This design comes from an exercise in tuning for small area and a short achievable clock period on the open sky130 flow, not from production work.
In this exercise RTL edits were held to simulation tests only and were not proved equivalent to the original.
The series may have gaps, and a smaller design here may also do less where the tests do not look.
No activity file was given, so power comes from the tool's default toggle rates.

===== design/flow/run.sh =====
#!/bin/bash
# synth_recipe.tcl (not shown) runs the flow's synth.tcl, then flattens the netlist and writes it again
# the make line also repeats each setting of config.mk as NAME=value (left out here)
make -C /OpenROAD-flow-scripts/flow DESIGN_CONFIG=/design/flow/config.mk WORK_HOME=/design/flow/orfs CLKGATE_MAP_FILE= SYNTH_SCRIPT=/design/flow/synth_recipe.tcl finish

===== design/flow/config.mk =====
export PLATFORM = sky130hd
export DESIGN_NAME = pcie_axi_m
export DESIGN_NICKNAME = pcie_axi_m
export VERILOG_FILES = /design/flow/design.v
export SDC_FILE = /design/flow/constraint.sdc
export NUM_CORES = 4
export LEC_CHECK = 0
export CAP_MARGIN = 20
export CORE_MARGIN = 2
export CORE_UTILIZATION = 50
export PLACE_DENSITY = 0.65
export SETUP_SLACK_MARGIN = 2.5
export SLEW_MARGIN = 20
export SYNTH_MEMORY_MAX_BITS = 8192

===== design/flow/constraint.sdc =====
create_clock -name core_clock -period 7.0 [get_ports {clk}]
set_input_delay 1.4000 -clock core_clock [delete_from_list [all_inputs] [get_ports {clk}]]
set_output_delay 1.4000 -clock core_clock [all_outputs]
set_load 0.01 [all_outputs]

===== design/flow/design.v =====
module fifo_ram #(
    DATA_WIDTH              =        8,
    RAM_DEPTH               =        16
)(
    input                                                   clk,
    input                                                   r_en,
    input                   [RAM_DEPTH-1:0]                 r_sel,
    output      reg         [DATA_WIDTH - 1 : 0]            r_data,
    input                                                   w_en,
    input                   [RAM_DEPTH-1:0]                 w_sel,
    input                   [DATA_WIDTH - 1 : 0]            w_data
);
    wire                    [DATA_WIDTH*RAM_DEPTH-1:0]      mem_flat;
    genvar g;
    generate
        for (g = 0; g < RAM_DEPTH; g = g + 1) begin : row
            reg [DATA_WIDTH-1:0] word;
            always @(posedge clk) begin
                if (w_en & w_sel[g])
                    word <= w_data;
            end
            assign mem_flat[g*DATA_WIDTH +: DATA_WIDTH] = word;
        end
    endgenerate
    reg                     [DATA_WIDTH - 1 : 0]            rd;
    integer i;
    always @* begin
        rd = {DATA_WIDTH{1'b0}};
        for (i = 0; i < RAM_DEPTH; i = i + 1)
            rd = rd | (mem_flat[i*DATA_WIDTH +: DATA_WIDTH] & {DATA_WIDTH{r_sel[i]}});
    end
    always @(posedge clk) begin
        if (r_en)
            r_data <= rd;
    end
endmodule
module syn_fifo #(
    DATA_WIDTH              =        8,
    FIFO_DEPTH              =        16,
    ADDR_WIDTH              =        4
) (
    input                                                   clk,
    input                                                   rst_n,
    input                                                   w_en,
    input                   [DATA_WIDTH - 1 : 0]            w_data,
    input                                                   r_en,
    output                  [DATA_WIDTH - 1 : 0]            r_data,
    output      reg                                         is_empty,
    output      reg                                         is_full
);
    reg                     [ADDR_WIDTH : 0]                w_ptr;
    reg                     [ADDR_WIDTH : 0]                r_ptr;
    wire                    [ADDR_WIDTH : 0]                w_ptr_nxt = w_ptr + w_en;
    wire                    [ADDR_WIDTH : 0]                r_ptr_nxt = r_ptr + r_en;
    reg                     [FIFO_DEPTH-1:0]                w_oh;
    reg                     [FIFO_DEPTH-1:0]                r_oh;
    always @(posedge clk) begin
        if (!rst_n) begin
            w_ptr    <= 0;
            r_ptr    <= 0;
            w_oh     <= 1;
            r_oh     <= 1;
            is_full  <= 1'b0;
            is_empty <= 1'b1;
        end
        else begin
            w_ptr    <= w_ptr_nxt;
            r_ptr    <= r_ptr_nxt;
            if (w_en) w_oh <= {w_oh[FIFO_DEPTH-2:0], w_oh[FIFO_DEPTH-1]};
            if (r_en) r_oh <= {r_oh[FIFO_DEPTH-2:0], r_oh[FIFO_DEPTH-1]};
            is_full  <= (w_ptr_nxt[ADDR_WIDTH-1:0] == r_ptr_nxt[ADDR_WIDTH-1:0]) &  (w_ptr_nxt[ADDR_WIDTH] ^ r_ptr_nxt[ADDR_WIDTH]);
            is_empty <= (w_ptr_nxt[ADDR_WIDTH-1:0] == r_ptr_nxt[ADDR_WIDTH-1:0]) & ~(w_ptr_nxt[ADDR_WIDTH] ^ r_ptr_nxt[ADDR_WIDTH]);
        end
    end
    fifo_ram #(
        .DATA_WIDTH(DATA_WIDTH),
        .RAM_DEPTH(FIFO_DEPTH)
    ) fifo_ram_ins (
        .clk(clk),
        .r_en(r_en),
        .r_sel(r_oh),
        .r_data(r_data),
        .w_en(w_en),
        .w_sel(w_oh),
        .w_data(w_data)
    );
endmodule
module tlp_demux #(
    DOUBLE_WORD             =        32,
    HEADER_SIZE             =        4*DOUBLE_WORD,
    TLP_DATA_WIDTH          =        8*DOUBLE_WORD
) (
    input       wire                                        clk,
    input       wire                                        rst_n,
    input       wire        [TLP_DATA_WIDTH-1:0]            in_data,
    input       wire        [HEADER_SIZE-1:0]               in_hdr,
    input       wire                                        in_sop,
    input       wire                                        in_eop,
    input       wire                                        in_valid,
    output      reg                                         in_ready,
    output      reg         [HEADER_SIZE-1:0]               r_out_hdr,
    output      reg                                         r_out_sop,
    output      reg                                         r_out_valid,
    output      reg         [TLP_DATA_WIDTH-1:0]            w_out_data,
    output      wire        [HEADER_SIZE-1:0]               w_out_hdr,
    output      reg                                         w_out_sop,
    output      reg                                         w_out_eop,
    output      reg                                         w_out_valid
);
    localparam RD_FMT_TYPE = 8'b001_00000;
    localparam WR_FMT_TYPE = 8'b011_00000;
    wire islegal = (in_hdr[HEADER_SIZE-1-:8] == RD_FMT_TYPE) || (in_hdr[HEADER_SIZE-1-:8] == WR_FMT_TYPE);
    wire wr_rd   = in_hdr[HEADER_SIZE-2];
    wire in_acc  = in_ready & in_valid & islegal;
    wire in_to_w = in_acc & wr_rd & ~w_out_valid;
    wire in_to_r = in_acc & ~wr_rd & ~r_out_valid;
    reg                                                     w_ep;
    reg                     [2:0]                           w_off;
    reg                     [HEADER_SIZE-1:0]               w_hdr_q;
    always @(posedge clk) begin
        if (!rst_n) begin
            in_ready    <= 1'b0;
            r_out_valid <= 1'b0;
            w_out_valid <= 1'b0;
            w_ep        <= 1'b0;
            w_off       <= 3'b0;
        end
        else begin
            in_ready    <= ~in_acc;
            r_out_valid <= in_to_r;
            w_out_valid <= in_to_w;
            if (in_to_w) begin
                w_ep  <= in_hdr[110];
                w_off <= in_hdr[4:2];
            end
        end
    end
    always @(posedge clk) begin
        w_out_data <= in_data;
        w_hdr_q    <= in_hdr;
        w_out_sop  <= in_sop;
        w_out_eop  <= in_eop;
        r_out_hdr  <= in_hdr;
        r_out_sop  <= in_sop;
    end
    assign w_out_hdr = {w_hdr_q[127:111], w_ep, w_hdr_q[109:5], w_off, w_hdr_q[1:0]};
endmodule
module wr_tlp_axi #(
    DOUBLE_WORD             =        32,
    HEADER_SIZE             =        4*DOUBLE_WORD,
    TLP_DATA_WIDTH          =        8*DOUBLE_WORD,
    AXI_DATA_WIDTH          =        TLP_DATA_WIDTH,
    AXI_ADDR_WIDTH          =        64,
    AXI_STRB_WIDTH          =        AXI_DATA_WIDTH/8,
    AXI_ID_WIDTH            =        8
) (
    input                                                   clk,
    input                                                   rst_n,
    input       wire        [HEADER_SIZE-1:0]               tlp_hdr,
    input       wire        [TLP_DATA_WIDTH-1:0]            tlp_data,
    input       wire                                        tlp_sop,
    input       wire                                        tlp_eop,
    input       wire                                        tlp_valid,
    output      reg                                         tlp_ready,
    output      wire        [AXI_ID_WIDTH-1:0]              axi_awid,
    output      reg         [AXI_ADDR_WIDTH-1:0]            axi_awaddr,
    output      reg         [7:0]                           axi_awlen,
    output      wire        [2:0]                           axi_awsize,
    output      wire        [1:0]                           axi_awburst,
    output      wire                                        axi_awlock,
    output      wire        [3:0]                           axi_awcache,
    output      wire        [2:0]                           axi_awprot,
    output      reg                                         axi_awvalid,
    input       wire                                        axi_awready,
    output      wire        [AXI_DATA_WIDTH-1:0]            axi_wdata,
    output      reg                                         axi_wvalid,
    output      reg         [AXI_STRB_WIDTH-1:0]            axi_wstrb,
    output      reg                                         axi_wlast,
    input       wire                                        axi_wready,
    output      reg                                         axi_bready,
    output                                                  tlp_error
);
    assign axi_awid    = {AXI_ID_WIDTH{1'b0}};
    assign axi_awsize  = 3'd5;
    assign axi_awburst = 2'b01;
    assign axi_awlock  = 1'b0;
    assign axi_awcache = 4'b0011;
    assign axi_awprot  = 3'b010;
    wire                                                    hdr_ep = tlp_hdr[110];
    wire                                                    effc_tlp_valid = tlp_valid & ~hdr_ep;
    assign tlp_error = hdr_ep;
    wire                                                    is_full;
    wire                                                    is_empty;
    wire                                                    w_en;
    reg                                                     r_en;
    wire                    [AXI_DATA_WIDTH-1:0]            data_to_fifo;
    localparam RX_BUSY       = 2'b00;
    localparam RX_WAITE      = 2'b01;
    localparam RX_STORE_LAST = 2'b10;
    reg                     [1:0]                           rx_status;
    reg                     [2:0]                           addr_offset;
    reg                     [TLP_DATA_WIDTH-1:0]            tlp_data_in;
    reg                     [HEADER_SIZE-1:0]               tlp_hdr_in;
    reg                                                     start_tx_tmp, start_tx;
    reg                                                     clr_tx;
    wire rx_busy = (rx_status == RX_BUSY);
    wire rx_last = (rx_status == RX_STORE_LAST);
    wire rx_wait = (rx_status == RX_WAITE);
    wire acc     = rx_busy & tlp_ready & effc_tlp_valid;
    assign w_en  = acc | (rx_last & ~is_full);
    always @(posedge clk) begin
        if (!rst_n) begin
            rx_status    <= RX_WAITE;
            start_tx_tmp <= 1'b0;
            start_tx     <= 1'b0;
            tlp_ready    <= 1'b0;
            tlp_data_in  <= {TLP_DATA_WIDTH{1'b0}};
            addr_offset  <= 3'b0;
        end
        else begin
            case (rx_status)
                RX_BUSY: begin
                    tlp_ready   <= ~acc & (tlp_ready | ~is_full);
                    addr_offset <= tlp_hdr[4:2];
                    if (acc & tlp_eop)
                        rx_status <= (addr_offset == 3'b0) ? RX_WAITE : RX_STORE_LAST;
                end
                RX_STORE_LAST: begin
                    if (!is_full)
                        rx_status <= RX_WAITE;
                end
                RX_WAITE: begin
                    tlp_ready <= 1'b0;
                    if (!start_tx)
                        rx_status <= RX_BUSY;
                end
                default:;
            endcase
            if (acc)
                tlp_data_in <= tlp_data;
            start_tx_tmp <= ~clr_tx & (start_tx_tmp | (acc & tlp_sop));
            start_tx     <= start_tx_tmp;
        end
    end
    always @(posedge clk) begin
        if (acc & tlp_sop)
            tlp_hdr_in <= tlp_hdr;
    end
    wire [2:0]                  sh_o = rx_last ? addr_offset : tlp_hdr[4:2];
    wire [TLP_DATA_WIDTH-1:0]   sh_a = rx_last ? tlp_data_in : tlp_data;
    wire [TLP_DATA_WIDTH-1:0]   sh_b = rx_last ? {TLP_DATA_WIDTH{1'b0}} : tlp_data_in;
    wire [2*TLP_DATA_WIDTH-1:0] sh_c = {sh_a, sh_b};
    assign data_to_fifo = sh_c[(8 - sh_o)*DOUBLE_WORD +: TLP_DATA_WIDTH];
    localparam IDLE_IDX      = 0;
    localparam TRANSFER_IDX  = 1;
    localparam WAITE_END_IDX = 2;
    localparam IDLE          = 3'b001;
    localparam TRANSFER      = 3'b010;
    localparam WAITE_END     = 3'b100;
    localparam START_TR      = 1'b0;
    localparam CONTINUE_TR   = 1'b1;
    reg                     [2:0]                           status;
    reg                                                     tr_status;
    reg                     [7:0]                           burst_cnt;
    reg                     [2:0]                           offset_lock;
    wire                    [9:0]                           hdr_lock_length = tlp_hdr_in[105:96] - 1'b1;
    wire                    [3:0]                           hdr_lock_last_be  = tlp_hdr_in[71:68];
    wire                    [3:0]                           hdr_lock_first_be = tlp_hdr_in[67:64];
    reg                     [1:0]                           first_be_offset;
    always @* begin
        casez (hdr_lock_first_be)
            4'b0000: first_be_offset = 2'b00;
            4'bzzz1: first_be_offset = 2'b00;
            4'bzz10: first_be_offset = 2'b01;
            4'bz100: first_be_offset = 2'b10;
            4'b1000: first_be_offset = 2'b11;
            default: first_be_offset = 2'b00;
        endcase
    end
    wire w_hs   = axi_wvalid & axi_wready;
    wire b_one  = (burst_cnt == 8'd1);
    wire b_zero = (burst_cnt == 8'd0);
    wire in_tr  = status[TRANSFER_IDX] & ~status[IDLE_IDX];
    wire in_idle = status[IDLE_IDX];
    wire w_act  = in_tr & ((tr_status == START_TR) | ~b_zero);
    always @* begin
        clr_tx = 1'b0;
        if (in_tr) begin
            if (tr_status == START_TR)
                clr_tx = b_one & w_hs;
            else
                clr_tx = b_zero;
        end
    end
    always @(posedge clk) begin
        if (!rst_n) begin
            status      <= WAITE_END;
            tr_status   <= START_TR;
            burst_cnt   <= 8'd0;
            offset_lock <= 3'd0;
            r_en        <= 1'b0;
            axi_awaddr  <= 64'd0;
            axi_awlen   <= 8'd0;
            axi_awvalid <= 1'b0;
            axi_wlast   <= 1'b0;
            axi_wvalid  <= 1'b0;
            axi_bready  <= 1'b0;
        end
        else begin
            axi_bready <= 1'b1;
            if (in_idle) begin
                axi_awaddr  <= {tlp_hdr_in[63:2], first_be_offset};
                offset_lock <= tlp_hdr_in[4:2];
                axi_awlen   <= {1'b0, hdr_lock_length[9:3]};
                burst_cnt   <= {1'b0, hdr_lock_length[9:3]} + 1'b1;
                if (start_tx) begin
                    axi_awvalid <= 1'b1;
                    status      <= TRANSFER;
                    tr_status   <= START_TR;
                end
            end
            else if (in_tr) begin
                if (axi_awready & axi_awvalid)
                    axi_awvalid <= 1'b0;
                if (w_act) begin
                    if (r_en)
                        r_en <= 1'b0;
                    else if (is_empty)
                        r_en <= 1'b0;
                    else if (!w_hs)
                        r_en <= 1'b1;
                end
                if (tr_status == START_TR) begin
                    if (b_one) begin
                        if (w_hs) begin
                            status     <= WAITE_END;
                            axi_wvalid <= 1'b0;
                            axi_wlast  <= 1'b0;
                        end
                        else begin
                            axi_wlast  <= 1'b1;
                            if (r_en) axi_wvalid <= 1'b1;
                        end
                    end
                    else begin
                        if (w_hs) begin
                            tr_status  <= CONTINUE_TR;
                            axi_wvalid <= 1'b0;
                            burst_cnt  <= burst_cnt - 1'b1;
                        end
                        else if (r_en)
                            axi_wvalid <= 1'b1;
                    end
                end
                else begin
                    if (b_zero)
                        status <= WAITE_END;
                    else begin
                        if (w_hs) begin
                            axi_wvalid <= 1'b0;
                            axi_wlast  <= (burst_cnt == 8'd2);
                            burst_cnt  <= burst_cnt - 1'b1;
                        end
                        else if (r_en)
                            axi_wvalid <= 1'b1;
                    end
                end
            end
            else if (status[WAITE_END_IDX]) begin
                status <= IDLE;
            end
        end
    end
    always @(posedge clk) begin
        if (w_act & r_en) begin
            if (tr_status == START_TR)
                axi_wstrb <= {{(AXI_STRB_WIDTH-4){1'b1}}, hdr_lock_first_be} << {offset_lock[0], 2'b00};  
            else
                axi_wstrb <= b_one ? ({hdr_lock_last_be, {(AXI_STRB_WIDTH-4){1'b1}}} >> {offset_lock[0], 2'b00})
                                   : {AXI_STRB_WIDTH{1'b1}};
        end
    end
    syn_fifo #(
        .DATA_WIDTH(TLP_DATA_WIDTH),
        .FIFO_DEPTH(16),
        .ADDR_WIDTH(4)
    ) data_fifo (
        .clk(clk),
        .rst_n(rst_n),
        .w_en(w_en),
        .w_data(data_to_fifo),
        .r_en(r_en),
        .r_data(axi_wdata),
        .is_empty(is_empty),
        .is_full(is_full)
    );
endmodule
module rd_tlp_axi #(
    DOUBLE_WORD             =        32,
    HEADER_SIZE             =        4*DOUBLE_WORD,
    TLP_DATA_WIDTH          =        8*DOUBLE_WORD,
    AXI_ID_WIDTH            =        8,
    AXI_DATA_WIDTH          =        TLP_DATA_WIDTH,
    AXI_ADDR_WIDTH          =        64,
    AXI_STRB_WIDTH          =        AXI_DATA_WIDTH/8,
    TLP_STRB_WIDTH          =        TLP_DATA_WIDTH/8
) (
    input       wire                                        clk,
    input       wire                                        rst_n,
    input       wire        [HEADER_SIZE-1:0]               req_tlp_hdr,
    input       wire                                        req_tlp_sop,
    input       wire                                        req_tlp_eop,
    input       wire                                        req_tlp_valid,
    output      reg                                         req_tlp_ready,
    output      wire        [HEADER_SIZE-1:0]               cpl_tlp_hdr,
    output      reg         [TLP_STRB_WIDTH-1:0]            cpl_tlp_strb,
    output      reg         [TLP_DATA_WIDTH-1:0]            cpl_tlp_data,
    output      reg                                         cpl_tlp_sop,
    output      reg                                         cpl_tlp_eop,
    output      reg                                         cpl_tlp_valid,
    input       wire                                        cpl_tlp_ready,
    output      wire        [AXI_ID_WIDTH-1:0]              axi_arid,
    output      reg         [AXI_ADDR_WIDTH-1:0]            axi_araddr,
    output      wire        [2:0]                           axi_arsize,
    output      reg         [7:0]                           axi_arlen,
    output      wire        [1:0]                           axi_arburst,
    output      wire        [2:0]                           axi_arprot,
    output      wire                                        axi_arlock,
    output      wire        [3:0]                           axi_arcache,
    output      reg                                         axi_arvalid,
    input       wire                                        axi_arready,
    input       wire        [AXI_DATA_WIDTH-1:0]            axi_rdata,
    input       wire        [AXI_STRB_WIDTH-1:0]            axi_rstrb,
    input       wire                                        axi_rlast,
    input       wire                                        axi_rvalid,
    output      reg                                         axi_rready,
    input       wire        [15:0]                          completer_id,
    output                                                  tlp_error
);
    reg                                                     req_tlp_ready_nxt;
    reg                     [HEADER_SIZE-1:0]               req_tlp_hdr_in,req_tlp_hdr_in_nxt;
    reg                     [HEADER_SIZE-1:0]               cpl_tlp_hdr_nxt;
    reg                     [TLP_DATA_WIDTH-1:0]            cpl_tlp_data_nxt;
    reg                     [TLP_STRB_WIDTH-1:0]            cpl_tlp_strb_nxt;
    reg                                                     cpl_tlp_sop_nxt;
    reg                                                     cpl_tlp_eop_nxt;
    reg                                                     cpl_tlp_valid_nxt;
    reg                     [AXI_ID_WIDTH-1:0]              axi_arid_nxt;
    reg                     [AXI_ADDR_WIDTH-1:0]            axi_araddr_nxt;
    reg                     [2:0]                           axi_arsize_nxt;
    reg                     [7:0]                           axi_arlen_nxt;
    reg                     [1:0]                           axi_arburst_nxt;
    reg                     [2:0]                           axi_arprot_nxt;
    reg                     [3:0]                           axi_arcache_nxt;
    reg                                                     axi_arlock_nxt;
    reg                                                     axi_arvalid_nxt;
    reg                                                     axi_rready_nxt;
    assign tlp_error = 1'b0;
    reg                                                     req_busy,req_busy_nxt;
    reg                                                     start_ar,start_ar_nxt;     
    reg                                                     busy_r,busy_r_nxt;     
    reg                                                     cpl_first,cpl_first_nxt;
    localparam RCB              = 128;  
    localparam AXI_DW_WIDTH     = AXI_DATA_WIDTH/DOUBLE_WORD;  
    localparam AXI_DW_WIDTH_LOG = $clog2(AXI_DW_WIDTH);
    wire                    [2:0]                           req_fmt;
    wire                    [4:0]                           req_type;
    wire                    [2:0]                           req_tc;
    wire                    [2:0]                           req_attr;
    wire                                                    req_ln;
    wire                                                    req_th;
    wire                                                    req_td;
    wire                                                    req_ep;
    wire                    [1:0]                           req_at;
    wire                    [10:0]                          req_length;
    wire                    [15:0]                          req_req_id;
    wire                    [9:0]                           req_tag;
    wire                    [3:0]                           req_first_be;
    wire                    [3:0]                           req_last_be;
    wire                    [63:0]                          req_addr;
    wire                    [1:0]                           req_ph;
    assign req_fmt      = req_tlp_hdr_in[127:125];
    assign req_type     = req_tlp_hdr_in[124:120];
    assign req_tc       = req_tlp_hdr_in[118:116];
    assign req_attr     = {req_tlp_hdr_in[114],req_tlp_hdr_in[109:108]};
    assign req_ln       = req_tlp_hdr_in[113];
    assign req_th       = req_tlp_hdr_in[112];
    assign req_td       = req_tlp_hdr_in[111];
    assign req_ep       = req_tlp_hdr_in[110];
    assign req_at       = req_tlp_hdr_in[107:106];
    assign req_length   = {req_tlp_hdr_in[105:96] == 10'b0, req_tlp_hdr_in[105:96]} - 1'b1;  
    assign req_req_id   = req_tlp_hdr_in[95:80];
    assign req_tag      = {req_tlp_hdr_in[119], req_tlp_hdr_in[115], req_tlp_hdr_in[79:72]};
    assign req_last_be  = req_tlp_hdr_in[71:68];
    assign req_first_be = req_tlp_hdr_in[67:64];
    assign req_addr     = {req_tlp_hdr_in[63:2], 2'b0};
    assign req_ph       = req_fmt[0] ? req_tlp_hdr_in[1:0] : req_tlp_hdr_in[33:32];
    reg                     [2:0]                           single_dword_len;
    reg                     [1:0]                           last_be_offset;
    reg                     [1:0]                           first_be_offset;
    localparam AXI_REQ_BURST_LEN = 1024*DOUBLE_WORD/AXI_DATA_WIDTH;
    localparam BURST_CNT_LOG     = $clog2(AXI_REQ_BURST_LEN)+1;
    localparam AXI_SIZE          = $clog2(AXI_DATA_WIDTH/8);
    localparam RCB_CNT_DEFAULT   = RCB/(AXI_DATA_WIDTH>>3);
    localparam CPL_CNT_LOG       = $clog2(RCB_CNT_DEFAULT);
    reg                     [BURST_CNT_LOG-1:0]             globle_tr_cnt,globle_tr_cnt_nxt;     
    reg                     [8:0]                           burst_cnt,burst_cnt_nxt;     
    reg                                                     axi_first,axi_first_nxt;
    reg                     [CPL_CNT_LOG:0]                 rcb_cnt,rcb_cnt_nxt;
    reg                     [AXI_DATA_WIDTH-1:0]            axi_rdata_in,axi_rdata_in_nxt;
    reg                     [AXI_STRB_WIDTH-1:0]            axi_rstrb_in,axi_rstrb_in_nxt;
    reg                                                     axi_rvalid_in,axi_rvalid_in_nxt;
    reg                     [2:0]                           cpl_fmt;
    reg                     [4:0]                           cpl_type;
    reg                     [2:0]                           cpl_tc;
    reg                     [9:0]                           cpl_tag;
    reg                     [2:0]                           cpl_attr;
    reg                                                     cpl_ln;
    reg                                                     cpl_th;
    reg                                                     cpl_ep;
    reg                                                     cpl_td;
    reg                     [1:0]                           cpl_at;
    reg                     [9:0]                           cpl_length;
    reg                     [15:0]                          cpl_com_id;
    reg                     [2:0]                           cpl_com_status;
    reg                                                     cpl_bcm;
    reg                     [11:0]                          cpl_byte_cnt,cpl_byte_cnt_nxt;
    reg                     [15:0]                          cpl_req_id;
    reg                     [6:0]                           cpl_lower_addr,cpl_lower_addr_q;
    reg                     [9:0]                           cpl_length_q;
    wire                    [2*AXI_DATA_WIDTH-1:0]          axi_shift;
    assign axi_shift = {axi_rdata, axi_rdata_in}<<(~axi_araddr[AXI_SIZE-1:0]);
    always @* begin
        cpl_first_nxt      = cpl_first;
        req_tlp_ready_nxt  = req_tlp_ready;
        req_busy_nxt       = req_busy;
        start_ar_nxt       = start_ar;
        req_tlp_hdr_in_nxt = req_tlp_hdr_in;
        if (!req_busy) begin
            req_tlp_ready_nxt = 1'b1;
        end
        if (req_tlp_valid & req_tlp_ready & req_tlp_sop) begin
            req_tlp_ready_nxt  = 1'b0;
            req_busy_nxt       = 1'b1;
            start_ar_nxt       = 1'b1;
            req_tlp_hdr_in_nxt = req_tlp_hdr;
        end
        casez (req_first_be)
            4'b1zz1: single_dword_len = 3'h4;
            4'b01z1: single_dword_len = 3'h3;
            4'b1z10: single_dword_len = 3'h3;
            4'b0011: single_dword_len = 3'h2;
            4'b0110: single_dword_len = 3'h2;
            4'b1100: single_dword_len = 3'h2;
            4'b0001: single_dword_len = 3'h1;
            4'b0010: single_dword_len = 3'h1;
            4'b0100: single_dword_len = 3'h1;
            4'b1000: single_dword_len = 3'h1;
            4'b0000: single_dword_len = 3'h1;
            default: single_dword_len = 3'h1;
        endcase
        casez (req_last_be)
            4'b0000: last_be_offset = 2'b00;
            4'b0001: last_be_offset = 2'b11;
            4'b001z: last_be_offset = 2'b10;
            4'b01zz: last_be_offset = 2'b01;
            4'b1zzz: last_be_offset = 2'b00;
            default: last_be_offset = 2'b00;
        endcase
        casez (req_first_be)
            4'b0000: first_be_offset = 2'b00;
            4'bzzz1: first_be_offset = 2'b00;
            4'bzz10: first_be_offset = 2'b01;
            4'bz100: first_be_offset = 2'b10;
            4'b1000: first_be_offset = 2'b11;
            default: first_be_offset = 2'b00;
        endcase
        axi_araddr_nxt  = axi_araddr;
        axi_arlen_nxt   = axi_arlen;
        axi_arvalid_nxt = axi_arvalid;
        globle_tr_cnt_nxt = globle_tr_cnt;
        busy_r_nxt        = busy_r;
        axi_first_nxt     = axi_first;
        rcb_cnt_nxt       = rcb_cnt;
        if (req_busy & start_ar) begin
            start_ar_nxt = 1'b0;
            globle_tr_cnt_nxt = (req_length >> AXI_DW_WIDTH_LOG) + 1'b1;
            axi_arvalid_nxt = 1'b1;
            axi_araddr_nxt  = {req_addr[63:2], first_be_offset};  
            if (globle_tr_cnt_nxt <= 256) begin
                axi_arlen_nxt = (req_length >> AXI_DW_WIDTH_LOG);
            end
            else begin
                axi_arlen_nxt = 8'hff;
            end
            axi_first_nxt = 1'b1;
            cpl_first_nxt = 1'b1;
            rcb_cnt_nxt   = ~(req_addr[7:AXI_SIZE+1])+1'b1;  
        end
        if (busy_r & axi_rlast) begin
            if (|globle_tr_cnt_nxt) begin
                if (globle_tr_cnt <= 256) begin
                    axi_arlen_nxt = globle_tr_cnt - 1'b1;
                end
                else begin
                    axi_arlen_nxt = 8'hff;
                end
                axi_araddr_nxt  = axi_araddr[63:AXI_SIZE] + 256*AXI_DATA_WIDTH/8;
                axi_arvalid_nxt = 1'b1;
            end
            else begin  
                busy_r_nxt = 1'b0;
            end
        end
        if (axi_arvalid & axi_arready) begin
            axi_arvalid_nxt = 1'b0;
            busy_r_nxt      = 1'b1;
        end
        axi_rdata_in_nxt  = axi_rdata_in;
        axi_rstrb_in_nxt  = axi_rstrb_in;
        axi_rready_nxt    = busy_r_nxt & ((cpl_tlp_ready & cpl_tlp_valid) | ~cpl_tlp_valid);
        if (axi_rvalid & axi_rready) begin
            axi_first_nxt     = 1'b0;
            axi_rready_nxt    = 1'b0;
            axi_rdata_in_nxt  = axi_rdata;
            axi_rstrb_in_nxt  = axi_rstrb;
            globle_tr_cnt_nxt = globle_tr_cnt - 1'b1;
        end
        cpl_fmt          = (|req_length) ? 3'b010 : 3'b000;  
        cpl_type         = 5'b01010;
        cpl_tc           = 3'b0;
        cpl_ln           = 1'b0;
        cpl_th           = 1'b0;
        cpl_ep           = 1'b0;
        cpl_td           = 1'b0;
        cpl_at           = 2'b0;
        cpl_tag          = req_tag;
        cpl_req_id       = req_req_id;
        cpl_com_id       = completer_id;
        cpl_com_status   = 3'b0;
        cpl_attr         = req_attr;
        cpl_byte_cnt_nxt = cpl_byte_cnt;
        cpl_bcm          = 1'b0;
        cpl_lower_addr   = cpl_lower_addr_q;
        cpl_length       = cpl_length_q;
        cpl_tlp_hdr_nxt[127:125] = cpl_fmt;
        cpl_tlp_hdr_nxt[124:120] = cpl_type;
        cpl_tlp_hdr_nxt[119]     = cpl_tag[9];
        cpl_tlp_hdr_nxt[118:116] = cpl_tc;
        cpl_tlp_hdr_nxt[115]     = cpl_tag[8];
        cpl_tlp_hdr_nxt[114]     = cpl_attr[2];
        cpl_tlp_hdr_nxt[113]     = cpl_ln;
        cpl_tlp_hdr_nxt[112]     = cpl_th;
        cpl_tlp_hdr_nxt[111]     = cpl_td;
        cpl_tlp_hdr_nxt[110]     = cpl_ep;
        cpl_tlp_hdr_nxt[109:108] = cpl_attr[1:0];
        cpl_tlp_hdr_nxt[107:106] = cpl_at;
        cpl_tlp_hdr_nxt[105:96]  = cpl_length;  
        cpl_tlp_hdr_nxt[95:80]   = cpl_com_id;
        cpl_tlp_hdr_nxt[79:77]   = cpl_com_status;
        cpl_tlp_hdr_nxt[76]      = cpl_bcm;
        cpl_tlp_hdr_nxt[75:64]   = cpl_byte_cnt_nxt;  
        cpl_tlp_hdr_nxt[63:48]   = cpl_req_id;
        cpl_tlp_hdr_nxt[47:40]   = cpl_tag;
        cpl_tlp_hdr_nxt[39]      = 1'b0;
        cpl_tlp_hdr_nxt[38:32]   = cpl_lower_addr;  
        cpl_tlp_hdr_nxt[31:0]    = 32'b0;
        cpl_tlp_data_nxt  = cpl_tlp_data;
        cpl_tlp_strb_nxt  = cpl_tlp_strb;
        cpl_tlp_valid_nxt = cpl_tlp_valid;
        cpl_tlp_sop_nxt   = cpl_tlp_sop;
        cpl_tlp_eop_nxt   = cpl_tlp_eop;
        if (req_busy) begin
            if (cpl_tlp_eop) begin
                cpl_first_nxt = 1'b0;
                rcb_cnt_nxt   = RCB_CNT_DEFAULT;
            end
            if (cpl_tlp_valid & cpl_tlp_ready) begin
                cpl_tlp_valid_nxt = 1'b0;
                cpl_tlp_sop_nxt   = 1'b0;
                cpl_tlp_eop_nxt   = 1'b0;
                rcb_cnt_nxt       = cpl_first ? (rcb_cnt - 1'b1) : rcb_cnt;
            end
            if (axi_rready & axi_rvalid) begin
                if (axi_first) begin
                    cpl_byte_cnt_nxt = ((req_length-1'b1)<<4)+single_dword_len;  
                end
                else begin
                    cpl_tlp_valid_nxt = 1'b1;
                    if (cpl_first) begin
                        cpl_tlp_data_nxt = axi_shift[2*AXI_DATA_WIDTH-1:AXI_DATA_WIDTH];
                        if (rcb_cnt == (~(req_addr[6:AXI_SIZE])+1'b1)) begin
                            cpl_tlp_sop_nxt = 1'b1;
                        end
                    end
                    else begin
                        cpl_tlp_data_nxt = axi_rdata_in;
                        if (rcb_cnt == RCB_CNT_DEFAULT) begin
                            cpl_tlp_sop_nxt = 1'b1;
                        end
                    end
                end
            end
            if (cpl_tlp_sop_nxt) begin
                if (cpl_first) begin
                    cpl_lower_addr   = axi_araddr[6:0];
                    cpl_length       = ~req_addr[6:2]+1'b1;
                    cpl_byte_cnt_nxt = cpl_byte_cnt - (~axi_araddr[6:0]+1'b1);
                end
                else begin
                    cpl_lower_addr   = 0;
                    cpl_length       = (cpl_byte_cnt > RCB) ? (RCB>>2) : (cpl_byte_cnt>>2);
                    cpl_byte_cnt_nxt = cpl_byte_cnt - RCB;
                end
            end
            if (rcb_cnt == 1'b1) begin
                if (axi_rvalid & axi_rready & ~axi_first) begin
                    cpl_tlp_eop_nxt = 1'b1;
                end
            end
            if (globle_tr_cnt == 0) begin
                if (~cpl_tlp_valid & ~cpl_tlp_ready) begin
                    cpl_tlp_eop_nxt   = 1'b1;
                    cpl_tlp_strb_nxt  = axi_rstrb_in;
                    cpl_tlp_data_nxt  = axi_rdata_in;
                    cpl_tlp_valid_nxt = 1'b1;
                end
            end
            if (cpl_first & cpl_tlp_eop_nxt) begin  
                cpl_tlp_strb_nxt = {TLP_STRB_WIDTH{1'b1}}>>(~axi_araddr[AXI_SIZE-1:0]+1'b1);
            end
            else begin
                cpl_tlp_strb_nxt = cpl_tlp_valid_nxt ? axi_rstrb_in : cpl_tlp_strb;
            end
            req_busy_nxt = ~(~(|globle_tr_cnt)&cpl_tlp_valid&cpl_tlp_ready&cpl_tlp_eop);
        end
    end
    always @(posedge clk) begin
        if (!rst_n) begin
            req_tlp_ready  <= 0;
            req_busy       <= 0;
            start_ar       <= 1'b0;
        end
        else begin
            req_tlp_ready  <= req_tlp_ready_nxt;
            req_busy       <= req_busy_nxt;
            start_ar       <= start_ar_nxt;
        end
    end
    always @(posedge clk) begin
        req_tlp_hdr_in <= req_tlp_hdr_in_nxt;
    end
    assign axi_arid    = {AXI_ID_WIDTH{1'b0}};
    assign axi_arsize  = 3'h5;
    assign axi_arburst = 2'b1;
    assign axi_arprot  = 3'b010;
    assign axi_arlock  = 1'b0;
    assign axi_arcache = 4'b0011;
    always @(posedge clk) begin
        if (!rst_n) begin
            axi_araddr    <= 0;
            axi_arlen     <= 0;
            axi_arvalid   <= 0;
            globle_tr_cnt <= 0;
            busy_r        <= 0;
            axi_first     <= 0;
            rcb_cnt       <= 0;
        end
        else begin
            axi_araddr    <= axi_araddr_nxt;
            axi_arlen     <= axi_arlen_nxt;
            axi_arvalid   <= axi_arvalid_nxt;
            globle_tr_cnt <= globle_tr_cnt_nxt;
            busy_r        <= busy_r_nxt;
            axi_first     <= axi_first_nxt;
            rcb_cnt       <= rcb_cnt_nxt;
        end
    end
    always @(posedge clk) begin
        if (!rst_n) begin
            axi_rdata_in  <= 0;
            axi_rstrb_in  <= 0;
            axi_rready    <= 0;
        end
        else begin
            axi_rdata_in  <= axi_rdata_in_nxt;
            axi_rstrb_in  <= axi_rstrb_in_nxt;
            axi_rready    <= axi_rready_nxt;
        end
    end
    reg                     [HEADER_SIZE-1:0]               cpl_hdr_q;
    always @(posedge clk) begin
        cpl_hdr_q    <= cpl_tlp_hdr_nxt;
        cpl_tlp_data <= cpl_tlp_data_nxt;
        cpl_tlp_strb <= cpl_tlp_strb_nxt;
    end
    assign cpl_tlp_hdr = {1'b0, cpl_hdr_q[126], 1'b0, 5'b01010, cpl_hdr_q[119], 3'b0, cpl_hdr_q[115:114], 4'b0,
                          cpl_hdr_q[109:108], 2'b0, cpl_hdr_q[105:96], cpl_hdr_q[95:80], 4'b0, cpl_hdr_q[75:64],
                          cpl_hdr_q[63:40], 1'b0, cpl_hdr_q[38:32], 32'b0};
    always @(posedge clk) begin
        if (!rst_n) begin
            cpl_tlp_sop   <= 0;
            cpl_tlp_eop   <= 0;
            cpl_tlp_valid <= 0;
            cpl_first     <= 0;
            cpl_byte_cnt  <= 0;
            cpl_lower_addr_q <= 0;
            cpl_length_q  <= 0;
        end
        else begin
            cpl_tlp_valid <= cpl_tlp_valid_nxt;
            cpl_tlp_sop   <= cpl_tlp_sop_nxt;
            cpl_tlp_eop   <= cpl_tlp_eop_nxt;
            cpl_first     <= cpl_first_nxt;
            cpl_byte_cnt  <= cpl_byte_cnt_nxt;
            cpl_lower_addr_q <= cpl_lower_addr;
            cpl_length_q  <= cpl_length;
        end
    end
endmodule
module pcie_axi_m #(
    PORTS                   =        2,
    DOUBLE_WORD             =        32,
    HEADER_SIZE             =        4*DOUBLE_WORD,
    TLP_DATA_WIDTH          =        8*DOUBLE_WORD,
    TLP_STRB_WIDTH          =        TLP_DATA_WIDTH/8,
    AXI_DATA_WIDTH          =        TLP_DATA_WIDTH,
    AXI_ADDR_WIDTH          =        64,
    AXI_STRB_WIDTH          =        AXI_DATA_WIDTH/8,
    AXI_ID_WIDTH            =        8,
    AXI_MAX_BURST_LEN       =        256
) (
    input                                                   clk,
    input                                                   rst_n,
    input                   [TLP_DATA_WIDTH-1:0]            req_tlp_data,
    input                   [HEADER_SIZE-1:0]               req_tlp_hdr,
    input                   [TLP_STRB_WIDTH-1:0]            req_tlp_strb,
    input                                                   req_tlp_sop,
    input                                                   req_tlp_eop,
    input                                                   req_tlp_valid,
    output                                                  req_tlp_ready,
    output                  [TLP_DATA_WIDTH-1:0]            cpl_tlp_data,
    output                  [HEADER_SIZE-1:0]               cpl_tlp_hdr,
    output                  [TLP_STRB_WIDTH-1:0]            cpl_tlp_strb,
    output                                                  cpl_tlp_sop,
    output                                                  cpl_tlp_eop,
    output                                                  cpl_tlp_valid,
    input                                                   cpl_tlp_ready,
    output                  [AXI_ID_WIDTH-1:0]              axi_awid,
    output                  [AXI_ADDR_WIDTH-1:0]            axi_awaddr,
    output                  [7:0]                           axi_awlen,
    output                  [2:0]                           axi_awsize,
    output                  [1:0]                           axi_awburst,
    output                  [2:0]                           axi_awprot,
    output                  [3:0]                           axi_awcache,
    output                                                  axi_awlock,
    output                                                  axi_awvalid,
    input                                                   axi_awready,
    output                  [AXI_DATA_WIDTH-1:0]            axi_wdata,
    output                  [AXI_STRB_WIDTH-1:0]            axi_wstrb,
    output                                                  axi_wlast,
    output                                                  axi_wvalid,
    input                                                   axi_wready,
    input                   [AXI_ID_WIDTH-1:0]              axi_bid,
    input                   [1:0]                           axi_bresp,
    input                                                   axi_bvalid,
    output                                                  axi_bready,
    output                  [AXI_ID_WIDTH-1:0]              axi_arid,
    output                  [AXI_ADDR_WIDTH-1:0]            axi_araddr,
    output                  [7:0]                           axi_arlen,
    output                  [2:0]                           axi_arsize,
    output                  [1:0]                           axi_arburst,
    output                  [3:0]                           axi_arcache,
    output                                                  axi_arlock,
    output                  [2:0]                           axi_arprot,
    output                                                  axi_arvalid,
    input                                                   axi_arready,
    input                   [AXI_DATA_WIDTH-1:0]            axi_rdata,
    input                   [AXI_STRB_WIDTH-1:0]            axi_rstrb,
    input                                                   axi_rlast,
    input                                                   axi_rvalid,
    output                                                  axi_rready,
    input                                                   demux_en,
    input                 [15:0]                            completer_id,
    output                                                  tlp_error
);
    wire                    [HEADER_SIZE-1:0]               w_out_hdr;
    wire                    [TLP_DATA_WIDTH-1:0]            w_out_data;
    wire                                                    w_out_sop;
    wire                                                    w_out_eop;
    wire                                                    w_out_valid;
    wire                                                    w_out_ready;
    wire                    [HEADER_SIZE-1:0]               r_out_hdr;
    wire                                                    r_out_sop;
    wire                                                    r_out_valid;
    wire                                                    r_out_ready;
    wire                                                    w_tlp_error;
    wire                                                    r_tlp_error;
    assign tlp_error = w_tlp_error | r_tlp_error;
    tlp_demux #(
        .DOUBLE_WORD(DOUBLE_WORD),
        .HEADER_SIZE(HEADER_SIZE),
        .TLP_DATA_WIDTH(TLP_DATA_WIDTH)
    ) tlp_demux_ins (
        .clk(clk),
        .rst_n(rst_n),
        .in_data(req_tlp_data),
        .in_hdr(req_tlp_hdr),
        .in_sop(req_tlp_sop),
        .in_eop(req_tlp_eop),
        .in_valid(req_tlp_valid),
        .in_ready(req_tlp_ready),
        .r_out_hdr(r_out_hdr),
        .r_out_sop(r_out_sop),
        .r_out_valid(r_out_valid),
        .w_out_data(w_out_data),
        .w_out_hdr(w_out_hdr),
        .w_out_sop(w_out_sop),
        .w_out_eop(w_out_eop),
        .w_out_valid(w_out_valid)
    );
    wr_tlp_axi #(
        .DOUBLE_WORD(DOUBLE_WORD),
        .HEADER_SIZE(HEADER_SIZE),
        .TLP_DATA_WIDTH(TLP_DATA_WIDTH),
        .AXI_DATA_WIDTH(AXI_DATA_WIDTH),
        .AXI_ADDR_WIDTH(AXI_ADDR_WIDTH),
        .AXI_STRB_WIDTH(AXI_STRB_WIDTH),
        .AXI_ID_WIDTH(AXI_ID_WIDTH)
    ) wr_tlp_axi_ins (
        .clk(clk),
        .rst_n(rst_n),
        .tlp_hdr(w_out_hdr),
        .tlp_data(w_out_data),
        .tlp_sop(w_out_sop),
        .tlp_eop(w_out_eop),
        .tlp_valid(w_out_valid),
        .tlp_ready(w_out_ready),
        .axi_awid(axi_awid),
        .axi_awaddr(axi_awaddr),
        .axi_awlen(axi_awlen),
        .axi_awsize(axi_awsize),
        .axi_awburst(axi_awburst),
        .axi_awlock(axi_awlock),
        .axi_awcache(axi_awcache),
        .axi_awprot(axi_awprot),
        .axi_awvalid(axi_awvalid),
        .axi_awready(axi_awready),
        .axi_wdata(axi_wdata),
        .axi_wvalid(axi_wvalid),
        .axi_wstrb(axi_wstrb),
        .axi_wlast(axi_wlast),
        .axi_wready(axi_wready),
        .axi_bready(axi_bready),
        .tlp_error(w_tlp_error)
    );
    rd_tlp_axi #(
        .DOUBLE_WORD(DOUBLE_WORD),
        .HEADER_SIZE(HEADER_SIZE),
        .TLP_DATA_WIDTH(TLP_DATA_WIDTH),
        .AXI_ID_WIDTH(AXI_ID_WIDTH),
        .AXI_DATA_WIDTH(AXI_DATA_WIDTH),
        .AXI_ADDR_WIDTH(AXI_ADDR_WIDTH),
        .AXI_STRB_WIDTH(AXI_STRB_WIDTH),
        .TLP_STRB_WIDTH(TLP_STRB_WIDTH)
    ) rd_tlp_axi_ins (
        .clk(clk),
        .rst_n(rst_n),
        .req_tlp_hdr(r_out_hdr),
        .req_tlp_sop(r_out_sop),
        .req_tlp_eop(1'b0),
        .req_tlp_valid(r_out_valid),
        .req_tlp_ready(r_out_ready),
        .cpl_tlp_hdr(cpl_tlp_hdr),
        .cpl_tlp_strb(cpl_tlp_strb),
        .cpl_tlp_data(cpl_tlp_data),
        .cpl_tlp_sop(cpl_tlp_sop),
        .cpl_tlp_eop(cpl_tlp_eop),
        .cpl_tlp_valid(cpl_tlp_valid),
        .cpl_tlp_ready(cpl_tlp_ready),
        .axi_arid(axi_arid),
        .axi_araddr(axi_araddr),
        .axi_arsize(axi_arsize),
        .axi_arlen(axi_arlen),
        .axi_arburst(axi_arburst),
        .axi_arprot(axi_arprot),
        .axi_arlock(axi_arlock),
        .axi_arcache(axi_arcache),
        .axi_arvalid(axi_arvalid),
        .axi_arready(axi_arready),
        .axi_rdata(axi_rdata),
        .axi_rstrb(axi_rstrb),
        .axi_rlast(axi_rlast),
        .axi_rvalid(axi_rvalid),
        .axi_rready(axi_rready),
        .completer_id(completer_id),
        .tlp_error(r_tlp_error)
    );
endmodule

Figure 1. The worst timing path (run 1).
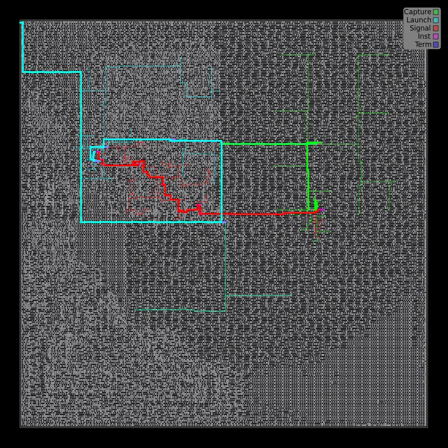
final setup TNS: 0 ps
post-layout min period: 4450 ps
final worst slack: 2550 ps
final core occ: 59.1%

Figure 2. M3 wires (run 1).
Scale bar: 200 um.
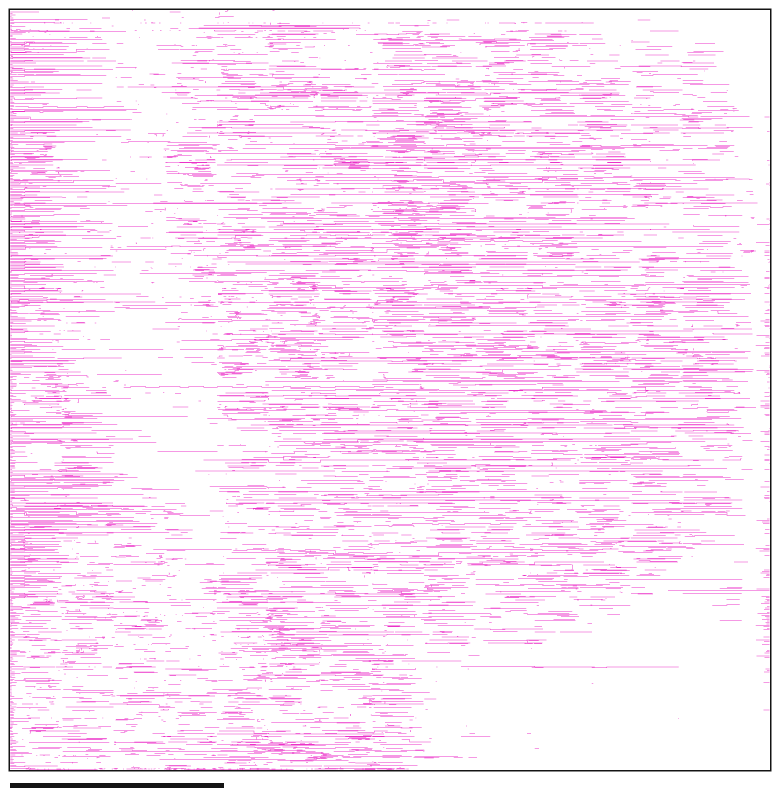
longest straight run	407 um
main direction	horizontal
wire length on this layer	117 mm
routed wire length: 949 mm
DR vias: 173000
met3 Use GR: 10.1%

Figure 3. Routed metal, one color a layer (run 1).
Scale bar: 200 um.
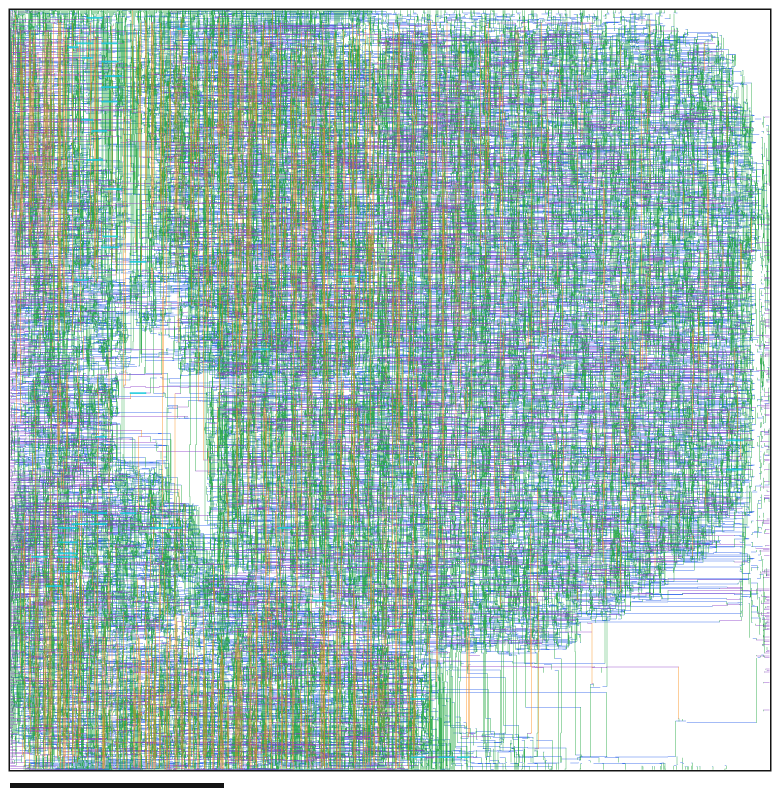
layer	color	wire length
met5	cyan	600 um
met1	blue	341 mm
met3	purple	117 mm
met4	orange	72.5 mm
met2	green	417 mm

run 1: how the worst min path moves through the flow:
stage,cells after the start,to,from,slack (ps)
after detailed placement,0,rd_tlp_axi_ins.cpl_hdr_q[55],rd_tlp_axi_ins.req_tlp_hdr_in[87],330
final,0,rd_tlp_axi_ins.cpl_hdr_q[42],rd_tlp_axi_ins.req_tlp_hdr_in[74],340
after CTS,0,rd_tlp_axi_ins.cpl_hdr_q[40],rd_tlp_axi_ins.req_tlp_hdr_in[72],350
after floorplan,0,rd_tlp_axi_ins.cpl_hdr_q[108],rd_tlp_axi_ins.req_tlp_hdr_in[108],320
after global placement,0,rd_tlp_axi_ins.cpl_hdr_q[42],rd_tlp_axi_ins.req_tlp_hdr_in[74],330
after global routing,0,rd_tlp_axi_ins.cpl_hdr_q[61],rd_tlp_axi_ins.req_tlp_hdr_in[93],350
run 1: cells in the final DEF (no fill, tap or decap), drive strengths merged, types with 61 or more instances in the layout:
| cell type | n |
|---|---|
| a21oi | 1185 |
| a221oi | 1088 |
| a22o | 1024 |
| a311oi | 111 |
| buf | 525 |
| clkbuf | 787 |
| clkdlybuf4s50 | 1476 |
| clkinv | 261 |
| conb | 112 |
| dfxtp | 1256 |
| diode | 257 |
| edfxtp | 4841 |
| inv | 116 |
| mux2 | 230 |
| mux2i | 959 |
| mux4 | 495 |
| nand2 | 2262 |
| nand3 | 103 |
| nand4 | 273 |
| nor2 | 763 |
| nor3 | 149 |
| o211ai | 61 |
| o21ai | 200 |
| o22ai | 370 |
run 1: power by group:
part | switching [W] | internal (W)
clock | 0.0146 | 0.0184
combinational | 0.00171 | 0.000926
sequential | 0.000276 | 0.0392
total | 0.0166 | 0.0585
run 1: synth_stat cells, drive strengths merged (5+ instances only):
master	count	area [sq um]
a22o	1024	8970
xnor2	53	464
o221ai	28	245
mux2	228	2570
o21ai	200	1000
nor4	16	100
buf	342	1790
nand3	103	515
a21o	11	82.6
a21oi	1185	5930
nor2b	5	31.3
and3	26	163
nor2	763	2860
a221o	19	190
nor3	149	746
a21boi	5	37.5
a221oi	1088	9540
o31ai	16	125
a311oi	111	972
xor2	49	429
nand2b	9	56.3
and2	47	294
nand4	273	1710
o211ai	61	458
dfxtp	1256	25100
o31a	6	52.6
edfxtp	4841	145000
nand2	2262	8490
mux4	495	11100
a211oi	56	420
o311ai	44	385
mux2i	959	9600
nand4b	5	43.8
or4	13	97.6
and4	7	61.3
a32o	39	390
ha	38	475
clkbuf	1176	4410
inv	101	379
o22ai	370	2310
a31oi	6	37.5
o21a	5	37.5
a22oi	16	125
or3	20	130
run 1: routing by layer:
metal / GRT usage [%] / up-vias / part of all wire [%]
met3: 10.1 / 1811 / 12
met5: 0 / - / 0.063
met2: 53.5 / 11100 / 44
met1: 47.5 / 87900 / 36
li1: - / 72000 / -
met4: 23.8 / 90 / 7.6
run 1: through the flow:
stage | util, % | power, W | worst slack [ps]
5_1_grt | 59.1 | 0.0766 | 2480
3_3_place_gp | 54.8 | 0.0427 | 2010
3_5_place_dp | 54.8 | 0.0427 | 1890
6_report | 59.1 | 0.0750 | 2550
2_1_floorplan | - | 0.0411 | 1110
4_1_cts | 58.9 | 0.0751 | 2500
run 1: sequential cells by signal, indices dropped and copies added (netlist names), 32 cells and up:
register                                        count
rd_tlp_axi_ins.axi_rdata_in                       256
rd_tlp_axi_ins.req_tlp_hdr_in                     105
rd_tlp_axi_ins.cpl_tlp_data                       256
wr_tlp_axi_ins.tlp_hdr_in                          80
wr_tlp_axi_ins.data_fifo.fifo_ram_ins.row.word   4096
wr_tlp_axi_ins.data_fifo.fifo_ram_ins.r_data      256
rd_tlp_axi_ins.cpl_tlp_strb                        32
rd_tlp_axi_ins.cpl_hdr_q                           75
wr_tlp_axi_ins.tlp_data_in                        256
tlp_demux_ins.w_out_data                          256
rd_tlp_axi_ins.axi_rstrb_in                        32
tlp_demux_ins.r_out_hdr                           109
wr_tlp_axi_ins.axi_awaddr                          64
rd_tlp_axi_ins.axi_araddr                          64
run 1: cell type report:
type	instances	area share [%]
flip-flops and latches	6097	58.1
multi-input cells	9972	25.0
repair buffers	2001	6.81
clock buffers	787	5.66
well taps	6655	2.84
clock inverters	351	1.20
diodes	257	0.219
inverters	103	0.170
repair inverters	3	0.00512
==> impl_metrics.py, run 1 <==
metrics = {
    "place": {
        "dpl.cell_count": 24800,
        "port-buffer-count": 1477,
        "place.gp.congestion": 0.957,
        "dpl.hpwl_mm": 603,
        "post_dp_cell_area_sq_um": 272000,
    },
    "sta": {
        "setup_violations": 0,
        "fmax_mhz": 225,
        "tightestPinTransition_ps": 1230,
        "finalCritPeriodShare_pct": 63.5,
        "maxSlewViolCount": 0,
        "slew_headroom_pct": 17.9,
        "rsz0062_at_grt": "true",
        "finalHoldViolations": 0,
        "whs_ps": 342,
        "clock_skew_ps": 128,
    },
    "cts": {
        "cts_resized": 24,
        "cts_tree": "built",
        "path_clk_slew_ps": 70,
        "clkLatencyLatePin_ps": 1160,
        "clockBufferDepth": 4,
        "cts.sinks": 6097,
        "holdBufCountCts": 0,
        "numCtsBuffers": 620,
        "clockRootBuffer": "clkbuf_16",
        "htree_levels": 6,
        "post_cts_buffers": 11,
    },
    "die": {
        "io-pin-count": 1644,
        "initial_core_util_pct": 50.1,
        "die-width_um": 709,
        "fp-row-count": 259,
        "fp.dieH_um": 709,
        "core_sq_um": 496000,
        "dieArea_sq_um": 503000,
    },
    "setup_path": {
        "slowest_stage": "mux2i_2",
        "path_cells": "ha_4 -> mux2i_2 -> ha_4 -> buf_4 -> buf_8 -> mux4_2 -> nand2_1 -> o22ai_1 -> a221o_1",
        "startpoint_type": "flop",
        "r2r_cells": 9,
        "max_stage_delay_ps": 690,
        "reg2reg_slack_ps": 2550,
        "crit_path_frequent_cell": "ha_4",
        "r2r_start": "wr_tlp_axi_ins.rx_status[1]",
        "cp.depth": 9,
        "critPathLaunch": "wr_tlp_axi_ins.rx_status[1]",
        "crit_type": "reg2reg",
        "critPathBufInv": 2,
        "crit_family": "multiplexers",
        "crit_fanout": 47,
        "arrival_ps": 5180,
        "end_kind": "flop",
        "cp.required_ps": 7730,
    },
    "synth": {
        "synth_mux_area_share_pct": 9.37,
        "synth-xor-area-share_pct": 0.368,
        "synth_cell_types": 84,
        "syn_area_sq_um": 249000,
        "synth-compound-area-share_pct": 12.7,
        "synth_fa_ha_area_share_pct": 0.199,
        "yosysWarnings": 5,
        "postSynthAreaPerCell_sq_um": 14.2,
        "synth_simple_gate_area_share_pct": 6.21,
        "postSynthCellCount": 17600,
        "ys_dominant_reg_cell": "edfxtp_1",
        "ys_seq_area_share_pct": 68.5,
        "synthArstFlopShare_pct": 0,
        "ys_seq_elements": 6097,
        "synth_edf_count": 4841,
        "synth_top_family_by_area": "compound AO/OA/AOI/OAI gates",
    },
    "detailed_routing": {
        "wl_per_cell_um": 36.2,
        "drc": 0,
        "drt-initial-drc-count": 24600,
        "via_per_inst": 6.59,
        "antenna_left": 0,
        "drt_first_pass_iters": 8,
    },
    "run": {
        "maxCapViolCount": 0,
    },
    "grt": {
        "grt_pass1_vias": 158000,
        "grt_antenna_before_repair": 209,
        "grt_max_degree": 211,
        "grt_pass1_wl_mm": 1290,
        "overflow": 0,
        "grt.total_usage_pct": 36.4,
    },
    "status": {
        "status": "timing/DRC/antenna clean",
    },
    "layout": {
        "fin_cells": 26200,
        "design_area_sq_um": 293000,
        "area_growth_pct": 17.9,
        "drive_gt1_share_pct": 12.0,
        "num-nets-final": 19600,
        "seq_area_sq_um": 171000,
        "multiInputGateArea_sq_um": 73200,
        "fillers": 38800,
    },
    "hold_path": {
        "worstHoldPathType": "reg2reg",
    },
    "power": {
        "p_per_area_nw_per_um2": 256,
        "p_leak_nw": 96.5,
        "ir_drop_uv": 291,
    },
}
Figure 4. Port wiring (run 1).
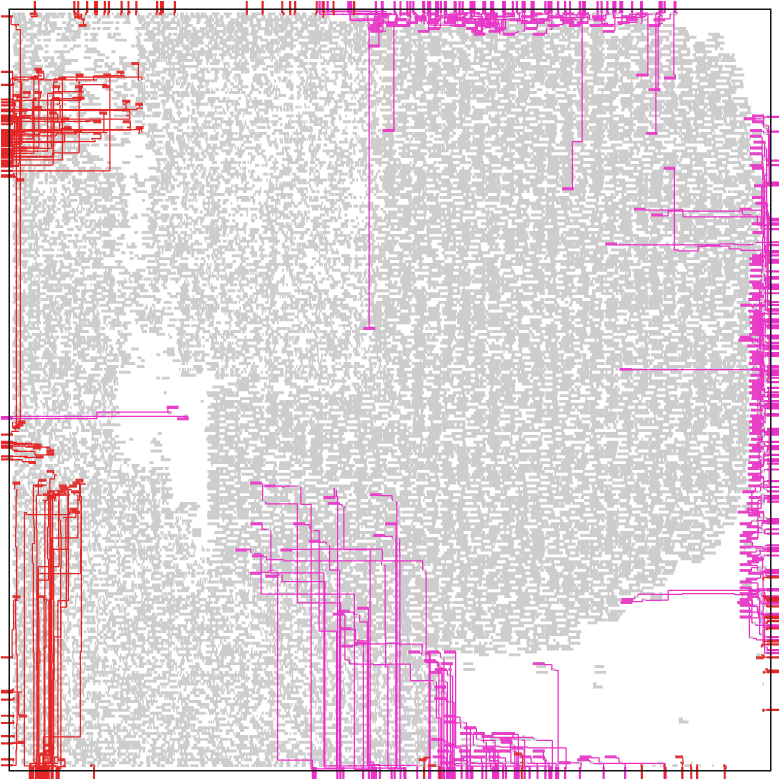

==> run 1 -> run 2 <==
--- a/design/flow/design.v
+++ b/design/flow/design.v
@@ -44,2 +44,3 @@
     input                                                   w_en,
+    input                                                   mem_we,       
     input                   [DATA_WIDTH - 1 : 0]            w_data,
@@ -82,3 +83,3 @@
         .r_data(r_data),
-        .w_en(w_en),
+        .w_en(mem_we),
         .w_sel(w_oh),
@@ -103,3 +104,3 @@
     output      reg                                         r_out_valid,
-    output      reg         [TLP_DATA_WIDTH-1:0]            w_out_data,
+    output      wire                                        w_pre,        
     output      wire        [HEADER_SIZE-1:0]               w_out_hdr,
@@ -138,3 +139,2 @@
     always @(posedge clk) begin
-        w_out_data <= in_data;
         w_hdr_q    <= in_hdr;
@@ -145,2 +145,3 @@
     end
+    assign w_pre = in_to_w & ~in_hdr[110];
     assign w_out_hdr = {w_hdr_q[127:111], w_ep, w_hdr_q[109:5], w_off, w_hdr_q[1:0]};
@@ -159,3 +160,5 @@
     input       wire        [HEADER_SIZE-1:0]               tlp_hdr,
-    input       wire        [TLP_DATA_WIDTH-1:0]            tlp_data,
+    input       wire        [TLP_DATA_WIDTH-1:0]            in_data,      
+    input       wire                                        w_pre,        
+    input       wire        [2:0]                           w_pre_off,    
     input       wire                                        tlp_sop,
@@ -194,2 +197,3 @@
     wire                                                    w_en;
+    wire                                                    mem_we;
     reg                                                     r_en;
@@ -210,2 +214,4 @@
     assign w_en  = acc | (rx_last & ~is_full);
+    wire acc_pre = w_pre & rx_busy & (tlp_ready | ~is_full);
+    assign mem_we = acc_pre | (rx_last & ~is_full);
     always @(posedge clk) begin
@@ -238,4 +244,4 @@
             endcase
-            if (acc)
-                tlp_data_in <= tlp_data;
+            if (acc_pre)
+                tlp_data_in <= in_data;
             start_tx_tmp <= ~clr_tx & (start_tx_tmp | (acc & tlp_sop));
@@ -248,7 +254,10 @@
     end
-    wire [2:0]                  sh_o = rx_last ? addr_offset : tlp_hdr[4:2];
-    wire [TLP_DATA_WIDTH-1:0]   sh_a = rx_last ? tlp_data_in : tlp_data;
+    wire [2:0]                  sh_o = rx_last ? addr_offset : w_pre_off;
+    wire [TLP_DATA_WIDTH-1:0]   sh_a = rx_last ? tlp_data_in : in_data;
     wire [TLP_DATA_WIDTH-1:0]   sh_b = rx_last ? {TLP_DATA_WIDTH{1'b0}} : tlp_data_in;
-    wire [2*TLP_DATA_WIDTH-1:0] sh_c = {sh_a, sh_b};
-    assign data_to_fifo = sh_c[(8 - sh_o)*DOUBLE_WORD +: TLP_DATA_WIDTH];
+    wire [15*DOUBLE_WORD-1:0]   sh_d  = {sh_a, sh_b[TLP_DATA_WIDTH-1:DOUBLE_WORD]};
+    wire [2:0]                  sh_n  = ~sh_o;
+    wire [11*DOUBLE_WORD-1:0]   sh_s1 = sh_n[2] ? sh_d[15*DOUBLE_WORD-1:4*DOUBLE_WORD] : sh_d[11*DOUBLE_WORD-1:0];
+    wire [9*DOUBLE_WORD-1:0]    sh_s2 = sh_n[1] ? sh_s1[11*DOUBLE_WORD-1:2*DOUBLE_WORD] : sh_s1[9*DOUBLE_WORD-1:0];
+    assign data_to_fifo               = sh_n[0] ? sh_s2[9*DOUBLE_WORD-1:DOUBLE_WORD] : sh_s2[8*DOUBLE_WORD-1:0];
     localparam IDLE_IDX      = 0;
@@ -390,2 +399,3 @@
         .w_en(w_en),
+        .mem_we(mem_we),
         .w_data(data_to_fifo),
@@ -530,4 +540,8 @@
     reg                     [9:0]                           cpl_length_q;
-    wire                    [2*AXI_DATA_WIDTH-1:0]          axi_shift;
-    assign axi_shift = {axi_rdata, axi_rdata_in}<<(~axi_araddr[AXI_SIZE-1:0]);
+    wire                    [AXI_DATA_WIDTH+30:0]           sh_e  = {axi_rdata, axi_rdata_in[AXI_DATA_WIDTH-1:AXI_DATA_WIDTH-31]};
+    wire                    [AXI_DATA_WIDTH+14:0]           sh_s1 = axi_araddr[4] ? sh_e[AXI_DATA_WIDTH+30:16] : sh_e[AXI_DATA_WIDTH+14:0];
+    wire                    [AXI_DATA_WIDTH+6:0]            sh_s2 = axi_araddr[3] ? sh_s1[AXI_DATA_WIDTH+14:8] : sh_s1[AXI_DATA_WIDTH+6:0];
+    wire                    [AXI_DATA_WIDTH+2:0]            sh_s3 = axi_araddr[2] ? sh_s2[AXI_DATA_WIDTH+6:4] : sh_s2[AXI_DATA_WIDTH+2:0];
+    wire                    [AXI_DATA_WIDTH:0]              sh_s4 = axi_araddr[1] ? sh_s3[AXI_DATA_WIDTH+2:2] : sh_s3[AXI_DATA_WIDTH:0];
+    wire                    [AXI_DATA_WIDTH-1:0]            axi_shift_hi = axi_araddr[0] ? sh_s4[AXI_DATA_WIDTH:1] : sh_s4[AXI_DATA_WIDTH-1:0];
     always @* begin
@@ -589,8 +603,3 @@
             axi_araddr_nxt  = {req_addr[63:2], first_be_offset};  
-            if (globle_tr_cnt_nxt <= 256) begin
-                axi_arlen_nxt = (req_length >> AXI_DW_WIDTH_LOG);
-            end
-            else begin
-                axi_arlen_nxt = 8'hff;
-            end
+            axi_arlen_nxt   = (req_length >> AXI_DW_WIDTH_LOG);
             axi_first_nxt = 1'b1;
@@ -600,9 +609,4 @@
         if (busy_r & axi_rlast) begin
-            if (|globle_tr_cnt_nxt) begin
-                if (globle_tr_cnt <= 256) begin
-                    axi_arlen_nxt = globle_tr_cnt - 1'b1;
-                end
-                else begin
-                    axi_arlen_nxt = 8'hff;
-                end
+            if ((req_busy & start_ar) | (|globle_tr_cnt)) begin
+                axi_arlen_nxt = globle_tr_cnt - 1'b1;
                 axi_araddr_nxt  = axi_araddr[63:AXI_SIZE] + 256*AXI_DATA_WIDTH/8;
@@ -690,3 +694,3 @@
                     if (cpl_first) begin
-                        cpl_tlp_data_nxt = axi_shift[2*AXI_DATA_WIDTH-1:AXI_DATA_WIDTH];
+                        cpl_tlp_data_nxt = axi_shift_hi;
                         if (rcb_cnt == (~(req_addr[6:AXI_SIZE])+1'b1)) begin
@@ -887,3 +891,3 @@
     wire                    [HEADER_SIZE-1:0]               w_out_hdr;
-    wire                    [TLP_DATA_WIDTH-1:0]            w_out_data;
+    wire                                                    w_pre;
     wire                                                    w_out_sop;
@@ -915,3 +919,3 @@
         .r_out_valid(r_out_valid),
-        .w_out_data(w_out_data),
+        .w_pre(w_pre),
         .w_out_hdr(w_out_hdr),
@@ -933,3 +937,5 @@
         .tlp_hdr(w_out_hdr),
-        .tlp_data(w_out_data),
+        .in_data(req_tlp_data),
+        .w_pre(w_pre),
+        .w_pre_off(req_tlp_hdr[4:2]),
         .tlp_sop(w_out_sop),
==> design/flow/flow/run.sh (new file) <==
#!/bin/bash
# Standard layout (standard.sh, unchanged synthesis and steps), with a smaller buffer
# cell on the input and output ports instead of the default delay buffer.
set -euo pipefail
cd "$(dirname "$0")/.."
export BUFFER_PORTS_ARGS="-buffer_cell sky130_fd_sc_hd__buf_2"
bash standard.sh finish > make_finish.log 2>&1
==> design/flow/standard.sh (new file) <==
#!/bin/bash
# synth_recipe.tcl (not shown) runs the flow's synth.tcl, then flattens the netlist and writes it again
# the make line also repeats each setting of config.mk as NAME=value (left out here)
make -C /OpenROAD-flow-scripts/flow DESIGN_CONFIG=/design/flow/config.mk WORK_HOME=/design/flow/orfs CLKGATE_MAP_FILE= SYNTH_SCRIPT=/design/flow/synth_recipe.tcl "${@:-finish}"
--- a/design/flow/config.mk
+++ b/design/flow/config.mk
@@ -10,4 +10,5 @@
 export CORE_UTILIZATION = 50
+export CTS_BUF_LIST = sky130_fd_sc_hd__clkbuf_8
 export PLACE_DENSITY = 0.65
-export SETUP_SLACK_MARGIN = 2.5
+export SETUP_SLACK_MARGIN = 3.0
 export SLEW_MARGIN = 20
removed: design/flow/run.sh
Figure 5. Port wiring (run 2).
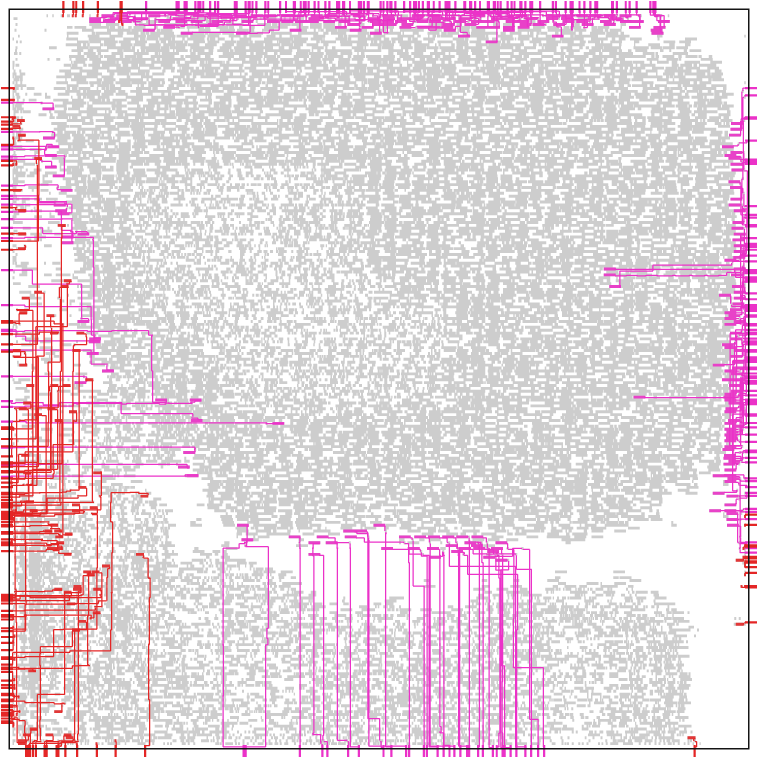
port	color	bits	direction	end cells	buffers	wire
cpl_tlp_hdr	red	128	output	128	75	8110 um
axi_wdata	magenta	256	output	256	256	16500 um
IO Pins: 1644
port buffer count: 1477

Figure 6. Full-chip view from the flow's report step (run 2).
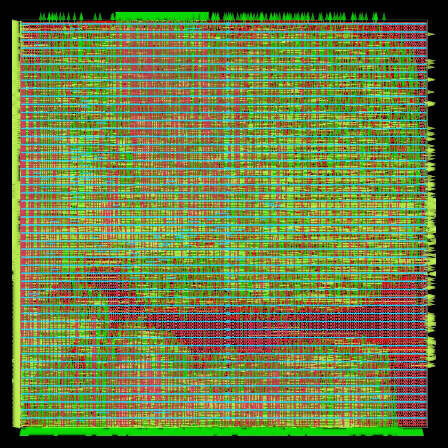
Design Area, Final: 272000 sq um
row count: 251

==> impl_metrics.py, run 2 <==
metrics = {
    "synth": {
        "synthArstFlopShare_pct": 0,
        "ys_dominant_reg_cell": "edfxtp_1",
        "ys_seq_elements": 5841,
        "yosys-top-cells-area": "edfxtp_1 62%, dfxtp_1 8.5%, a22o_1 4.7%",
        "postSynthCellCount": 16500,
        "yosys-top-cells-count": "4841 x edfxtp_1, 2157 x nand2_1, 1254 x a22o_1",
        "postSynthAreaPerCell_sq_um": 14.3,
        "ys_seq_area_share_pct": 70.4,
        "yosysTopAreaCellShare_pct": 61.9,
        "syn_area_sq_um": 235000,
        "synth_edf_count": 4841,
        "yosysTopAreaCell": "edfxtp_1",
        "synth_most_common_cell": "edfxtp_1",
    },
    "setup_path": {
        "max_stage_delay_ps": 1050,
        "crit_fanout": 22,
        "crit_type": "reg2out",
        "arrival_ps": 2730,
        "path_cells": "buf_2",
        "crit_family": "flip-flops",
        "slowest_stage": "edfxtp_1",
        "cp.required_ps": 5600,
        "critPathBufInv": 1,
    },
    "grt": {
        "grt_antenna_before_repair": 357,
        "overflow": 0,
        "grt_max_degree": 194,
        "grt_pass1_vias": 151000,
        "grt_pass1_wl_mm": 1260,
        "grt.total_usage_pct": 38.3,
    },
    "sta": {
        "finalCritPeriodShare_pct": 59.0,
        "rsz0062_at_grt": "true",
        "setup_tns_ps": 0,
        "slew_headroom_pct": 10.5,
        "finalHoldViolations": 0,
        "setup_violations": 0,
        "clock_skew_ps": 182,
        "tightestPinTransition_ps": 1340,
        "fmax_mhz": 242,
        "maxSlewViolCount": 0,
    },
    "layout": {
        "area_growth_pct": 15.9,
        "layout_commonest_cell": "edfxtp_1",
        "regMostFlops": "wr_tlp_axi_ins.data_fifo.fifo_ram_ins.row.word",
        "drive_gt1_share_pct": 20.0,
        "largest_reg_flops": 4096,
    },
    "status": {
        "status": "timing/DRC/antenna clean",
    },
    "detailed_routing": {
        "finalWirelength_mm": 945,
        "antenna_left": 0,
        "drt_first_pass_iters": 8,
        "drc": 0,
        "via_per_inst": 6.44,
        "drt-initial-drc-count": 25100,
    },
    "die": {
        "die-width_um": 689,
        "initial_core_util_pct": 50.2,
        "fp.dieH_um": 689,
        "dieArea_sq_um": 475000,
    },
    "cts": {
        "clockBufferDepth": 4,
        "cts.sinks": 5841,
        "htree_levels": 6,
        "clockRootBuffer": "clkbuf_8",
        "cts_tree": "built",
        "numCtsBuffers": 912,
        "clkLatencyLatePin_ps": 1450,
        "path_clk_slew_ps": 60,
    },
    "power": {
        "p_per_area_nw_per_um2": 252,
        "ir_drop_uv": 250,
    },
    "place": {
        "dpl.cell_count": 23400,
        "dpl.hpwl_mm": 614,
        "dp_slack_ps": 1270,
    },
    "hold_path": {
        "worstHoldPathType": "in2reg",
    },
    "run": {
        "maxCapViolCount": 0,
    },
}
Figure 7. The worst timing path (run 2).
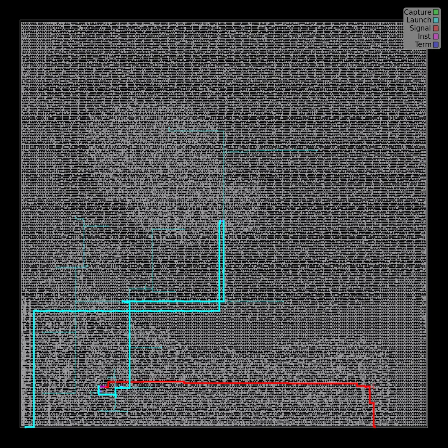
post-layout min period: 4130 ps
final worst slack: 2870 ps
final core occ: 58.2%
Post-Layout Cell Count: 26200

[run 2: worst paths after layout]
check / startpoint / end / slack (ps) / cells past startpoint
max: rd_tlp_axi_ins.cpl_tlp_strb[4] / cpl_tlp_strb[4] / 2870 / 1
min reg2reg: rd_tlp_axi_ins.req_tlp_hdr_in[89] / rd_tlp_axi_ins.cpl_hdr_q[57] / 290 / 0
max reg2reg: wr_tlp_axi_ins.rx_status[0] / flop / 2940 / 8
min: completer_id[4] / rd_tlp_axi_ins.cpl_hdr_q[84] / 60 / 1
[run 2: timing repair]
action,4_1_cts,5_1_grt
pin swaps,16,0
endpoints found under the hold margin,33,0
cloned,10,0
hold buffers,33,0
gates resized for setup,12,23
setup endpoints to repair,3589,725
buffers inserted,57,6
[run 2: area by class of cell]
type	instances	area [sq um]
Antenna cell	1042	2610
Clock buffer	976	13400
Clock inverter	724	3830
Fill cell	37400	195000
Inverter	83	339
Multi-Input combinational cell	9272	64600
Sequential cell	5841	165000
Tap cell	6198	7750
Timing Repair Buffer	2092	14100
[run 2: cells by family after synthesis]
logic type | share of synthesized area [%]
muxes | 6.29
and+or+nand+nor | 6.58
DFF | 70.4
adders and majority gates | 0.206
other | 0.00320
xor gates and xnor gates | 0.380
buffers and inverters | 2.64
AOI/OAI and AO/OA | 13.5
[run 2: metrics by stage]
stage	power [W]	hold slack (ps)	instance area [sq um]	util, %
after CTS	0.0687	0.366	269000	57.6
after detailed placement	0.0417	329	251000	53.6
after global placement	0.0416	332	251000	53.6
after floorplan	0.0400	323	235000	-
after global routing	0.0704	44.5	272000	58.1
final	0.0687	60.7	272000	58.2
[run 2: where the power goes]
part           total (W)  leakage, nW  switching, W  internal, W
Clock             0.0275         10.0        0.0140       0.0135
Sequential        0.0380         52.1     0.0000884       0.0379
Combinational    0.00321         31.2       0.00239     0.000815
Total             0.0687         93.3        0.0165       0.0522
[run 2: layer usage]
metal | vias up | part of all wire, % | track usage [%]
met5 | - | 0.10 | 0
met4 | 144 | 8.0 | 26.9
met3 | 2196 | 14 | 15.0
met2 | 12000 | 42 | 53.8
met1 | 84900 | 35 | 48.6
li1 | 69600 | - | -
Figure 8. M3 wires (run 2).
Scale bar: 200 um.
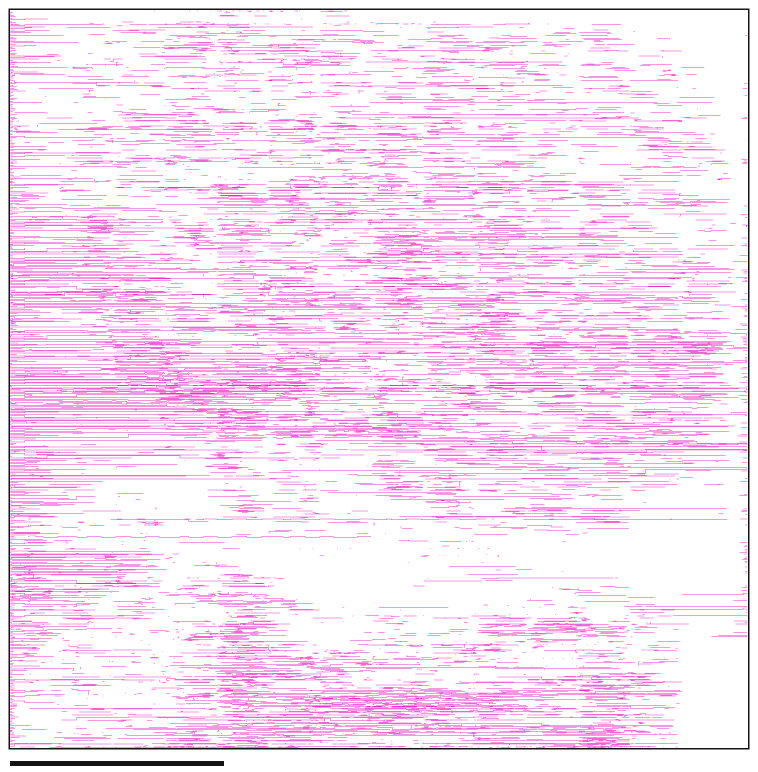

==> run 2 -> run 3 <==
==> design/flow/run.sh (new file) <==
#!/bin/bash
# synth_recipe.tcl (not shown) runs the flow's synth.tcl, then flattens the netlist and writes it again
# the make line also repeats each setting of config.mk as NAME=value (left out here)
make -C /OpenROAD-flow-scripts/flow DESIGN_CONFIG=/design/flow/config.mk WORK_HOME=/design/flow/orfs CLKGATE_MAP_FILE= SYNTH_SCRIPT=/design/flow/synth_recipe.tcl finish
--- a/design/flow/config.mk
+++ b/design/flow/config.mk
@@ -9,5 +9,4 @@
 export CORE_MARGIN = 2
-export CORE_UTILIZATION = 50
-export CTS_BUF_LIST = sky130_fd_sc_hd__clkbuf_8
-export PLACE_DENSITY = 0.65
+export CORE_UTILIZATION = 62
+export PLACE_DENSITY = 0.72
 export SETUP_SLACK_MARGIN = 3.0
removed: design/flow/flow/run.sh
removed: design/flow/standard.sh
Figure 9. M3 wires (run 3).
Scale bar: 200 um.
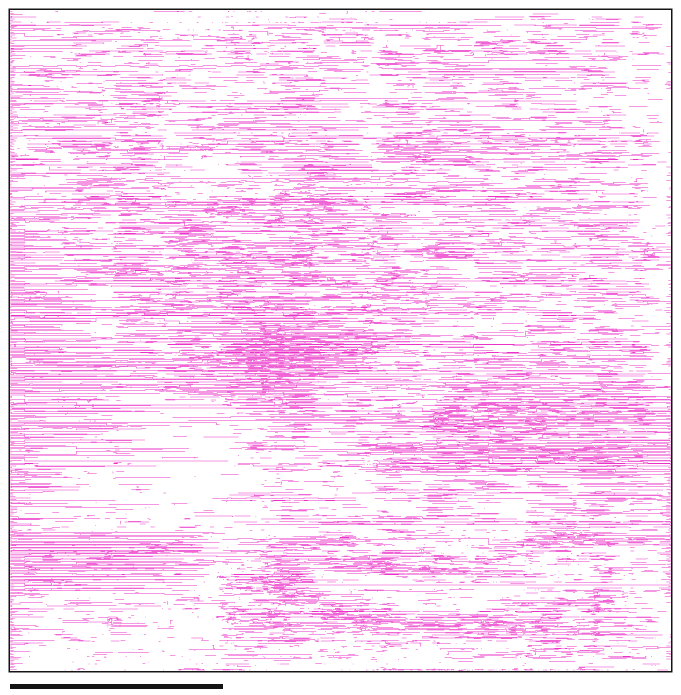
wire length on this layer	148 mm
nets with wire on the layer	3389
share of all routed wire	16%

Figure 10. Routed metal, one color a layer (run 3).
Scale bar: 200 um.
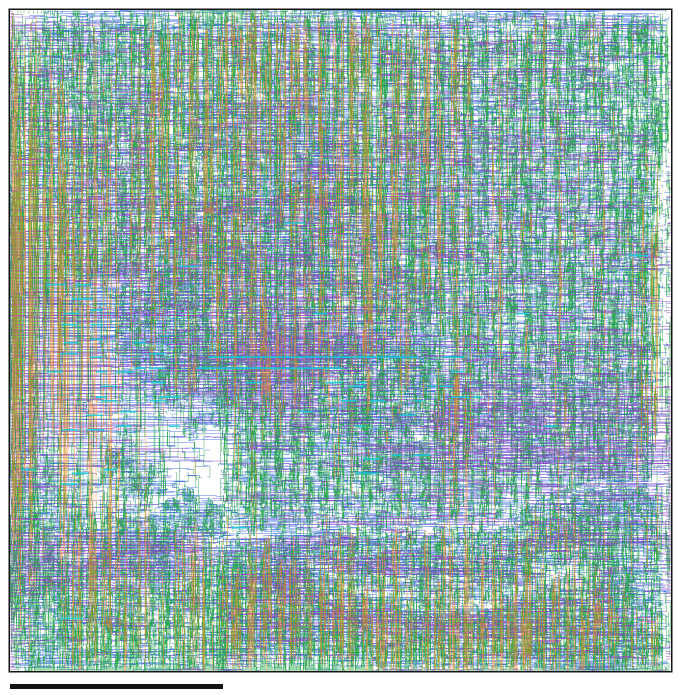
layer	color	wire length
met3	purple	148 mm
met2	green	379 mm
met4	orange	78.8 mm
met5	cyan	1120 um
met1	blue	293 mm
drt wl/cell: 37.8 um
GRT Util Overall: 45.4%
DR vias: 169000
routed wire length: 900 mm

==> impl_metrics.py, run 3 <==
metrics = {
    "grt": {
        "grt_pass1_vias": 152000,
        "grt_pass1_wl_mm": 1210,
        "use_met1_pct": 57.2,
        "overflow": 0,
        "grt_antenna_before_repair": 281,
        "busiest_layer": "met2",
        "grt_max_degree": 177,
    },
    "layout": {
        "fillers": 23700,
        "drive_gt1_share_pct": 11.0,
        "layout_commonest_cell": "edfxtp_1",
        "seq_area_sq_um": 165000,
        "final_cell_mix": "4841 x edfxtp_1, 2151 x nand2_1, 1474 x clkdlybuf4s50_1, 1254 x a22o_1, 1036 x a221oi_1",
        "multiInputGateArea_sq_um": 64600,
        "largest_reg_flops": 4096,
        "num-nets-final": 18600,
        "area_growth_pct": 18.5,
    },
    "place": {
        "dpl.hpwl_mm": 571,
        "post_dp_cell_area_sq_um": 257000,
        "port-buffer-count": 1477,
        "dp_slack_ps": 1170,
        "place.gp.congestion": 1.17,
    },
    "setup_path": {
        "crit_type": "in2reg",
        "end_kind": "flop",
        "arrival_ps": 4910,
        "startpoint_type": "primary input",
        "crit_family": "buffers and inverters",
        "crit_fanout": 38,
    },
    "sta": {
        "finalHoldViolations": 0,
        "slew_headroom_pct": 6.93,
        "tightestPinTransition_ps": 1390,
        "setup_violations": 0,
        "fmax_mhz": 238,
        "finalCritPeriodShare_pct": 60.1,
        "setup_tns_ps": 0,
        "whs_ps": 320,
        "maxSlewViolCount": 0,
        "fin_crit_ps": 4210,
    },
    "synth": {
        "synth_simple_gate_area_share_pct": 6.58,
        "synth_top_family_by_area": "compound AO/OA/AOI/OAI gates",
        "yosysTopAreaCell": "edfxtp_1",
        "postSynthAreaPerCell_sq_um": 14.3,
        "synth_most_common_cell": "edfxtp_1",
        "yosysWarnings": 5,
        "ys_dominant_reg_cell": "edfxtp_1",
        "yosysTopAreaCellShare_pct": 61.9,
        "syn_area_sq_um": 235000,
        "yosys-top-cells-count": "4841 x edfxtp_1, 2157 x nand2_1, 1254 x a22o_1",
        "synth-xor-area-share_pct": 0.380,
        "ys_seq_elements": 5841,
        "synth-compound-area-share_pct": 13.5,
        "synthArstFlopShare_pct": 0,
        "postSynthCellCount": 16500,
        "synth_mux_area_share_pct": 6.29,
        "ys_seq_area_share_pct": 70.4,
    },
    "hold_path": {
        "worstHoldPathType": "reg2reg",
    },
    "cts": {
        "numCtsBuffers": 580,
        "htree_levels": 6,
        "clkLatencyLatePin_ps": 1130,
        "cts_tree": "built",
        "holdBufCountCts": 0,
        "clockRootBuffer": "clkbuf_16",
        "cts.sinks": 5841,
        "path_clk_slew_ps": 60,
        "clockBufferDepth": 4,
    },
    "run": {
        "maxCapViolCount": 0,
    },
    "die": {
        "fp-row-count": 226,
        "dieArea_sq_um": 384000,
        "die-width_um": 620,
        "initial_core_util_pct": 62.1,
    },
    "detailed_routing": {
        "drc": 0,
        "drt_first_pass_iters": 12,
        "via_per_inst": 7.10,
        "drt-initial-drc-count": 29000,
    },
    "power": {
        "power.total_w": 0.0728,
        "p_per_area_nw_per_um2": 262,
        "ir_drop_uv": 287,
        "p_leak_nw": 91.9,
    },
    "status": {
        "status": "timing/DRC/antenna clean",
    },
}
Figure 11. Full-chip view from the flow's report step (run 3).
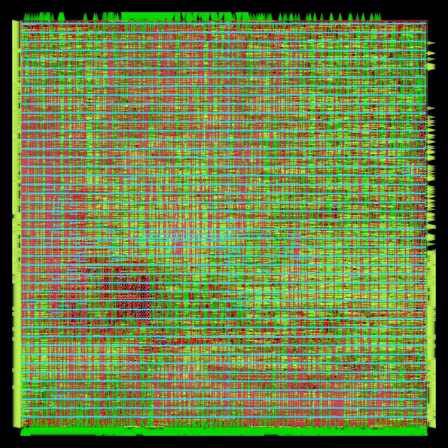
Post-Layout Cell Count: 23800
Design Area, Final: 278000 sq um

-- run 3: cell counts after synthesis --
No cell type changed its count.
-- run 3: worst paths after layout --
| path | from | endpoint | slack, ps | cells after the start |
|---|---|---|---|---|
| worst max-delay path | req_tlp_hdr[2] | flop | 2790 | 6 |
| worst min-delay path | rd_tlp_axi_ins.req_tlp_hdr_in[90] | rd_tlp_axi_ins.cpl_hdr_q[58] | 320 | 0 |
| worst max register to register | wr_tlp_axi_ins.rx_status[0] | flop | 2940 | 7 |
| worst min register to register | rd_tlp_axi_ins.req_tlp_hdr_in[90] | rd_tlp_axi_ins.cpl_hdr_q[58] | 320 | 0 |
-- run 3: cell families (layout without fill, tap and decap cells) --
kind of cell    Yosys count  count (layout)
flops                  5841            5841
compound gates         4277            4277
simple gates           3640            3646
buf+inv                1475            3173
mux                    1093            1094
xor+xnor                102             102
fa+ha+maj                38              38
other cells               2             600
-- run 3: repair_timing --
item / 4_1_cts / 5_1_grt
gates cloned: 5 / 3
gates resized for setup: 28 / 34
setup endpoints to repair: 5209 / 1803
setup buffers: 15 / 40
pin swaps: 7 / 5
-- run 3: layout make-up --
cell class                      count  share of cell area, %
Sequential cell                  5841                   59.5
Inverter                           83                  0.122
Clock buffer                      758                   5.61
Antenna cell                      488                  0.439
Clock inverter                    307                   1.29
Timing Repair Buffer             2025                   7.60
Multi-Input combinational cell   9269                   23.2
Tap cell                         5016                   2.26
-- run 3: power breakdown --
group / internal [W] / switching [W]
registers: 0.0379 / 0.0000938
logic: 0.00101 / 0.00231
clock network: 0.0176 / 0.0139
-- run 3: worst reg2reg max path: stages, from the launching register on --
cell and delay [ps]:
dfxtp_1 340, inv_1 130, ha_4 460, clkinv_4 350, nand2_2 340, nand2_4 440
buf_12 520, o22ai_2 1090
-- run 3: layer usage --
layer | vias to the layer above | share of wire [%]
met2 | 14700 | 42
met1 | 83300 | 32
met3 | 2701 | 16
met4 | 128 | 8.8
met5 | - | 0.12
li1 | 68000 | -
-- run 3: through the flow --
step	cells	util (%)
4_1_cts	23300	73.0
5_1_grt	23700	73.5
3_5_place_dp	22200	67.9
2_1_floorplan	16600	-
6_report	23800	73.6
3_3_place_gp	22200	67.8
Figure 12. Port wiring (run 3).
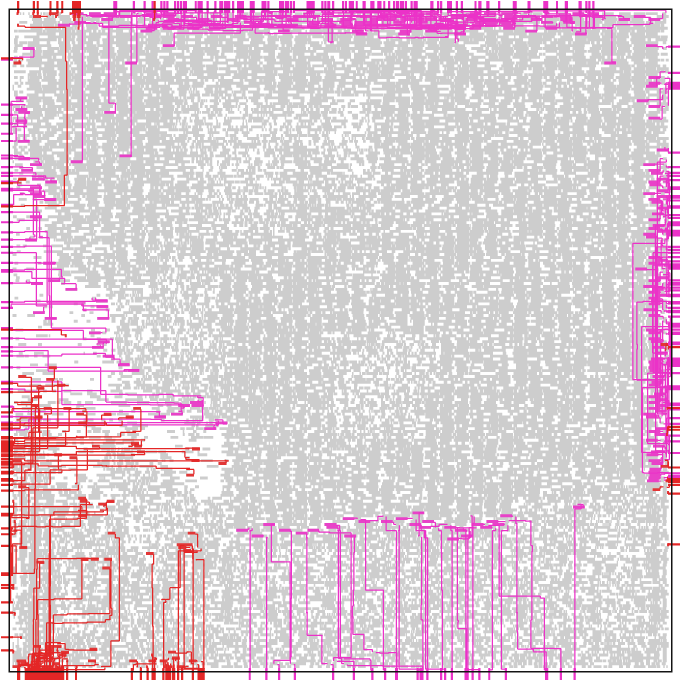

==> run 3 -> run 4 <==
--- a/design/flow/design.v
+++ b/design/flow/design.v
@@ -8,3 +8,2 @@
     output      reg         [DATA_WIDTH - 1 : 0]            r_data,
-    input                                                   w_en,
     input                   [RAM_DEPTH-1:0]                 w_sel,
@@ -18,3 +17,3 @@
             always @(posedge clk) begin
-                if (w_en & w_sel[g])
+                if (w_sel[g])
                     word <= w_data;
@@ -44,3 +43,6 @@
     input                                                   w_en,
-    input                                                   mem_we,       
+    input                                                   k_nxt,        
+    input                                                   w_match,      
+    input                                                   last_we,      
+    output                                                  is_full_nxt,
     input                   [DATA_WIDTH - 1 : 0]            w_data,
@@ -57,2 +59,6 @@
     reg                     [FIFO_DEPTH-1:0]                r_oh;
+    wire                    [FIFO_DEPTH-1:0]                w_oh_nxt = w_en ? {w_oh[FIFO_DEPTH-2:0], w_oh[FIFO_DEPTH-1]} : w_oh;
+    reg                     [FIFO_DEPTH-1:0]                rowk;
+    wire                    [FIFO_DEPTH-1:0]                row_we = (rowk & {FIFO_DEPTH{w_match}}) | (w_oh & {FIFO_DEPTH{last_we}});
+    assign is_full_nxt = (w_ptr_nxt[ADDR_WIDTH-1:0] == r_ptr_nxt[ADDR_WIDTH-1:0]) & (w_ptr_nxt[ADDR_WIDTH] ^ r_ptr_nxt[ADDR_WIDTH]);
     always @(posedge clk) begin
@@ -62,2 +68,3 @@
             w_oh     <= 1;
+            rowk     <= 0;
             r_oh     <= 1;
@@ -69,5 +76,6 @@
             r_ptr    <= r_ptr_nxt;
-            if (w_en) w_oh <= {w_oh[FIFO_DEPTH-2:0], w_oh[FIFO_DEPTH-1]};
+            w_oh     <= w_oh_nxt;
+            rowk     <= w_oh_nxt & {FIFO_DEPTH{k_nxt}};
             if (r_en) r_oh <= {r_oh[FIFO_DEPTH-2:0], r_oh[FIFO_DEPTH-1]};
-            is_full  <= (w_ptr_nxt[ADDR_WIDTH-1:0] == r_ptr_nxt[ADDR_WIDTH-1:0]) &  (w_ptr_nxt[ADDR_WIDTH] ^ r_ptr_nxt[ADDR_WIDTH]);
+            is_full  <= is_full_nxt;
             is_empty <= (w_ptr_nxt[ADDR_WIDTH-1:0] == r_ptr_nxt[ADDR_WIDTH-1:0]) & ~(w_ptr_nxt[ADDR_WIDTH] ^ r_ptr_nxt[ADDR_WIDTH]);
@@ -83,4 +91,3 @@
         .r_data(r_data),
-        .w_en(mem_we),
-        .w_sel(w_oh),
+        .w_sel(row_we),
         .w_data(w_data)
@@ -104,3 +111,4 @@
     output      reg                                         r_out_valid,
-    output      wire                                        w_pre,        
+    output      wire                                        in_acc,       
+    output      wire                                        w_match,      
     output      wire        [HEADER_SIZE-1:0]               w_out_hdr,
@@ -114,3 +122,3 @@
     wire wr_rd   = in_hdr[HEADER_SIZE-2];
-    wire in_acc  = in_ready & in_valid & islegal;
+    assign in_acc = in_ready & in_valid & islegal;
     wire in_to_w = in_acc & wr_rd & ~w_out_valid;
@@ -145,3 +153,3 @@
     end
-    assign w_pre = in_to_w & ~in_hdr[110];
+    assign w_match = in_valid & (in_hdr[HEADER_SIZE-1-:8] == WR_FMT_TYPE) & ~in_hdr[110];
     assign w_out_hdr = {w_hdr_q[127:111], w_ep, w_hdr_q[109:5], w_off, w_hdr_q[1:0]};
@@ -161,3 +169,4 @@
     input       wire        [TLP_DATA_WIDTH-1:0]            in_data,      
-    input       wire                                        w_pre,        
+    input       wire                                        in_acc,       
+    input       wire                                        w_match,      
     input       wire        [2:0]                           w_pre_off,    
@@ -197,9 +206,6 @@
     wire                                                    w_en;
-    wire                                                    mem_we;
     reg                                                     r_en;
     wire                    [AXI_DATA_WIDTH-1:0]            data_to_fifo;
-    localparam RX_BUSY       = 2'b00;
-    localparam RX_WAITE      = 2'b01;
-    localparam RX_STORE_LAST = 2'b10;
-    reg                     [1:0]                           rx_status;
+    reg                                                     rx_b, rx_w, rx_l;
+    reg                                                     rx_nl;        
     reg                     [2:0]                           addr_offset;
@@ -209,12 +215,20 @@
     reg                                                     clr_tx;
-    wire rx_busy = (rx_status == RX_BUSY);
-    wire rx_last = (rx_status == RX_STORE_LAST);
-    wire rx_wait = (rx_status == RX_WAITE);
-    wire acc     = rx_busy & tlp_ready & effc_tlp_valid;
-    assign w_en  = acc | (rx_last & ~is_full);
-    wire acc_pre = w_pre & rx_busy & (tlp_ready | ~is_full);
-    assign mem_we = acc_pre | (rx_last & ~is_full);
+    wire                                                    is_full_nxt;
+    wire acc       = rx_b & tlp_ready & effc_tlp_valid;
+    wire acc_eop   = acc & tlp_eop;
+    wire last_we   = rx_l & ~is_full;
+    assign w_en    = acc | last_we;
+    wire rx_b_nxt  = (rx_b & ~acc_eop) | (rx_w & ~start_tx);
+    wire rx_l_nxt  = (rx_b & acc_eop & (addr_offset != 3'b0)) | (rx_l & is_full);
+    wire rx_w_nxt  = (rx_b & acc_eop & (addr_offset == 3'b0)) | last_we | (rx_w & start_tx);
+    wire ready_nxt = (rx_b & ~acc & (tlp_ready | ~is_full)) | (rx_l & tlp_ready);
+    reg                                                     k;
+    wire k_nxt     = ~in_acc & rx_b_nxt & (ready_nxt | ~is_full_nxt);
+    wire acc_pre   = k & w_match;
     always @(posedge clk) begin
         if (!rst_n) begin
-            rx_status    <= RX_WAITE;
+            rx_b         <= 1'b0;
+            rx_w         <= 1'b1;
+            rx_l         <= 1'b0;
+            rx_nl        <= 1'b1;
             start_tx_tmp <= 1'b0;
@@ -224,22 +238,13 @@
             addr_offset  <= 3'b0;
+            k            <= 1'b0;
         end
         else begin
-            case (rx_status)
-                RX_BUSY: begin
-                    tlp_ready   <= ~acc & (tlp_ready | ~is_full);
-                    addr_offset <= tlp_hdr[4:2];
-                    if (acc & tlp_eop)
-                        rx_status <= (addr_offset == 3'b0) ? RX_WAITE : RX_STORE_LAST;
-                end
-                RX_STORE_LAST: begin
-                    if (!is_full)
-                        rx_status <= RX_WAITE;
-                end
-                RX_WAITE: begin
-                    tlp_ready <= 1'b0;
-                    if (!start_tx)
-                        rx_status <= RX_BUSY;
-                end
-                default:;
-            endcase
+            rx_b         <= rx_b_nxt;
+            rx_w         <= rx_w_nxt;
+            rx_l         <= rx_l_nxt;
+            rx_nl        <= rx_b_nxt | rx_w_nxt;
+            tlp_ready    <= ready_nxt;
+            k            <= k_nxt;
+            if (rx_b)
+                addr_offset <= tlp_hdr[4:2];
             if (acc_pre)
@@ -254,5 +259,5 @@
     end
-    wire [2:0]                  sh_o = rx_last ? addr_offset : w_pre_off;
-    wire [TLP_DATA_WIDTH-1:0]   sh_a = rx_last ? tlp_data_in : in_data;
-    wire [TLP_DATA_WIDTH-1:0]   sh_b = rx_last ? {TLP_DATA_WIDTH{1'b0}} : tlp_data_in;
+    wire [2:0]                  sh_o = rx_l ? addr_offset : w_pre_off;
+    wire [TLP_DATA_WIDTH-1:0]   sh_a = rx_l ? tlp_data_in : in_data;
+    wire [TLP_DATA_WIDTH-1:0]   sh_b = tlp_data_in & {TLP_DATA_WIDTH{rx_nl}};
     wire [15*DOUBLE_WORD-1:0]   sh_d  = {sh_a, sh_b[TLP_DATA_WIDTH-1:DOUBLE_WORD]};
@@ -399,3 +404,6 @@
         .w_en(w_en),
-        .mem_we(mem_we),
+        .k_nxt(k_nxt),
+        .w_match(w_match),
+        .last_we(last_we),
+        .is_full_nxt(is_full_nxt),
         .w_data(data_to_fifo),
@@ -891,3 +899,4 @@
     wire                    [HEADER_SIZE-1:0]               w_out_hdr;
-    wire                                                    w_pre;
+    wire                                                    in_acc;
+    wire                                                    w_match;
     wire                                                    w_out_sop;
@@ -919,3 +928,4 @@
         .r_out_valid(r_out_valid),
-        .w_pre(w_pre),
+        .in_acc(in_acc),
+        .w_match(w_match),
         .w_out_hdr(w_out_hdr),
@@ -938,3 +948,4 @@
         .in_data(req_tlp_data),
-        .w_pre(w_pre),
+        .in_acc(in_acc),
+        .w_match(w_match),
         .w_pre_off(req_tlp_hdr[4:2]),
==> design/flow/flow/run.sh (new file) <==
#!/bin/bash
# Standard layout (standard.sh, unchanged synthesis and steps), with a smaller buffer
# cell on the input and output ports instead of the default delay buffer.
set -euo pipefail
cd "$(dirname "$0")/.."
export BUFFER_PORTS_ARGS="-buffer_cell sky130_fd_sc_hd__buf_2"
bash standard.sh finish > make_finish.log 2>&1
==> design/flow/standard.sh (new file) <==
#!/bin/bash
# synth_recipe.tcl (not shown) runs the flow's synth.tcl, then flattens the netlist and writes it again
# the make line also repeats each setting of config.mk as NAME=value (left out here)
make -C /OpenROAD-flow-scripts/flow DESIGN_CONFIG=/design/flow/config.mk WORK_HOME=/design/flow/orfs CLKGATE_MAP_FILE= SYNTH_SCRIPT=/design/flow/synth_recipe.tcl "${@:-finish}"
--- a/design/flow/config.mk
+++ b/design/flow/config.mk
@@ -10,4 +10,6 @@
 export CORE_UTILIZATION = 62
+export CTS_CLUSTER_DIAMETER = 80
+export CTS_CLUSTER_SIZE = 22
 export PLACE_DENSITY = 0.72
-export SETUP_SLACK_MARGIN = 3.0
+export SETUP_SLACK_MARGIN = 3.4
 export SLEW_MARGIN = 20
removed: design/flow/run.sh
Figure 13. Port wiring (run 4).
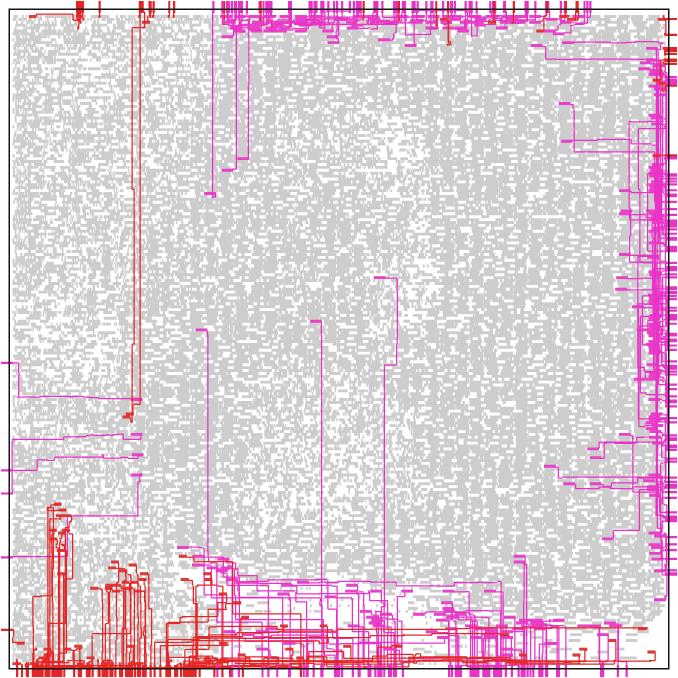
port	color	bits	direction	end cells	buffers	wire
axi_wdata	magenta	256	output	256	256	17400 um
cpl_tlp_hdr	red	128	output	128	75	9860 um

Figure 14. M3 wires (run 4).
Scale bar: 200 um.
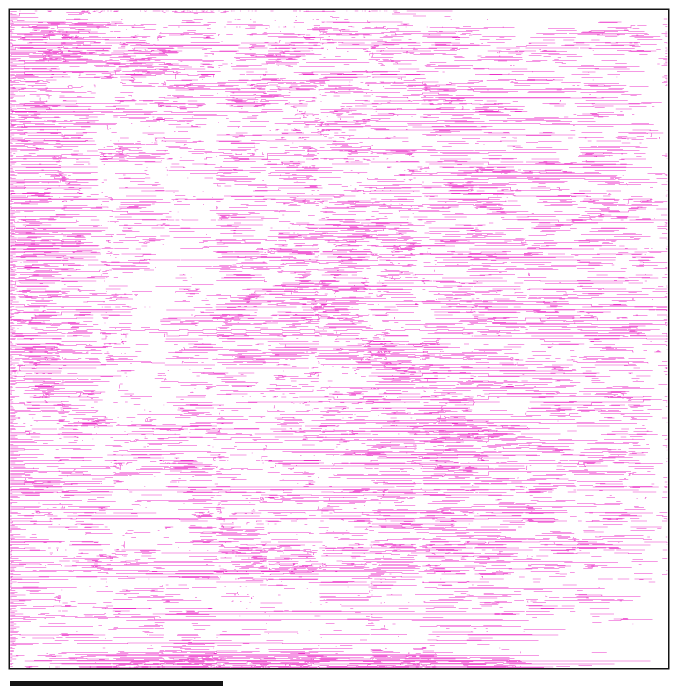
nets with wire on the layer	3160
longest straight run	445 um
DR vias: 162000
met3 Use GR: 12.1%
routed wire length: 896 mm

==> impl_metrics.py, run 4 <==
metrics = {
    "status": {
        "status": "timing/DRC/antenna clean",
    },
    "setup_path": {
        "reg2reg_slack_ps": 3310,
        "r2r_cells": 4,
        "r2r_start": "wr_tlp_axi_ins.addr_offset[1]",
        "cp.required_ps": 7650,
        "startpoint_type": "primary input",
        "crit_fanout": 80,
        "end_kind": "flop",
        "max_stage_delay_ps": 860,
        "crit_type": "in2reg",
        "slowest_stage": "buf_4",
        "arrival_ps": 4400,
        "path_cells": "buf_2 -> mux2_8 -> buf_4 -> mux2i_1 -> mux2i_2",
    },
    "place": {
        "place.gp.congestion": 1.13,
        "dpl.hpwl_mm": 578,
        "port-buffer-count": 1477,
    },
    "detailed_routing": {
        "drt_first_pass_iters": 7,
        "wl_per_cell_um": 40.2,
        "drt-initial-drc-count": 27400,
        "via_per_inst": 7.25,
        "antenna_left": 0,
    },
    "cts": {
        "clockBufferDepth": 4,
        "cts_tree": "built",
        "cts.sinks": 5860,
        "htree_levels": 5,
        "holdBufCountCts": 0,
        "path_clk_slew_ps": 90,
        "clockRootBuffer": "clkbuf_16",
        "numCtsBuffers": 317,
    },
    "die": {
        "die-width_um": 617,
        "dieArea_sq_um": 380000,
        "core_sq_um": 373000,
        "initial_core_util_pct": 62.4,
        "io-pin-count": 1644,
    },
    "grt": {
        "grt_pass1_wl_mm": 1200,
        "grt_pass1_vias": 144000,
        "grt_antenna_before_repair": 332,
        "overflow": 0,
        "grt_max_degree": 180,
    },
    "synth": {
        "synth-xor-area-share_pct": 0.372,
        "synth_fa_ha_area_share_pct": 0.186,
        "yosys-top-cells-area": "edfxtp_1 62%, dfxtp_1 8.8%, a221oi_1 4.8%",
        "ys_seq_elements": 5860,
        "ys_seq_area_share_pct": 71.2,
        "synthArstFlopShare_pct": 0,
        "postSynthAreaPerCell_sq_um": 14.8,
        "yosysWarnings": 5,
        "yosysTopAreaCellShare_pct": 62.5,
        "postSynthCellCount": 15700,
        "synth_simple_gate_area_share_pct": 5.78,
        "yosysTopAreaCell": "edfxtp_1",
        "synth_most_common_cell": "edfxtp_1",
        "ys_dominant_reg_cell": "edfxtp_1",
        "synth_edf_count": 4841,
        "synth_top_family_by_area": "compound AO/OA/AOI/OAI gates",
        "synth_mux_area_share_pct": 6.99,
    },
    "hold_path": {
        "hold_path_startpoint": "rd_tlp_axi_ins.req_tlp_hdr_in[75]",
        "min_to": "rd_tlp_axi_ins.cpl_hdr_q[43]",
        "worstHoldPathType": "reg2reg",
        "whs_path_depth": 0,
    },
    "sta": {
        "setup_violations": 0,
        "setup_tns_ps": 0,
        "fin_crit_ps": 3760,
        "clock_skew_ps": 58.5,
        "maxSlewViolCount": 0,
        "fmax_mhz": 266,
        "finalHoldViolations": 0,
        "finalCritPeriodShare_pct": 53.7,
        "rsz0062_at_grt": "true",
        "slew_headroom_pct": 12.5,
        "tightestPinTransition_ps": 1300,
    },
    "run": {
        "maxCapViolCount": 0,
    },
    "layout": {
        "largest_reg_flops": 4096,
        "layout_commonest_cell": "edfxtp_1",
        "area_growth_pct": 11.0,
        "regMostFlops": "wr_tlp_axi_ins.data_fifo.fifo_ram_ins.row.word",
        "final_cell_mix": "4841 x edfxtp_1, 2134 x nand2_1, 1476 x buf_2, 1281 x a221oi_1, 1029 x a22o_1",
        "drive_gt1_share_pct": 17.2,
        "num-nets-final": 17500,
    },
    "power": {
        "p_leak_nw": 85.7,
        "ir_drop_uv": 212,
    },
}
Figure 15. Full-chip view from the flow's report step (run 4).
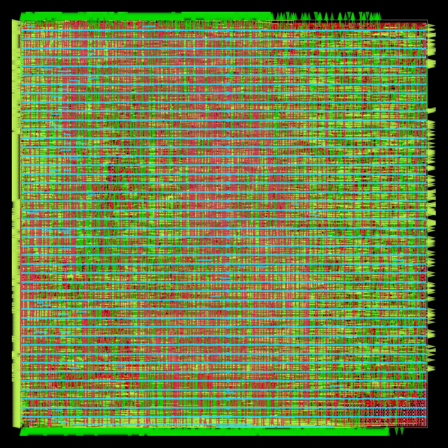
chip height: 617 um
Design Area, Final: 258000 sq um
row count: 224

## run 4: metal layers
layer	part of all wire [%]	vias to the layer above	global-route usage (%)
met2	43	13300	65.4
met1	33	80900	59.4
met4	10	98	38.7
met3	13	2373	12.1
li1	-	64800	-
met5	0.12	-	0
## run 4: repair_timing
action | CTS | global route
resized for setup | 209 | 57
endpoints found under the setup margin | 3931 | 2981
buffers inserted | 8 | 7
hold endpoints to repair | 0 | 0
cloned | 2 | 3
## run 4: final cells by class
| class | instances | area (sq um) |
|---|---|---|
| fill | 25300 | 115000 |
| sequential | 5860 | 166000 |
| inverter | 43 | 184 |
| clock buffer | 501 | 8780 |
| antenna | 385 | 963 |
| multi-input combinational | 8593 | 63700 |
| tap | 4972 | 6220 |
| clock inverter | 52 | 741 |
| timing repair buffer | 1871 | 11800 |
## run 4: per-stage QoR
step           worst slack [ps]  hold slack (ps)  total power, W  std cells  instance area (sq um)
3_3_place_gp               1810              327          0.0417      21300                 246000
5_1_grt                    3270              358          0.0628      22100                 258000
2_1_floorplan              2620              323          0.0402      15800                 233000
6_report                   3240              349          0.0617      22300                 258000
4_1_cts                    3170              350          0.0614      21900                 257000
3_5_place_dp               1780              327          0.0418      21300                 246000
## run 4: critical path: cells and delay by family
kind	cells	cell delay, ps
multiplexers	3	1860
buffers and inverters	2	1050
## run 4: worst max path at each step
stage / start / endpoint / cells past startpoint
6_report: req_tlp_hdr[3] / flop / 5
2_1_floorplan: req_tlp_hdr[121] / flop / 5
3_5_place_dp: req_tlp_hdr[4] / flop / 6
3_3_place_gp: req_tlp_hdr[4] / flop / 6
4_1_cts: wr_tlp_axi_ins.rx_l / flop / 9
5_1_grt: req_tlp_hdr[3] / flop / 5
## run 4: cell families (layout without fill, tap and decap cells)
| kind of cell | after synthesis | after routing |
|---|---|---|
| and+or+nand+nor | 3163 | 3163 |
| AOI/OAI and AO/OA | 4004 | 4004 |
| other | 2 | 497 |
| muxes | 1181 | 1182 |
| DFF | 5860 | 5860 |
| buffers and inverters | 1389 | 2467 |
| adders and majority gates | 34 | 34 |
| xor gates and xnor gates | 98 | 98 |
## run 4: power by group
part / internal, W / total [W] / switching [W]
Sequential: 0.0380 / 0.0381 / 0.0000867
Clock: 0.00894 / 0.0204 / 0.0115
Combinational: 0.000877 / 0.00324 / 0.00236
Total: 0.0478 / 0.0617 / 0.0139
Figure 16. The worst timing path (run 4).
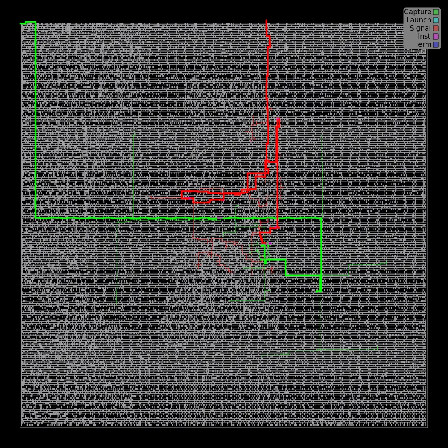

==> run 4 -> run 5 <==
--- a/design/flow/config.mk
+++ b/design/flow/config.mk
@@ -10,4 +10,2 @@
 export CORE_UTILIZATION = 62
-export CTS_CLUSTER_DIAMETER = 80
-export CTS_CLUSTER_SIZE = 22
 export PLACE_DENSITY = 0.72
Figure 17. The worst timing path (run 5).
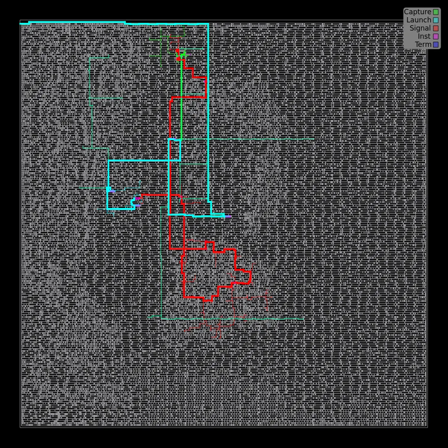
Post-Layout Cell Count: 22800
final worst slack: 3100 ps
final core occ: 71.8%
post-layout min period: 3900 ps

Figure 18. Routed metal, one color a layer (run 5).
Scale bar: 200 um.
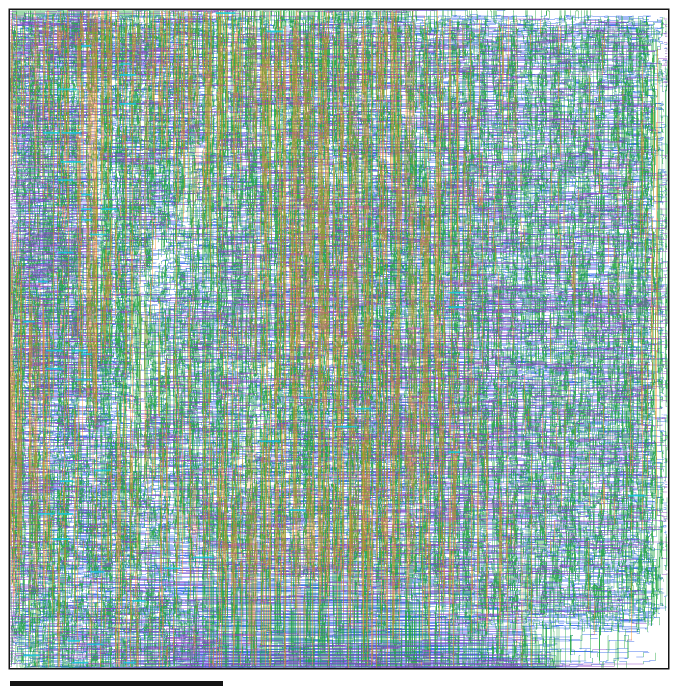
layer	color	wire length
met1	blue	299 mm
met5	cyan	608 um
met4	orange	92.4 mm
met2	green	391 mm
met3	purple	127 mm

Figure 19. M3 wires (run 5).
Scale bar: 200 um.
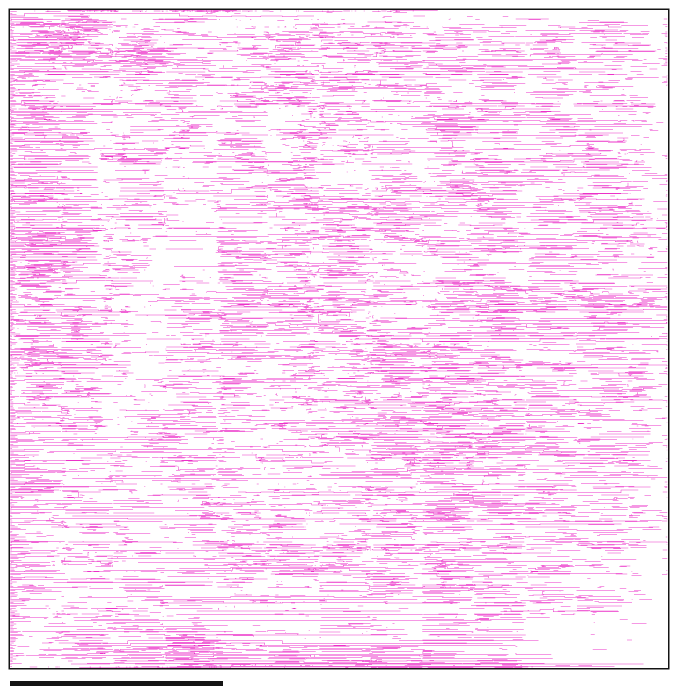
longest straight run	431 um
main direction	horizontal
nets with wire on the layer	3246
share of all routed wire	14%
met3 Use GR: 13.6%
routed wire length: 910 mm
DR vias: 164000

==> impl_metrics.py, run 5 <==
metrics = {
    "sta": {
        "tightestPinTransition_ps": 1430,
        "setup_violations": 0,
        "clock_skew_ps": 48.0,
        "setup_tns_ps": 0,
        "fmax_mhz": 257,
        "rsz0062_at_grt": "true",
        "finalHoldViolations": 0,
        "finalCritPeriodShare_pct": 55.7,
        "slew_headroom_pct": 3.74,
        "maxSlewViolCount": 0,
    },
    "power": {
        "p_per_area_nw_per_um2": 272,
        "power.total_w": 0.0728,
        "ir_drop_uv": 300,
        "p_leak_nw": 90.4,
    },
    "synth": {
        "ys_dominant_reg_cell": "edfxtp_1",
        "yosysWarnings": 5,
        "ys_seq_area_share_pct": 71.2,
        "postSynthAreaPerCell_sq_um": 14.8,
        "yosysTopAreaCellShare_pct": 62.5,
        "yosys-top-cells-area": "edfxtp_1 62%, dfxtp_1 8.8%, a221oi_1 4.8%",
        "synth_edf_count": 4841,
        "synthArstFlopShare_pct": 0,
        "ys_seq_elements": 5860,
        "synth_most_common_cell": "edfxtp_1",
        "postSynthCellCount": 15700,
        "syn_area_sq_um": 233000,
        "yosys-top-cells-count": "4841 x edfxtp_1, 2139 x nand2_1, 1281 x a221oi_1",
        "yosysTopAreaCell": "edfxtp_1",
        "synth_cell_types": 81,
    },
    "layout": {
        "area_growth_pct": 15.1,
        "num-nets-final": 17700,
        "largest_reg_flops": 4096,
        "final_cell_mix": "4841 x edfxtp_1, 2133 x nand2_1, 1476 x buf_2, 1281 x a221oi_1, 1031 x a22o_1",
        "layout_commonest_cell": "edfxtp_1",
        "regMostFlops": "wr_tlp_axi_ins.data_fifo.fifo_ram_ins.row.word",
        "drive_gt1_share_pct": 19.4,
    },
    "setup_path": {
        "arrival_ps": 4550,
        "crit_family": "compound AO/OA/AOI/OAI gates",
        "max_stage_delay_ps": 1120,
        "end_kind": "flop",
        "crit_type": "reg2reg",
        "startpoint_type": "flop",
        "r2r_cells": 6,
        "r2r_start": "wr_tlp_axi_ins.rx_l",
        "cp.required_ps": 7650,
        "crit_fanout": 47,
        "reg2reg_slack_ps": 3100,
        "critPathBufInv": 1,
        "slowest_stage": "o21ai_1",
        "path_cells": "buf_8 -> mux2_4 -> nand3_1 -> o21ai_0 -> o21ai_1 -> mux2i_2",
    },
    "cts": {
        "clkLatencyLatePin_ps": 1110,
        "clockBufferDepth": 4,
        "cts.sinks": 5860,
        "cts_tree": "built",
        "clockRootBuffer": "clkbuf_16",
        "path_clk_slew_ps": 60,
        "htree_levels": 6,
        "holdBufCountCts": 0,
        "numCtsBuffers": 582,
    },
    "place": {
        "dpl.hpwl_mm": 578,
        "port-buffer-count": 1477,
        "dp_slack_ps": 1780,
        "place.gp.congestion": 1.13,
        "dpl.cell_count": 21300,
    },
    "grt": {
        "grt_pass1_wl_mm": 1220,
        "grt_max_degree": 180,
        "grt.total_usage_pct": 46.7,
        "grt_pass1_vias": 149000,
        "grt_antenna_before_repair": 342,
        "overflow": 0,
    },
    "detailed_routing": {
        "via_per_inst": 7.20,
        "drc": 0,
        "wl_per_cell_um": 39.9,
        "drt-initial-drc-count": 27800,
        "drt_first_pass_iters": 7,
        "antenna_left": 0,
    },
    "die": {
        "fp.dieH_um": 617,
        "die-width_um": 617,
        "initial_core_util_pct": 62.4,
        "io-pin-count": 1644,
        "fp-row-count": 224,
        "dieArea_sq_um": 380000,
        "core_sq_um": 373000,
    },
    "hold_path": {
        "hold_path_startpoint": "rd_tlp_axi_ins.req_tlp_hdr_in[75]",
        "whs_path_depth": 0,
        "min_to": "rd_tlp_axi_ins.cpl_hdr_q[43]",
        "worstHoldPathType": "reg2reg",
    },
    "run": {
        "maxCapViolCount": 0,
    },
    "status": {
        "status": "timing/DRC/antenna clean",
    },
}
[run 5: cell counts after synthesis]
Identical to the previous run, type by type.
[run 5: logic make-up after synthesis]
logic type | share of synthesized area [%]
compound gates | 13.0
simple gates | 5.78
flops | 71.2
xor+xnor | 0.372
mux | 6.99
fa+ha+maj | 0.186
other cells | 0.00323
buf+inv | 2.46
[run 5: how the worst max path moves through the flow]
stage / cells after the start / startpoint / endpoint / slack (ps)
after floorplan: 5 / req_tlp_hdr[121] / flop / 2620
after global placement: 6 / req_tlp_hdr[4] / flop / 1810
after detailed placement: 6 / req_tlp_hdr[4] / flop / 1780
after CTS: 9 / wr_tlp_axi_ins.rx_l / flop / 3150
after global routing: 6 / wr_tlp_axi_ins.rx_l / flop / 3210
final: 6 / wr_tlp_axi_ins.rx_l / flop / 3100
[run 5: area by class of cell]
type	count	area (sq um)
Clock inverter	310	3310
Tap cell	4972	6220
Antenna cell	433	1080
Fill cell	24000	105000
Sequential cell	5860	166000
Inverter	43	184
Clock buffer	753	15700
Timing Repair Buffer	1873	11900
Multi-Input combinational cell	8593	63700
[run 5: repair_timing]
action | 4_1_cts | 5_1_grt
pin swaps | 1 | 1
gates cloned | 2 | 4
setup buffers | 11 | 5
setup endpoints to repair | 3986 | 3459
resized for setup | 198 | 63
[run 5: report_power, final]
group	total, W	switching, W	internal (W)
registers	0.0381	0.0000879	0.0380
clock network	0.0315	0.0138	0.0177
logic	0.00326	0.00237	0.000881
total	0.0728	0.0163	0.0566
[run 5: per-stage QoR]
step | hold WS, ps | area [sq um] | utilization [%]
2_1_floorplan | 323 | 233000 | -
3_3_place_gp | 327 | 246000 | 65.9
3_5_place_dp | 327 | 246000 | 66.0
4_1_cts | 344 | 266000 | 71.4
5_1_grt | 352 | 267000 | 71.7
6_report | 342 | 268000 | 71.8
[run 5: routing by layer]
metal | share of wire, % | track usage (%) | up-vias
met5 | 0.067 | 0 | -
met4 | 10 | 40.0 | 94
met3 | 14 | 13.6 | 2681
met2 | 43 | 66.5 | 14100
met1 | 33 | 59.2 | 82000
li1 | - | - | 65700
Figure 20. Port wiring (run 5).
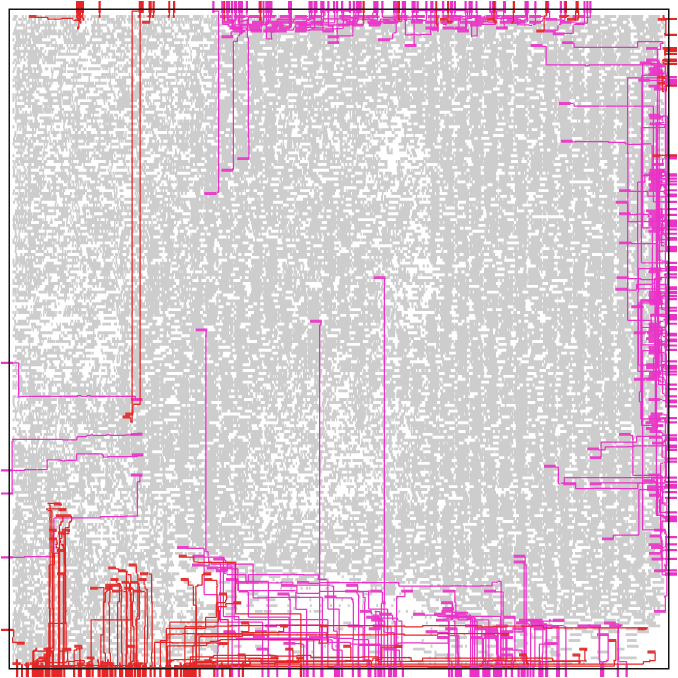

==> run 5 -> run 6 <==
--- a/design/flow/design.v
+++ b/design/flow/design.v
@@ -548,8 +548,17 @@
     reg                     [9:0]                           cpl_length_q;
+    reg                     [6:0]                           ara_n;
+    reg                                                     rready_n;
+    wire                    [6:0]                           ara_lo   = ~ara_n;
+    wire                                                    rready_i = ~rready_n;
+    reg                                                     valid_n, sop_n, eop_n, arvalid_n;
+    wire                                                    valid_i   = ~valid_n;
+    wire                                                    sop_i     = ~sop_n;
+    wire                                                    eop_i     = ~eop_n;
+    wire                                                    arvalid_i = ~arvalid_n;
     wire                    [AXI_DATA_WIDTH+30:0]           sh_e  = {axi_rdata, axi_rdata_in[AXI_DATA_WIDTH-1:AXI_DATA_WIDTH-31]};
-    wire                    [AXI_DATA_WIDTH+14:0]           sh_s1 = axi_araddr[4] ? sh_e[AXI_DATA_WIDTH+30:16] : sh_e[AXI_DATA_WIDTH+14:0];
-    wire                    [AXI_DATA_WIDTH+6:0]            sh_s2 = axi_araddr[3] ? sh_s1[AXI_DATA_WIDTH+14:8] : sh_s1[AXI_DATA_WIDTH+6:0];
-    wire                    [AXI_DATA_WIDTH+2:0]            sh_s3 = axi_araddr[2] ? sh_s2[AXI_DATA_WIDTH+6:4] : sh_s2[AXI_DATA_WIDTH+2:0];
-    wire                    [AXI_DATA_WIDTH:0]              sh_s4 = axi_araddr[1] ? sh_s3[AXI_DATA_WIDTH+2:2] : sh_s3[AXI_DATA_WIDTH:0];
-    wire                    [AXI_DATA_WIDTH-1:0]            axi_shift_hi = axi_araddr[0] ? sh_s4[AXI_DATA_WIDTH:1] : sh_s4[AXI_DATA_WIDTH-1:0];
+    wire                    [AXI_DATA_WIDTH+14:0]           sh_s1 = ara_n[4] ? sh_e[AXI_DATA_WIDTH+14:0] : sh_e[AXI_DATA_WIDTH+30:16];
+    wire                    [AXI_DATA_WIDTH+6:0]            sh_s2 = ara_n[3] ? sh_s1[AXI_DATA_WIDTH+6:0] : sh_s1[AXI_DATA_WIDTH+14:8];
+    wire                    [AXI_DATA_WIDTH+2:0]            sh_s3 = ara_n[2] ? sh_s2[AXI_DATA_WIDTH+2:0] : sh_s2[AXI_DATA_WIDTH+6:4];
+    wire                    [AXI_DATA_WIDTH:0]              sh_s4 = ara_n[1] ? sh_s3[AXI_DATA_WIDTH:0] : sh_s3[AXI_DATA_WIDTH+2:2];
+    wire                    [AXI_DATA_WIDTH-1:0]            axi_shift_hi = ara_n[0] ? sh_s4[AXI_DATA_WIDTH-1:0] : sh_s4[AXI_DATA_WIDTH:1];
     always @* begin
@@ -601,3 +610,3 @@
         axi_arlen_nxt   = axi_arlen;
-        axi_arvalid_nxt = axi_arvalid;
+        axi_arvalid_nxt = arvalid_i;
         globle_tr_cnt_nxt = globle_tr_cnt;
@@ -626,3 +635,3 @@
         end
-        if (axi_arvalid & axi_arready) begin
+        if (arvalid_i & axi_arready) begin
             axi_arvalid_nxt = 1'b0;
@@ -632,4 +641,4 @@
         axi_rstrb_in_nxt  = axi_rstrb_in;
-        axi_rready_nxt    = busy_r_nxt & ((cpl_tlp_ready & cpl_tlp_valid) | ~cpl_tlp_valid);
-        if (axi_rvalid & axi_rready) begin
+        axi_rready_nxt    = busy_r_nxt & ((cpl_tlp_ready & valid_i) | ~valid_i);
+        if (axi_rvalid & rready_i) begin
             axi_first_nxt     = 1'b0;
@@ -681,7 +690,7 @@
         cpl_tlp_strb_nxt  = cpl_tlp_strb;
-        cpl_tlp_valid_nxt = cpl_tlp_valid;
-        cpl_tlp_sop_nxt   = cpl_tlp_sop;
-        cpl_tlp_eop_nxt   = cpl_tlp_eop;
+        cpl_tlp_valid_nxt = valid_i;
+        cpl_tlp_sop_nxt   = sop_i;
+        cpl_tlp_eop_nxt   = eop_i;
         if (req_busy) begin
-            if (cpl_tlp_eop) begin
+            if (eop_i) begin
                 cpl_first_nxt = 1'b0;
@@ -689,3 +698,3 @@
             end
-            if (cpl_tlp_valid & cpl_tlp_ready) begin
+            if (valid_i & cpl_tlp_ready) begin
                 cpl_tlp_valid_nxt = 1'b0;
@@ -695,3 +704,3 @@
             end
-            if (axi_rready & axi_rvalid) begin
+            if (rready_i & axi_rvalid) begin
                 if (axi_first) begin
@@ -717,5 +726,5 @@
                 if (cpl_first) begin
-                    cpl_lower_addr   = axi_araddr[6:0];
+                    cpl_lower_addr   = ara_lo;
                     cpl_length       = ~req_addr[6:2]+1'b1;
-                    cpl_byte_cnt_nxt = cpl_byte_cnt - (~axi_araddr[6:0]+1'b1);
+                    cpl_byte_cnt_nxt = cpl_byte_cnt - (~ara_lo+1'b1);
                 end
@@ -728,3 +737,3 @@
             if (rcb_cnt == 1'b1) begin
-                if (axi_rvalid & axi_rready & ~axi_first) begin
+                if (axi_rvalid & rready_i & ~axi_first) begin
                     cpl_tlp_eop_nxt = 1'b1;
@@ -733,3 +742,3 @@
             if (globle_tr_cnt == 0) begin
-                if (~cpl_tlp_valid & ~cpl_tlp_ready) begin
+                if (~valid_i & ~cpl_tlp_ready) begin
                     cpl_tlp_eop_nxt   = 1'b1;
@@ -741,3 +750,3 @@
             if (cpl_first & cpl_tlp_eop_nxt) begin  
-                cpl_tlp_strb_nxt = {TLP_STRB_WIDTH{1'b1}}>>(~axi_araddr[AXI_SIZE-1:0]+1'b1);
+                cpl_tlp_strb_nxt = {TLP_STRB_WIDTH{1'b1}}>>(~ara_lo[AXI_SIZE-1:0]+1'b1);
             end
@@ -746,3 +755,3 @@
             end
-            req_busy_nxt = ~(~(|globle_tr_cnt)&cpl_tlp_valid&cpl_tlp_ready&cpl_tlp_eop);
+            req_busy_nxt = ~(~(|globle_tr_cnt)&valid_i&cpl_tlp_ready&eop_i);
         end
@@ -773,4 +782,6 @@
             axi_araddr    <= 0;
+            ara_n         <= 7'h7f;
             axi_arlen     <= 0;
             axi_arvalid   <= 0;
+            arvalid_n     <= 1'b1;
             globle_tr_cnt <= 0;
@@ -782,4 +793,6 @@
             axi_araddr    <= axi_araddr_nxt;
+            ara_n         <= ~axi_araddr_nxt[6:0];
             axi_arlen     <= axi_arlen_nxt;
             axi_arvalid   <= axi_arvalid_nxt;
+            arvalid_n     <= ~axi_arvalid_nxt;
             globle_tr_cnt <= globle_tr_cnt_nxt;
@@ -795,2 +808,3 @@
             axi_rready    <= 0;
+            rready_n      <= 1'b1;
         end
@@ -800,2 +814,3 @@
             axi_rready    <= axi_rready_nxt;
+            rready_n      <= ~axi_rready_nxt;
         end
@@ -816,2 +831,5 @@
             cpl_tlp_valid <= 0;
+            valid_n       <= 1'b1;
+            sop_n         <= 1'b1;
+            eop_n         <= 1'b1;
             cpl_first     <= 0;
@@ -825,2 +843,5 @@
             cpl_tlp_eop   <= cpl_tlp_eop_nxt;
+            valid_n       <= ~cpl_tlp_valid_nxt;
+            sop_n         <= ~cpl_tlp_sop_nxt;
+            eop_n         <= ~cpl_tlp_eop_nxt;
             cpl_first     <= cpl_first_nxt;
--- a/design/flow/config.mk
+++ b/design/flow/config.mk
@@ -10,4 +10,6 @@
 export CORE_UTILIZATION = 62
+export CTS_CLUSTER_DIAMETER = 80
+export CTS_CLUSTER_SIZE = 22
 export PLACE_DENSITY = 0.72
-export SETUP_SLACK_MARGIN = 3.4
+export SETUP_SLACK_MARGIN = 3.5
 export SLEW_MARGIN = 20
Figure 21. Port wiring (run 6).
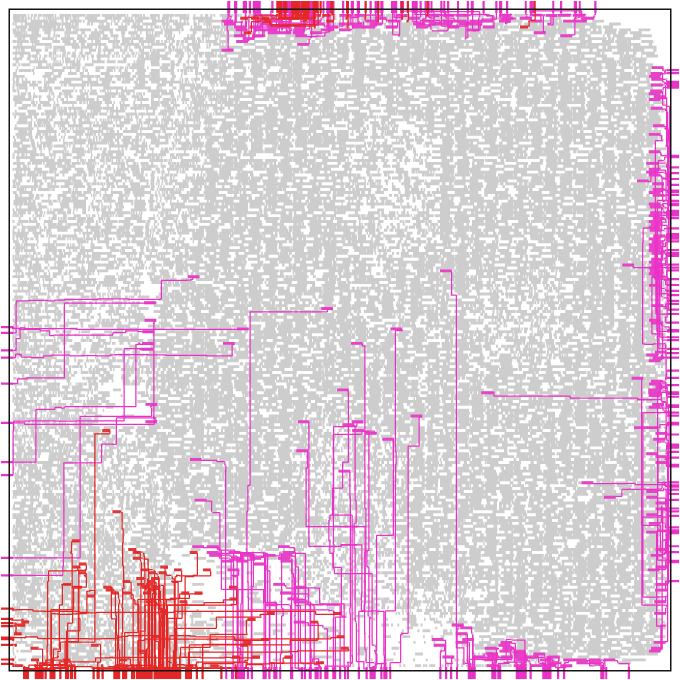
port	color	bits	direction	end cells	buffers	wire
cpl_tlp_hdr	red	128	output	128	75	7780 um
axi_wdata	magenta	256	output	256	256	17400 um

Figure 22. Full-chip view from the flow's report step (run 6).
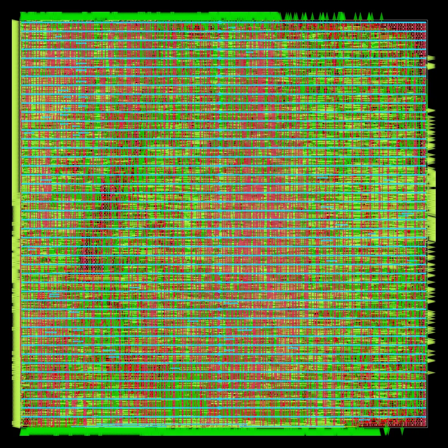
chip height: 618 um
routed wire length: 889 mm
Die Width: 618 um
row count: 225
Post-Layout Cell Count: 22600

==> impl_metrics.py, run 6 <==
metrics = {
    "layout": {
        "design_area_sq_um": 261000,
        "final_cell_mix": "4841 x edfxtp_1, 2114 x nand2_1, 1477 x buf_2, 1282 x a22o_1, 1033 x a221oi_1",
        "layout_commonest_cell": "edfxtp_1",
        "fillers": 25700,
        "area_growth_pct": 11.3,
        "drive_gt1_share_pct": 17.5,
        "regMostFlops": "wr_tlp_axi_ins.data_fifo.fifo_ram_ins.row.word",
        "largest_reg_flops": 4096,
        "seq_area_sq_um": 166000,
        "multiInputGateArea_sq_um": 64500,
        "num-nets-final": 17800,
    },
    "place": {
        "post_dp_cell_area_sq_um": 248000,
        "place.gp.congestion": 1.04,
        "dpl.hpwl_mm": 568,
        "port-buffer-count": 1477,
    },
    "synth": {
        "yosys-top-cells-area": "edfxtp_1 62%, dfxtp_1 8.8%, a22o_1 4.9%",
        "synth-compound-area-share_pct": 12.9,
        "ys_seq_area_share_pct": 70.9,
        "synth_fa_ha_area_share_pct": 0.185,
        "ys_seq_elements": 5872,
        "yosys-top-cells-count": "4841 x edfxtp_1, 2118 x nand2_1, 1314 x a22o_1",
        "synth-xor-area-share_pct": 0.385,
        "postSynthCellCount": 16000,
        "synthArstFlopShare_pct": 0,
        "yosysTopAreaCell": "edfxtp_1",
        "syn_area_sq_um": 234000,
        "ys_dominant_reg_cell": "edfxtp_1",
        "postSynthAreaPerCell_sq_um": 14.6,
        "synth_simple_gate_area_share_pct": 6.16,
        "synth_edf_count": 4841,
        "synth_cell_types": 84,
        "synth_top_family_by_area": "compound AO/OA/AOI/OAI gates",
        "synth_most_common_cell": "edfxtp_1",
        "yosysWarnings": 5,
        "yosysTopAreaCellShare_pct": 62.1,
        "synth_mux_area_share_pct": 6.94,
    },
    "power": {
        "intPower_w": 0.0482,
        "p_clk_share_pct": 33.4,
        "p_leak_nw": 88.1,
        "p_per_area_nw_per_um2": 239,
        "seq_power_share_pct": 61.3,
        "p_comb_share_pct": 5.3,
        "ir_drop_uv": 202,
        "power.share.switching_pct": 22.5,
        "power_switching_w": 0.0140,
    },
    "die": {
        "core_sq_um": 376000,
        "initial_core_util_pct": 62.3,
        "io-pin-count": 1644,
        "dieArea_sq_um": 382000,
    },
    "setup_path": {
        "reg2reg_slack_ps": 3410,
        "r2r_cells": 5,
        "arrival_ps": 4260,
        "reg2reg_to": "wr_tlp_axi_ins.data_fifo.fifo_ram_ins.r_data[3]",
        "cp.required_ps": 7600,
        "end_kind": "flop",
        "crit_type": "in2reg",
        "crit_path_frequent_cell": "mux2i_2",
        "r2r_start": "wr_tlp_axi_ins.data_fifo.r_oh[0]",
        "crit_fanout": 52,
        "crit_family": "multiplexers",
        "path_cells": "buf_2 -> mux2_8 -> buf_16 -> mux2i_2 -> mux2i_2",
        "max_stage_delay_ps": 960,
        "slowest_stage": "mux2i_2",
        "startpoint_type": "primary input",
        "critPathBufInv": 2,
    },
    "sta": {
        "setup_tns_ps": 0,
        "whs_ps": 345,
        "finalHoldViolations": 0,
        "slew_headroom_pct": 18.8,
        "clock_skew_ps": 53.8,
        "setup_violations": 0,
        "tightestPinTransition_ps": 1220,
        "rsz0062_at_grt": "false",
        "finalCritPeriodShare_pct": 52.3,
        "maxSlewViolCount": 0,
        "fmax_mhz": 273,
    },
    "hold_path": {
        "whs_path_depth": 0,
        "min_to": "rd_tlp_axi_ins.cpl_hdr_q[109]",
        "hold_path_startpoint": "rd_tlp_axi_ins.req_tlp_hdr_in[109]",
        "worstHoldPathType": "reg2reg",
    },
    "status": {
        "so.violations": "antenna violations",
        "status": "failed layout checks",
    },
    "detailed_routing": {
        "drt-initial-drc-count": 27500,
        "drc": 0,
        "antenna_left": 1,
        "num_vias": 163000,
        "drt_first_pass_iters": 11,
        "via_per_inst": 7.20,
        "wl_per_cell_um": 39.4,
    },
    "grt": {
        "overflow": 0,
        "grt_pass1_wl_mm": 1190,
        "grt_pass1_vias": 145000,
        "grt.total_usage_pct": 45.3,
        "grt_max_degree": 188,
        "grt_antenna_before_repair": 298,
    },
    "cts": {
        "clockRootBuffer": "clkbuf_16",
        "path_clk_slew_ps": 90,
        "clkLatencyLatePin_ps": 1000,
        "clockBufferDepth": 4,
        "htree_levels": 5,
        "cts_tree": "built",
        "holdBufCountCts": 0,
        "numCtsBuffers": 320,
        "cts.sinks": 5872,
    },
    "run": {
        "maxCapViolCount": 0,
    },
}
Figure 23. The worst timing path (run 6).
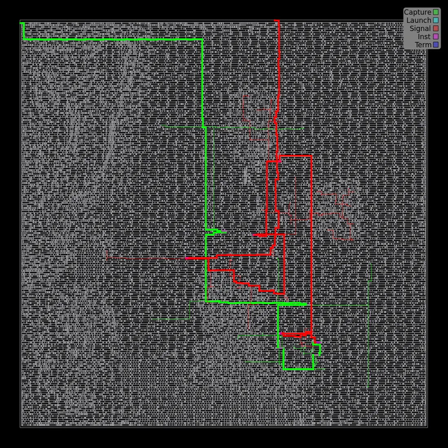
final worst slack: 3340 ps
final core occ: 69.4%
post-layout min period: 3660 ps

## run 6: how the worst max path moves through the flow
stage | end | start | cells past startpoint | slack, ps
final | flop | req_tlp_hdr[3] | 5 | 3340
after global routing | rd_tlp_axi_ins.cpl_tlp_data[100] | axi_rvalid | 8 | 3480
after CTS | flop | wr_tlp_axi_ins.rx_l | 7 | 3210
after detailed placement | flop | req_tlp_hdr[4] | 7 | 1720
after global placement | flop | req_tlp_hdr[4] | 6 | 1760
after floorplan | flop | req_tlp_hdr[122] | 5 | 2650
## run 6: through the flow
stage | total power [W] | cells | setup WS [ps]
floorplan | 0.0403 | 16100 | 2650
global placement | 0.0418 | 21700 | 1760
detailed placement | 0.0419 | 21700 | 1720
CTS | 0.0619 | 22200 | 3210
global route | 0.0633 | 22400 | 3480
finish | 0.0622 | 22600 | 3340
## run 6: cell families (layout without fill, tap and decap cells)
kind of cell / after synthesis / after routing
other: 2 / 413
and+or+nand+nor: 3412 / 3414
adders and majority gates: 34 / 34
DFF: 5872 / 5872
AOI/OAI and AO/OA: 4012 / 4016
muxes: 1172 / 1175
buffers and inverters: 1400 / 2555
xor gates and xnor gates: 103 / 103
## run 6: per-layer routing
layer	vias to the layer above	track usage (%)	share of wire [%]
met5	-	0	0.13
met2	13300	65.2	43
met1	81400	59.3	34
met4	102	32.9	8.8
li1	65400	-	-
met3	2359	13.0	14
## run 6: layout make-up
class                      count  area share (%)
timing repair buffer        1959            4.97
tap                         4994            2.40
multi-input combinational   8854            24.8
inverter                      60          0.0936
clock buffer                 481            3.40
antenna                      301           0.289
clock inverter                55           0.337
sequential                  5872            63.8
## run 6: power by group through the flow
stage / sequential, W / clock, W / combinational, W
2_1_floorplan: 0.0389 / 0 / 0.00138
3_3_place_gp: 0.0389 / 0 / 0.00290
5_1_grt: 0.0381 / 0.0219 / 0.00335
6_report: 0.0381 / 0.0208 / 0.00330
4_1_cts: 0.0381 / 0.0207 / 0.00307
3_5_place_dp: 0.0389 / 0 / 0.00296
## run 6: timing repair
item / CTS / global route
pin swaps: 4 / 7
setup endpoints to repair: 5401 / 2927
gates cloned: 10 / 5
gates resized for setup: 190 / 63
setup buffers: 10 / 25

[afterwards: timing with drivers on the ports]
The flow's constraints put no driver on any port. The routed layouts listed below were extracted and timed again, unchanged, in two steps.
Step 1 sets driving cells, clkbuf_16 on the clock port and buf_2 on the other inputs (assumed; they add their load-dependent delay and slew).
Step 2, shift: input delay + t, output delay - t, t = (earliest + latest rising clock arrival at the registers) / 2. This alone moves slack from input paths to output paths.
Slacks: ideal / step 1 / step 2; pairs: ideal / step 1.
run	t, ns	slack for setup (ns)	worst hold slack (ns)	worst setup path at the end	pins driven straight from the clock port
run 1	1.239	2.552 / 2.552 / 1.893	0.342 / 0.342 / 0.342	input to register	1
run 2	1.495	2.868 / 2.733 / 1.601	0.061 / -0.051 / 0.286	input to register	1
run 3	1.216	2.795 / 2.840 / 1.624	0.320 / 0.320 / 0.320	input to register	1
run 4	1.130	3.244 / 3.021 / 1.891	0.349 / 0.349 / 0.349	input to register	1
run 5	1.219	3.104 / 3.104 / 1.976	0.342 / 0.280 / 0.342	input to register	1
run 6	1.115	3.341 / 3.137 / 2.022	0.345 / 0.345 / 0.345	input to register	1
For run 4, which loses most, drivers alone change the setup slack by -0.223 ns; drivers and shift together by -1.353 ns.
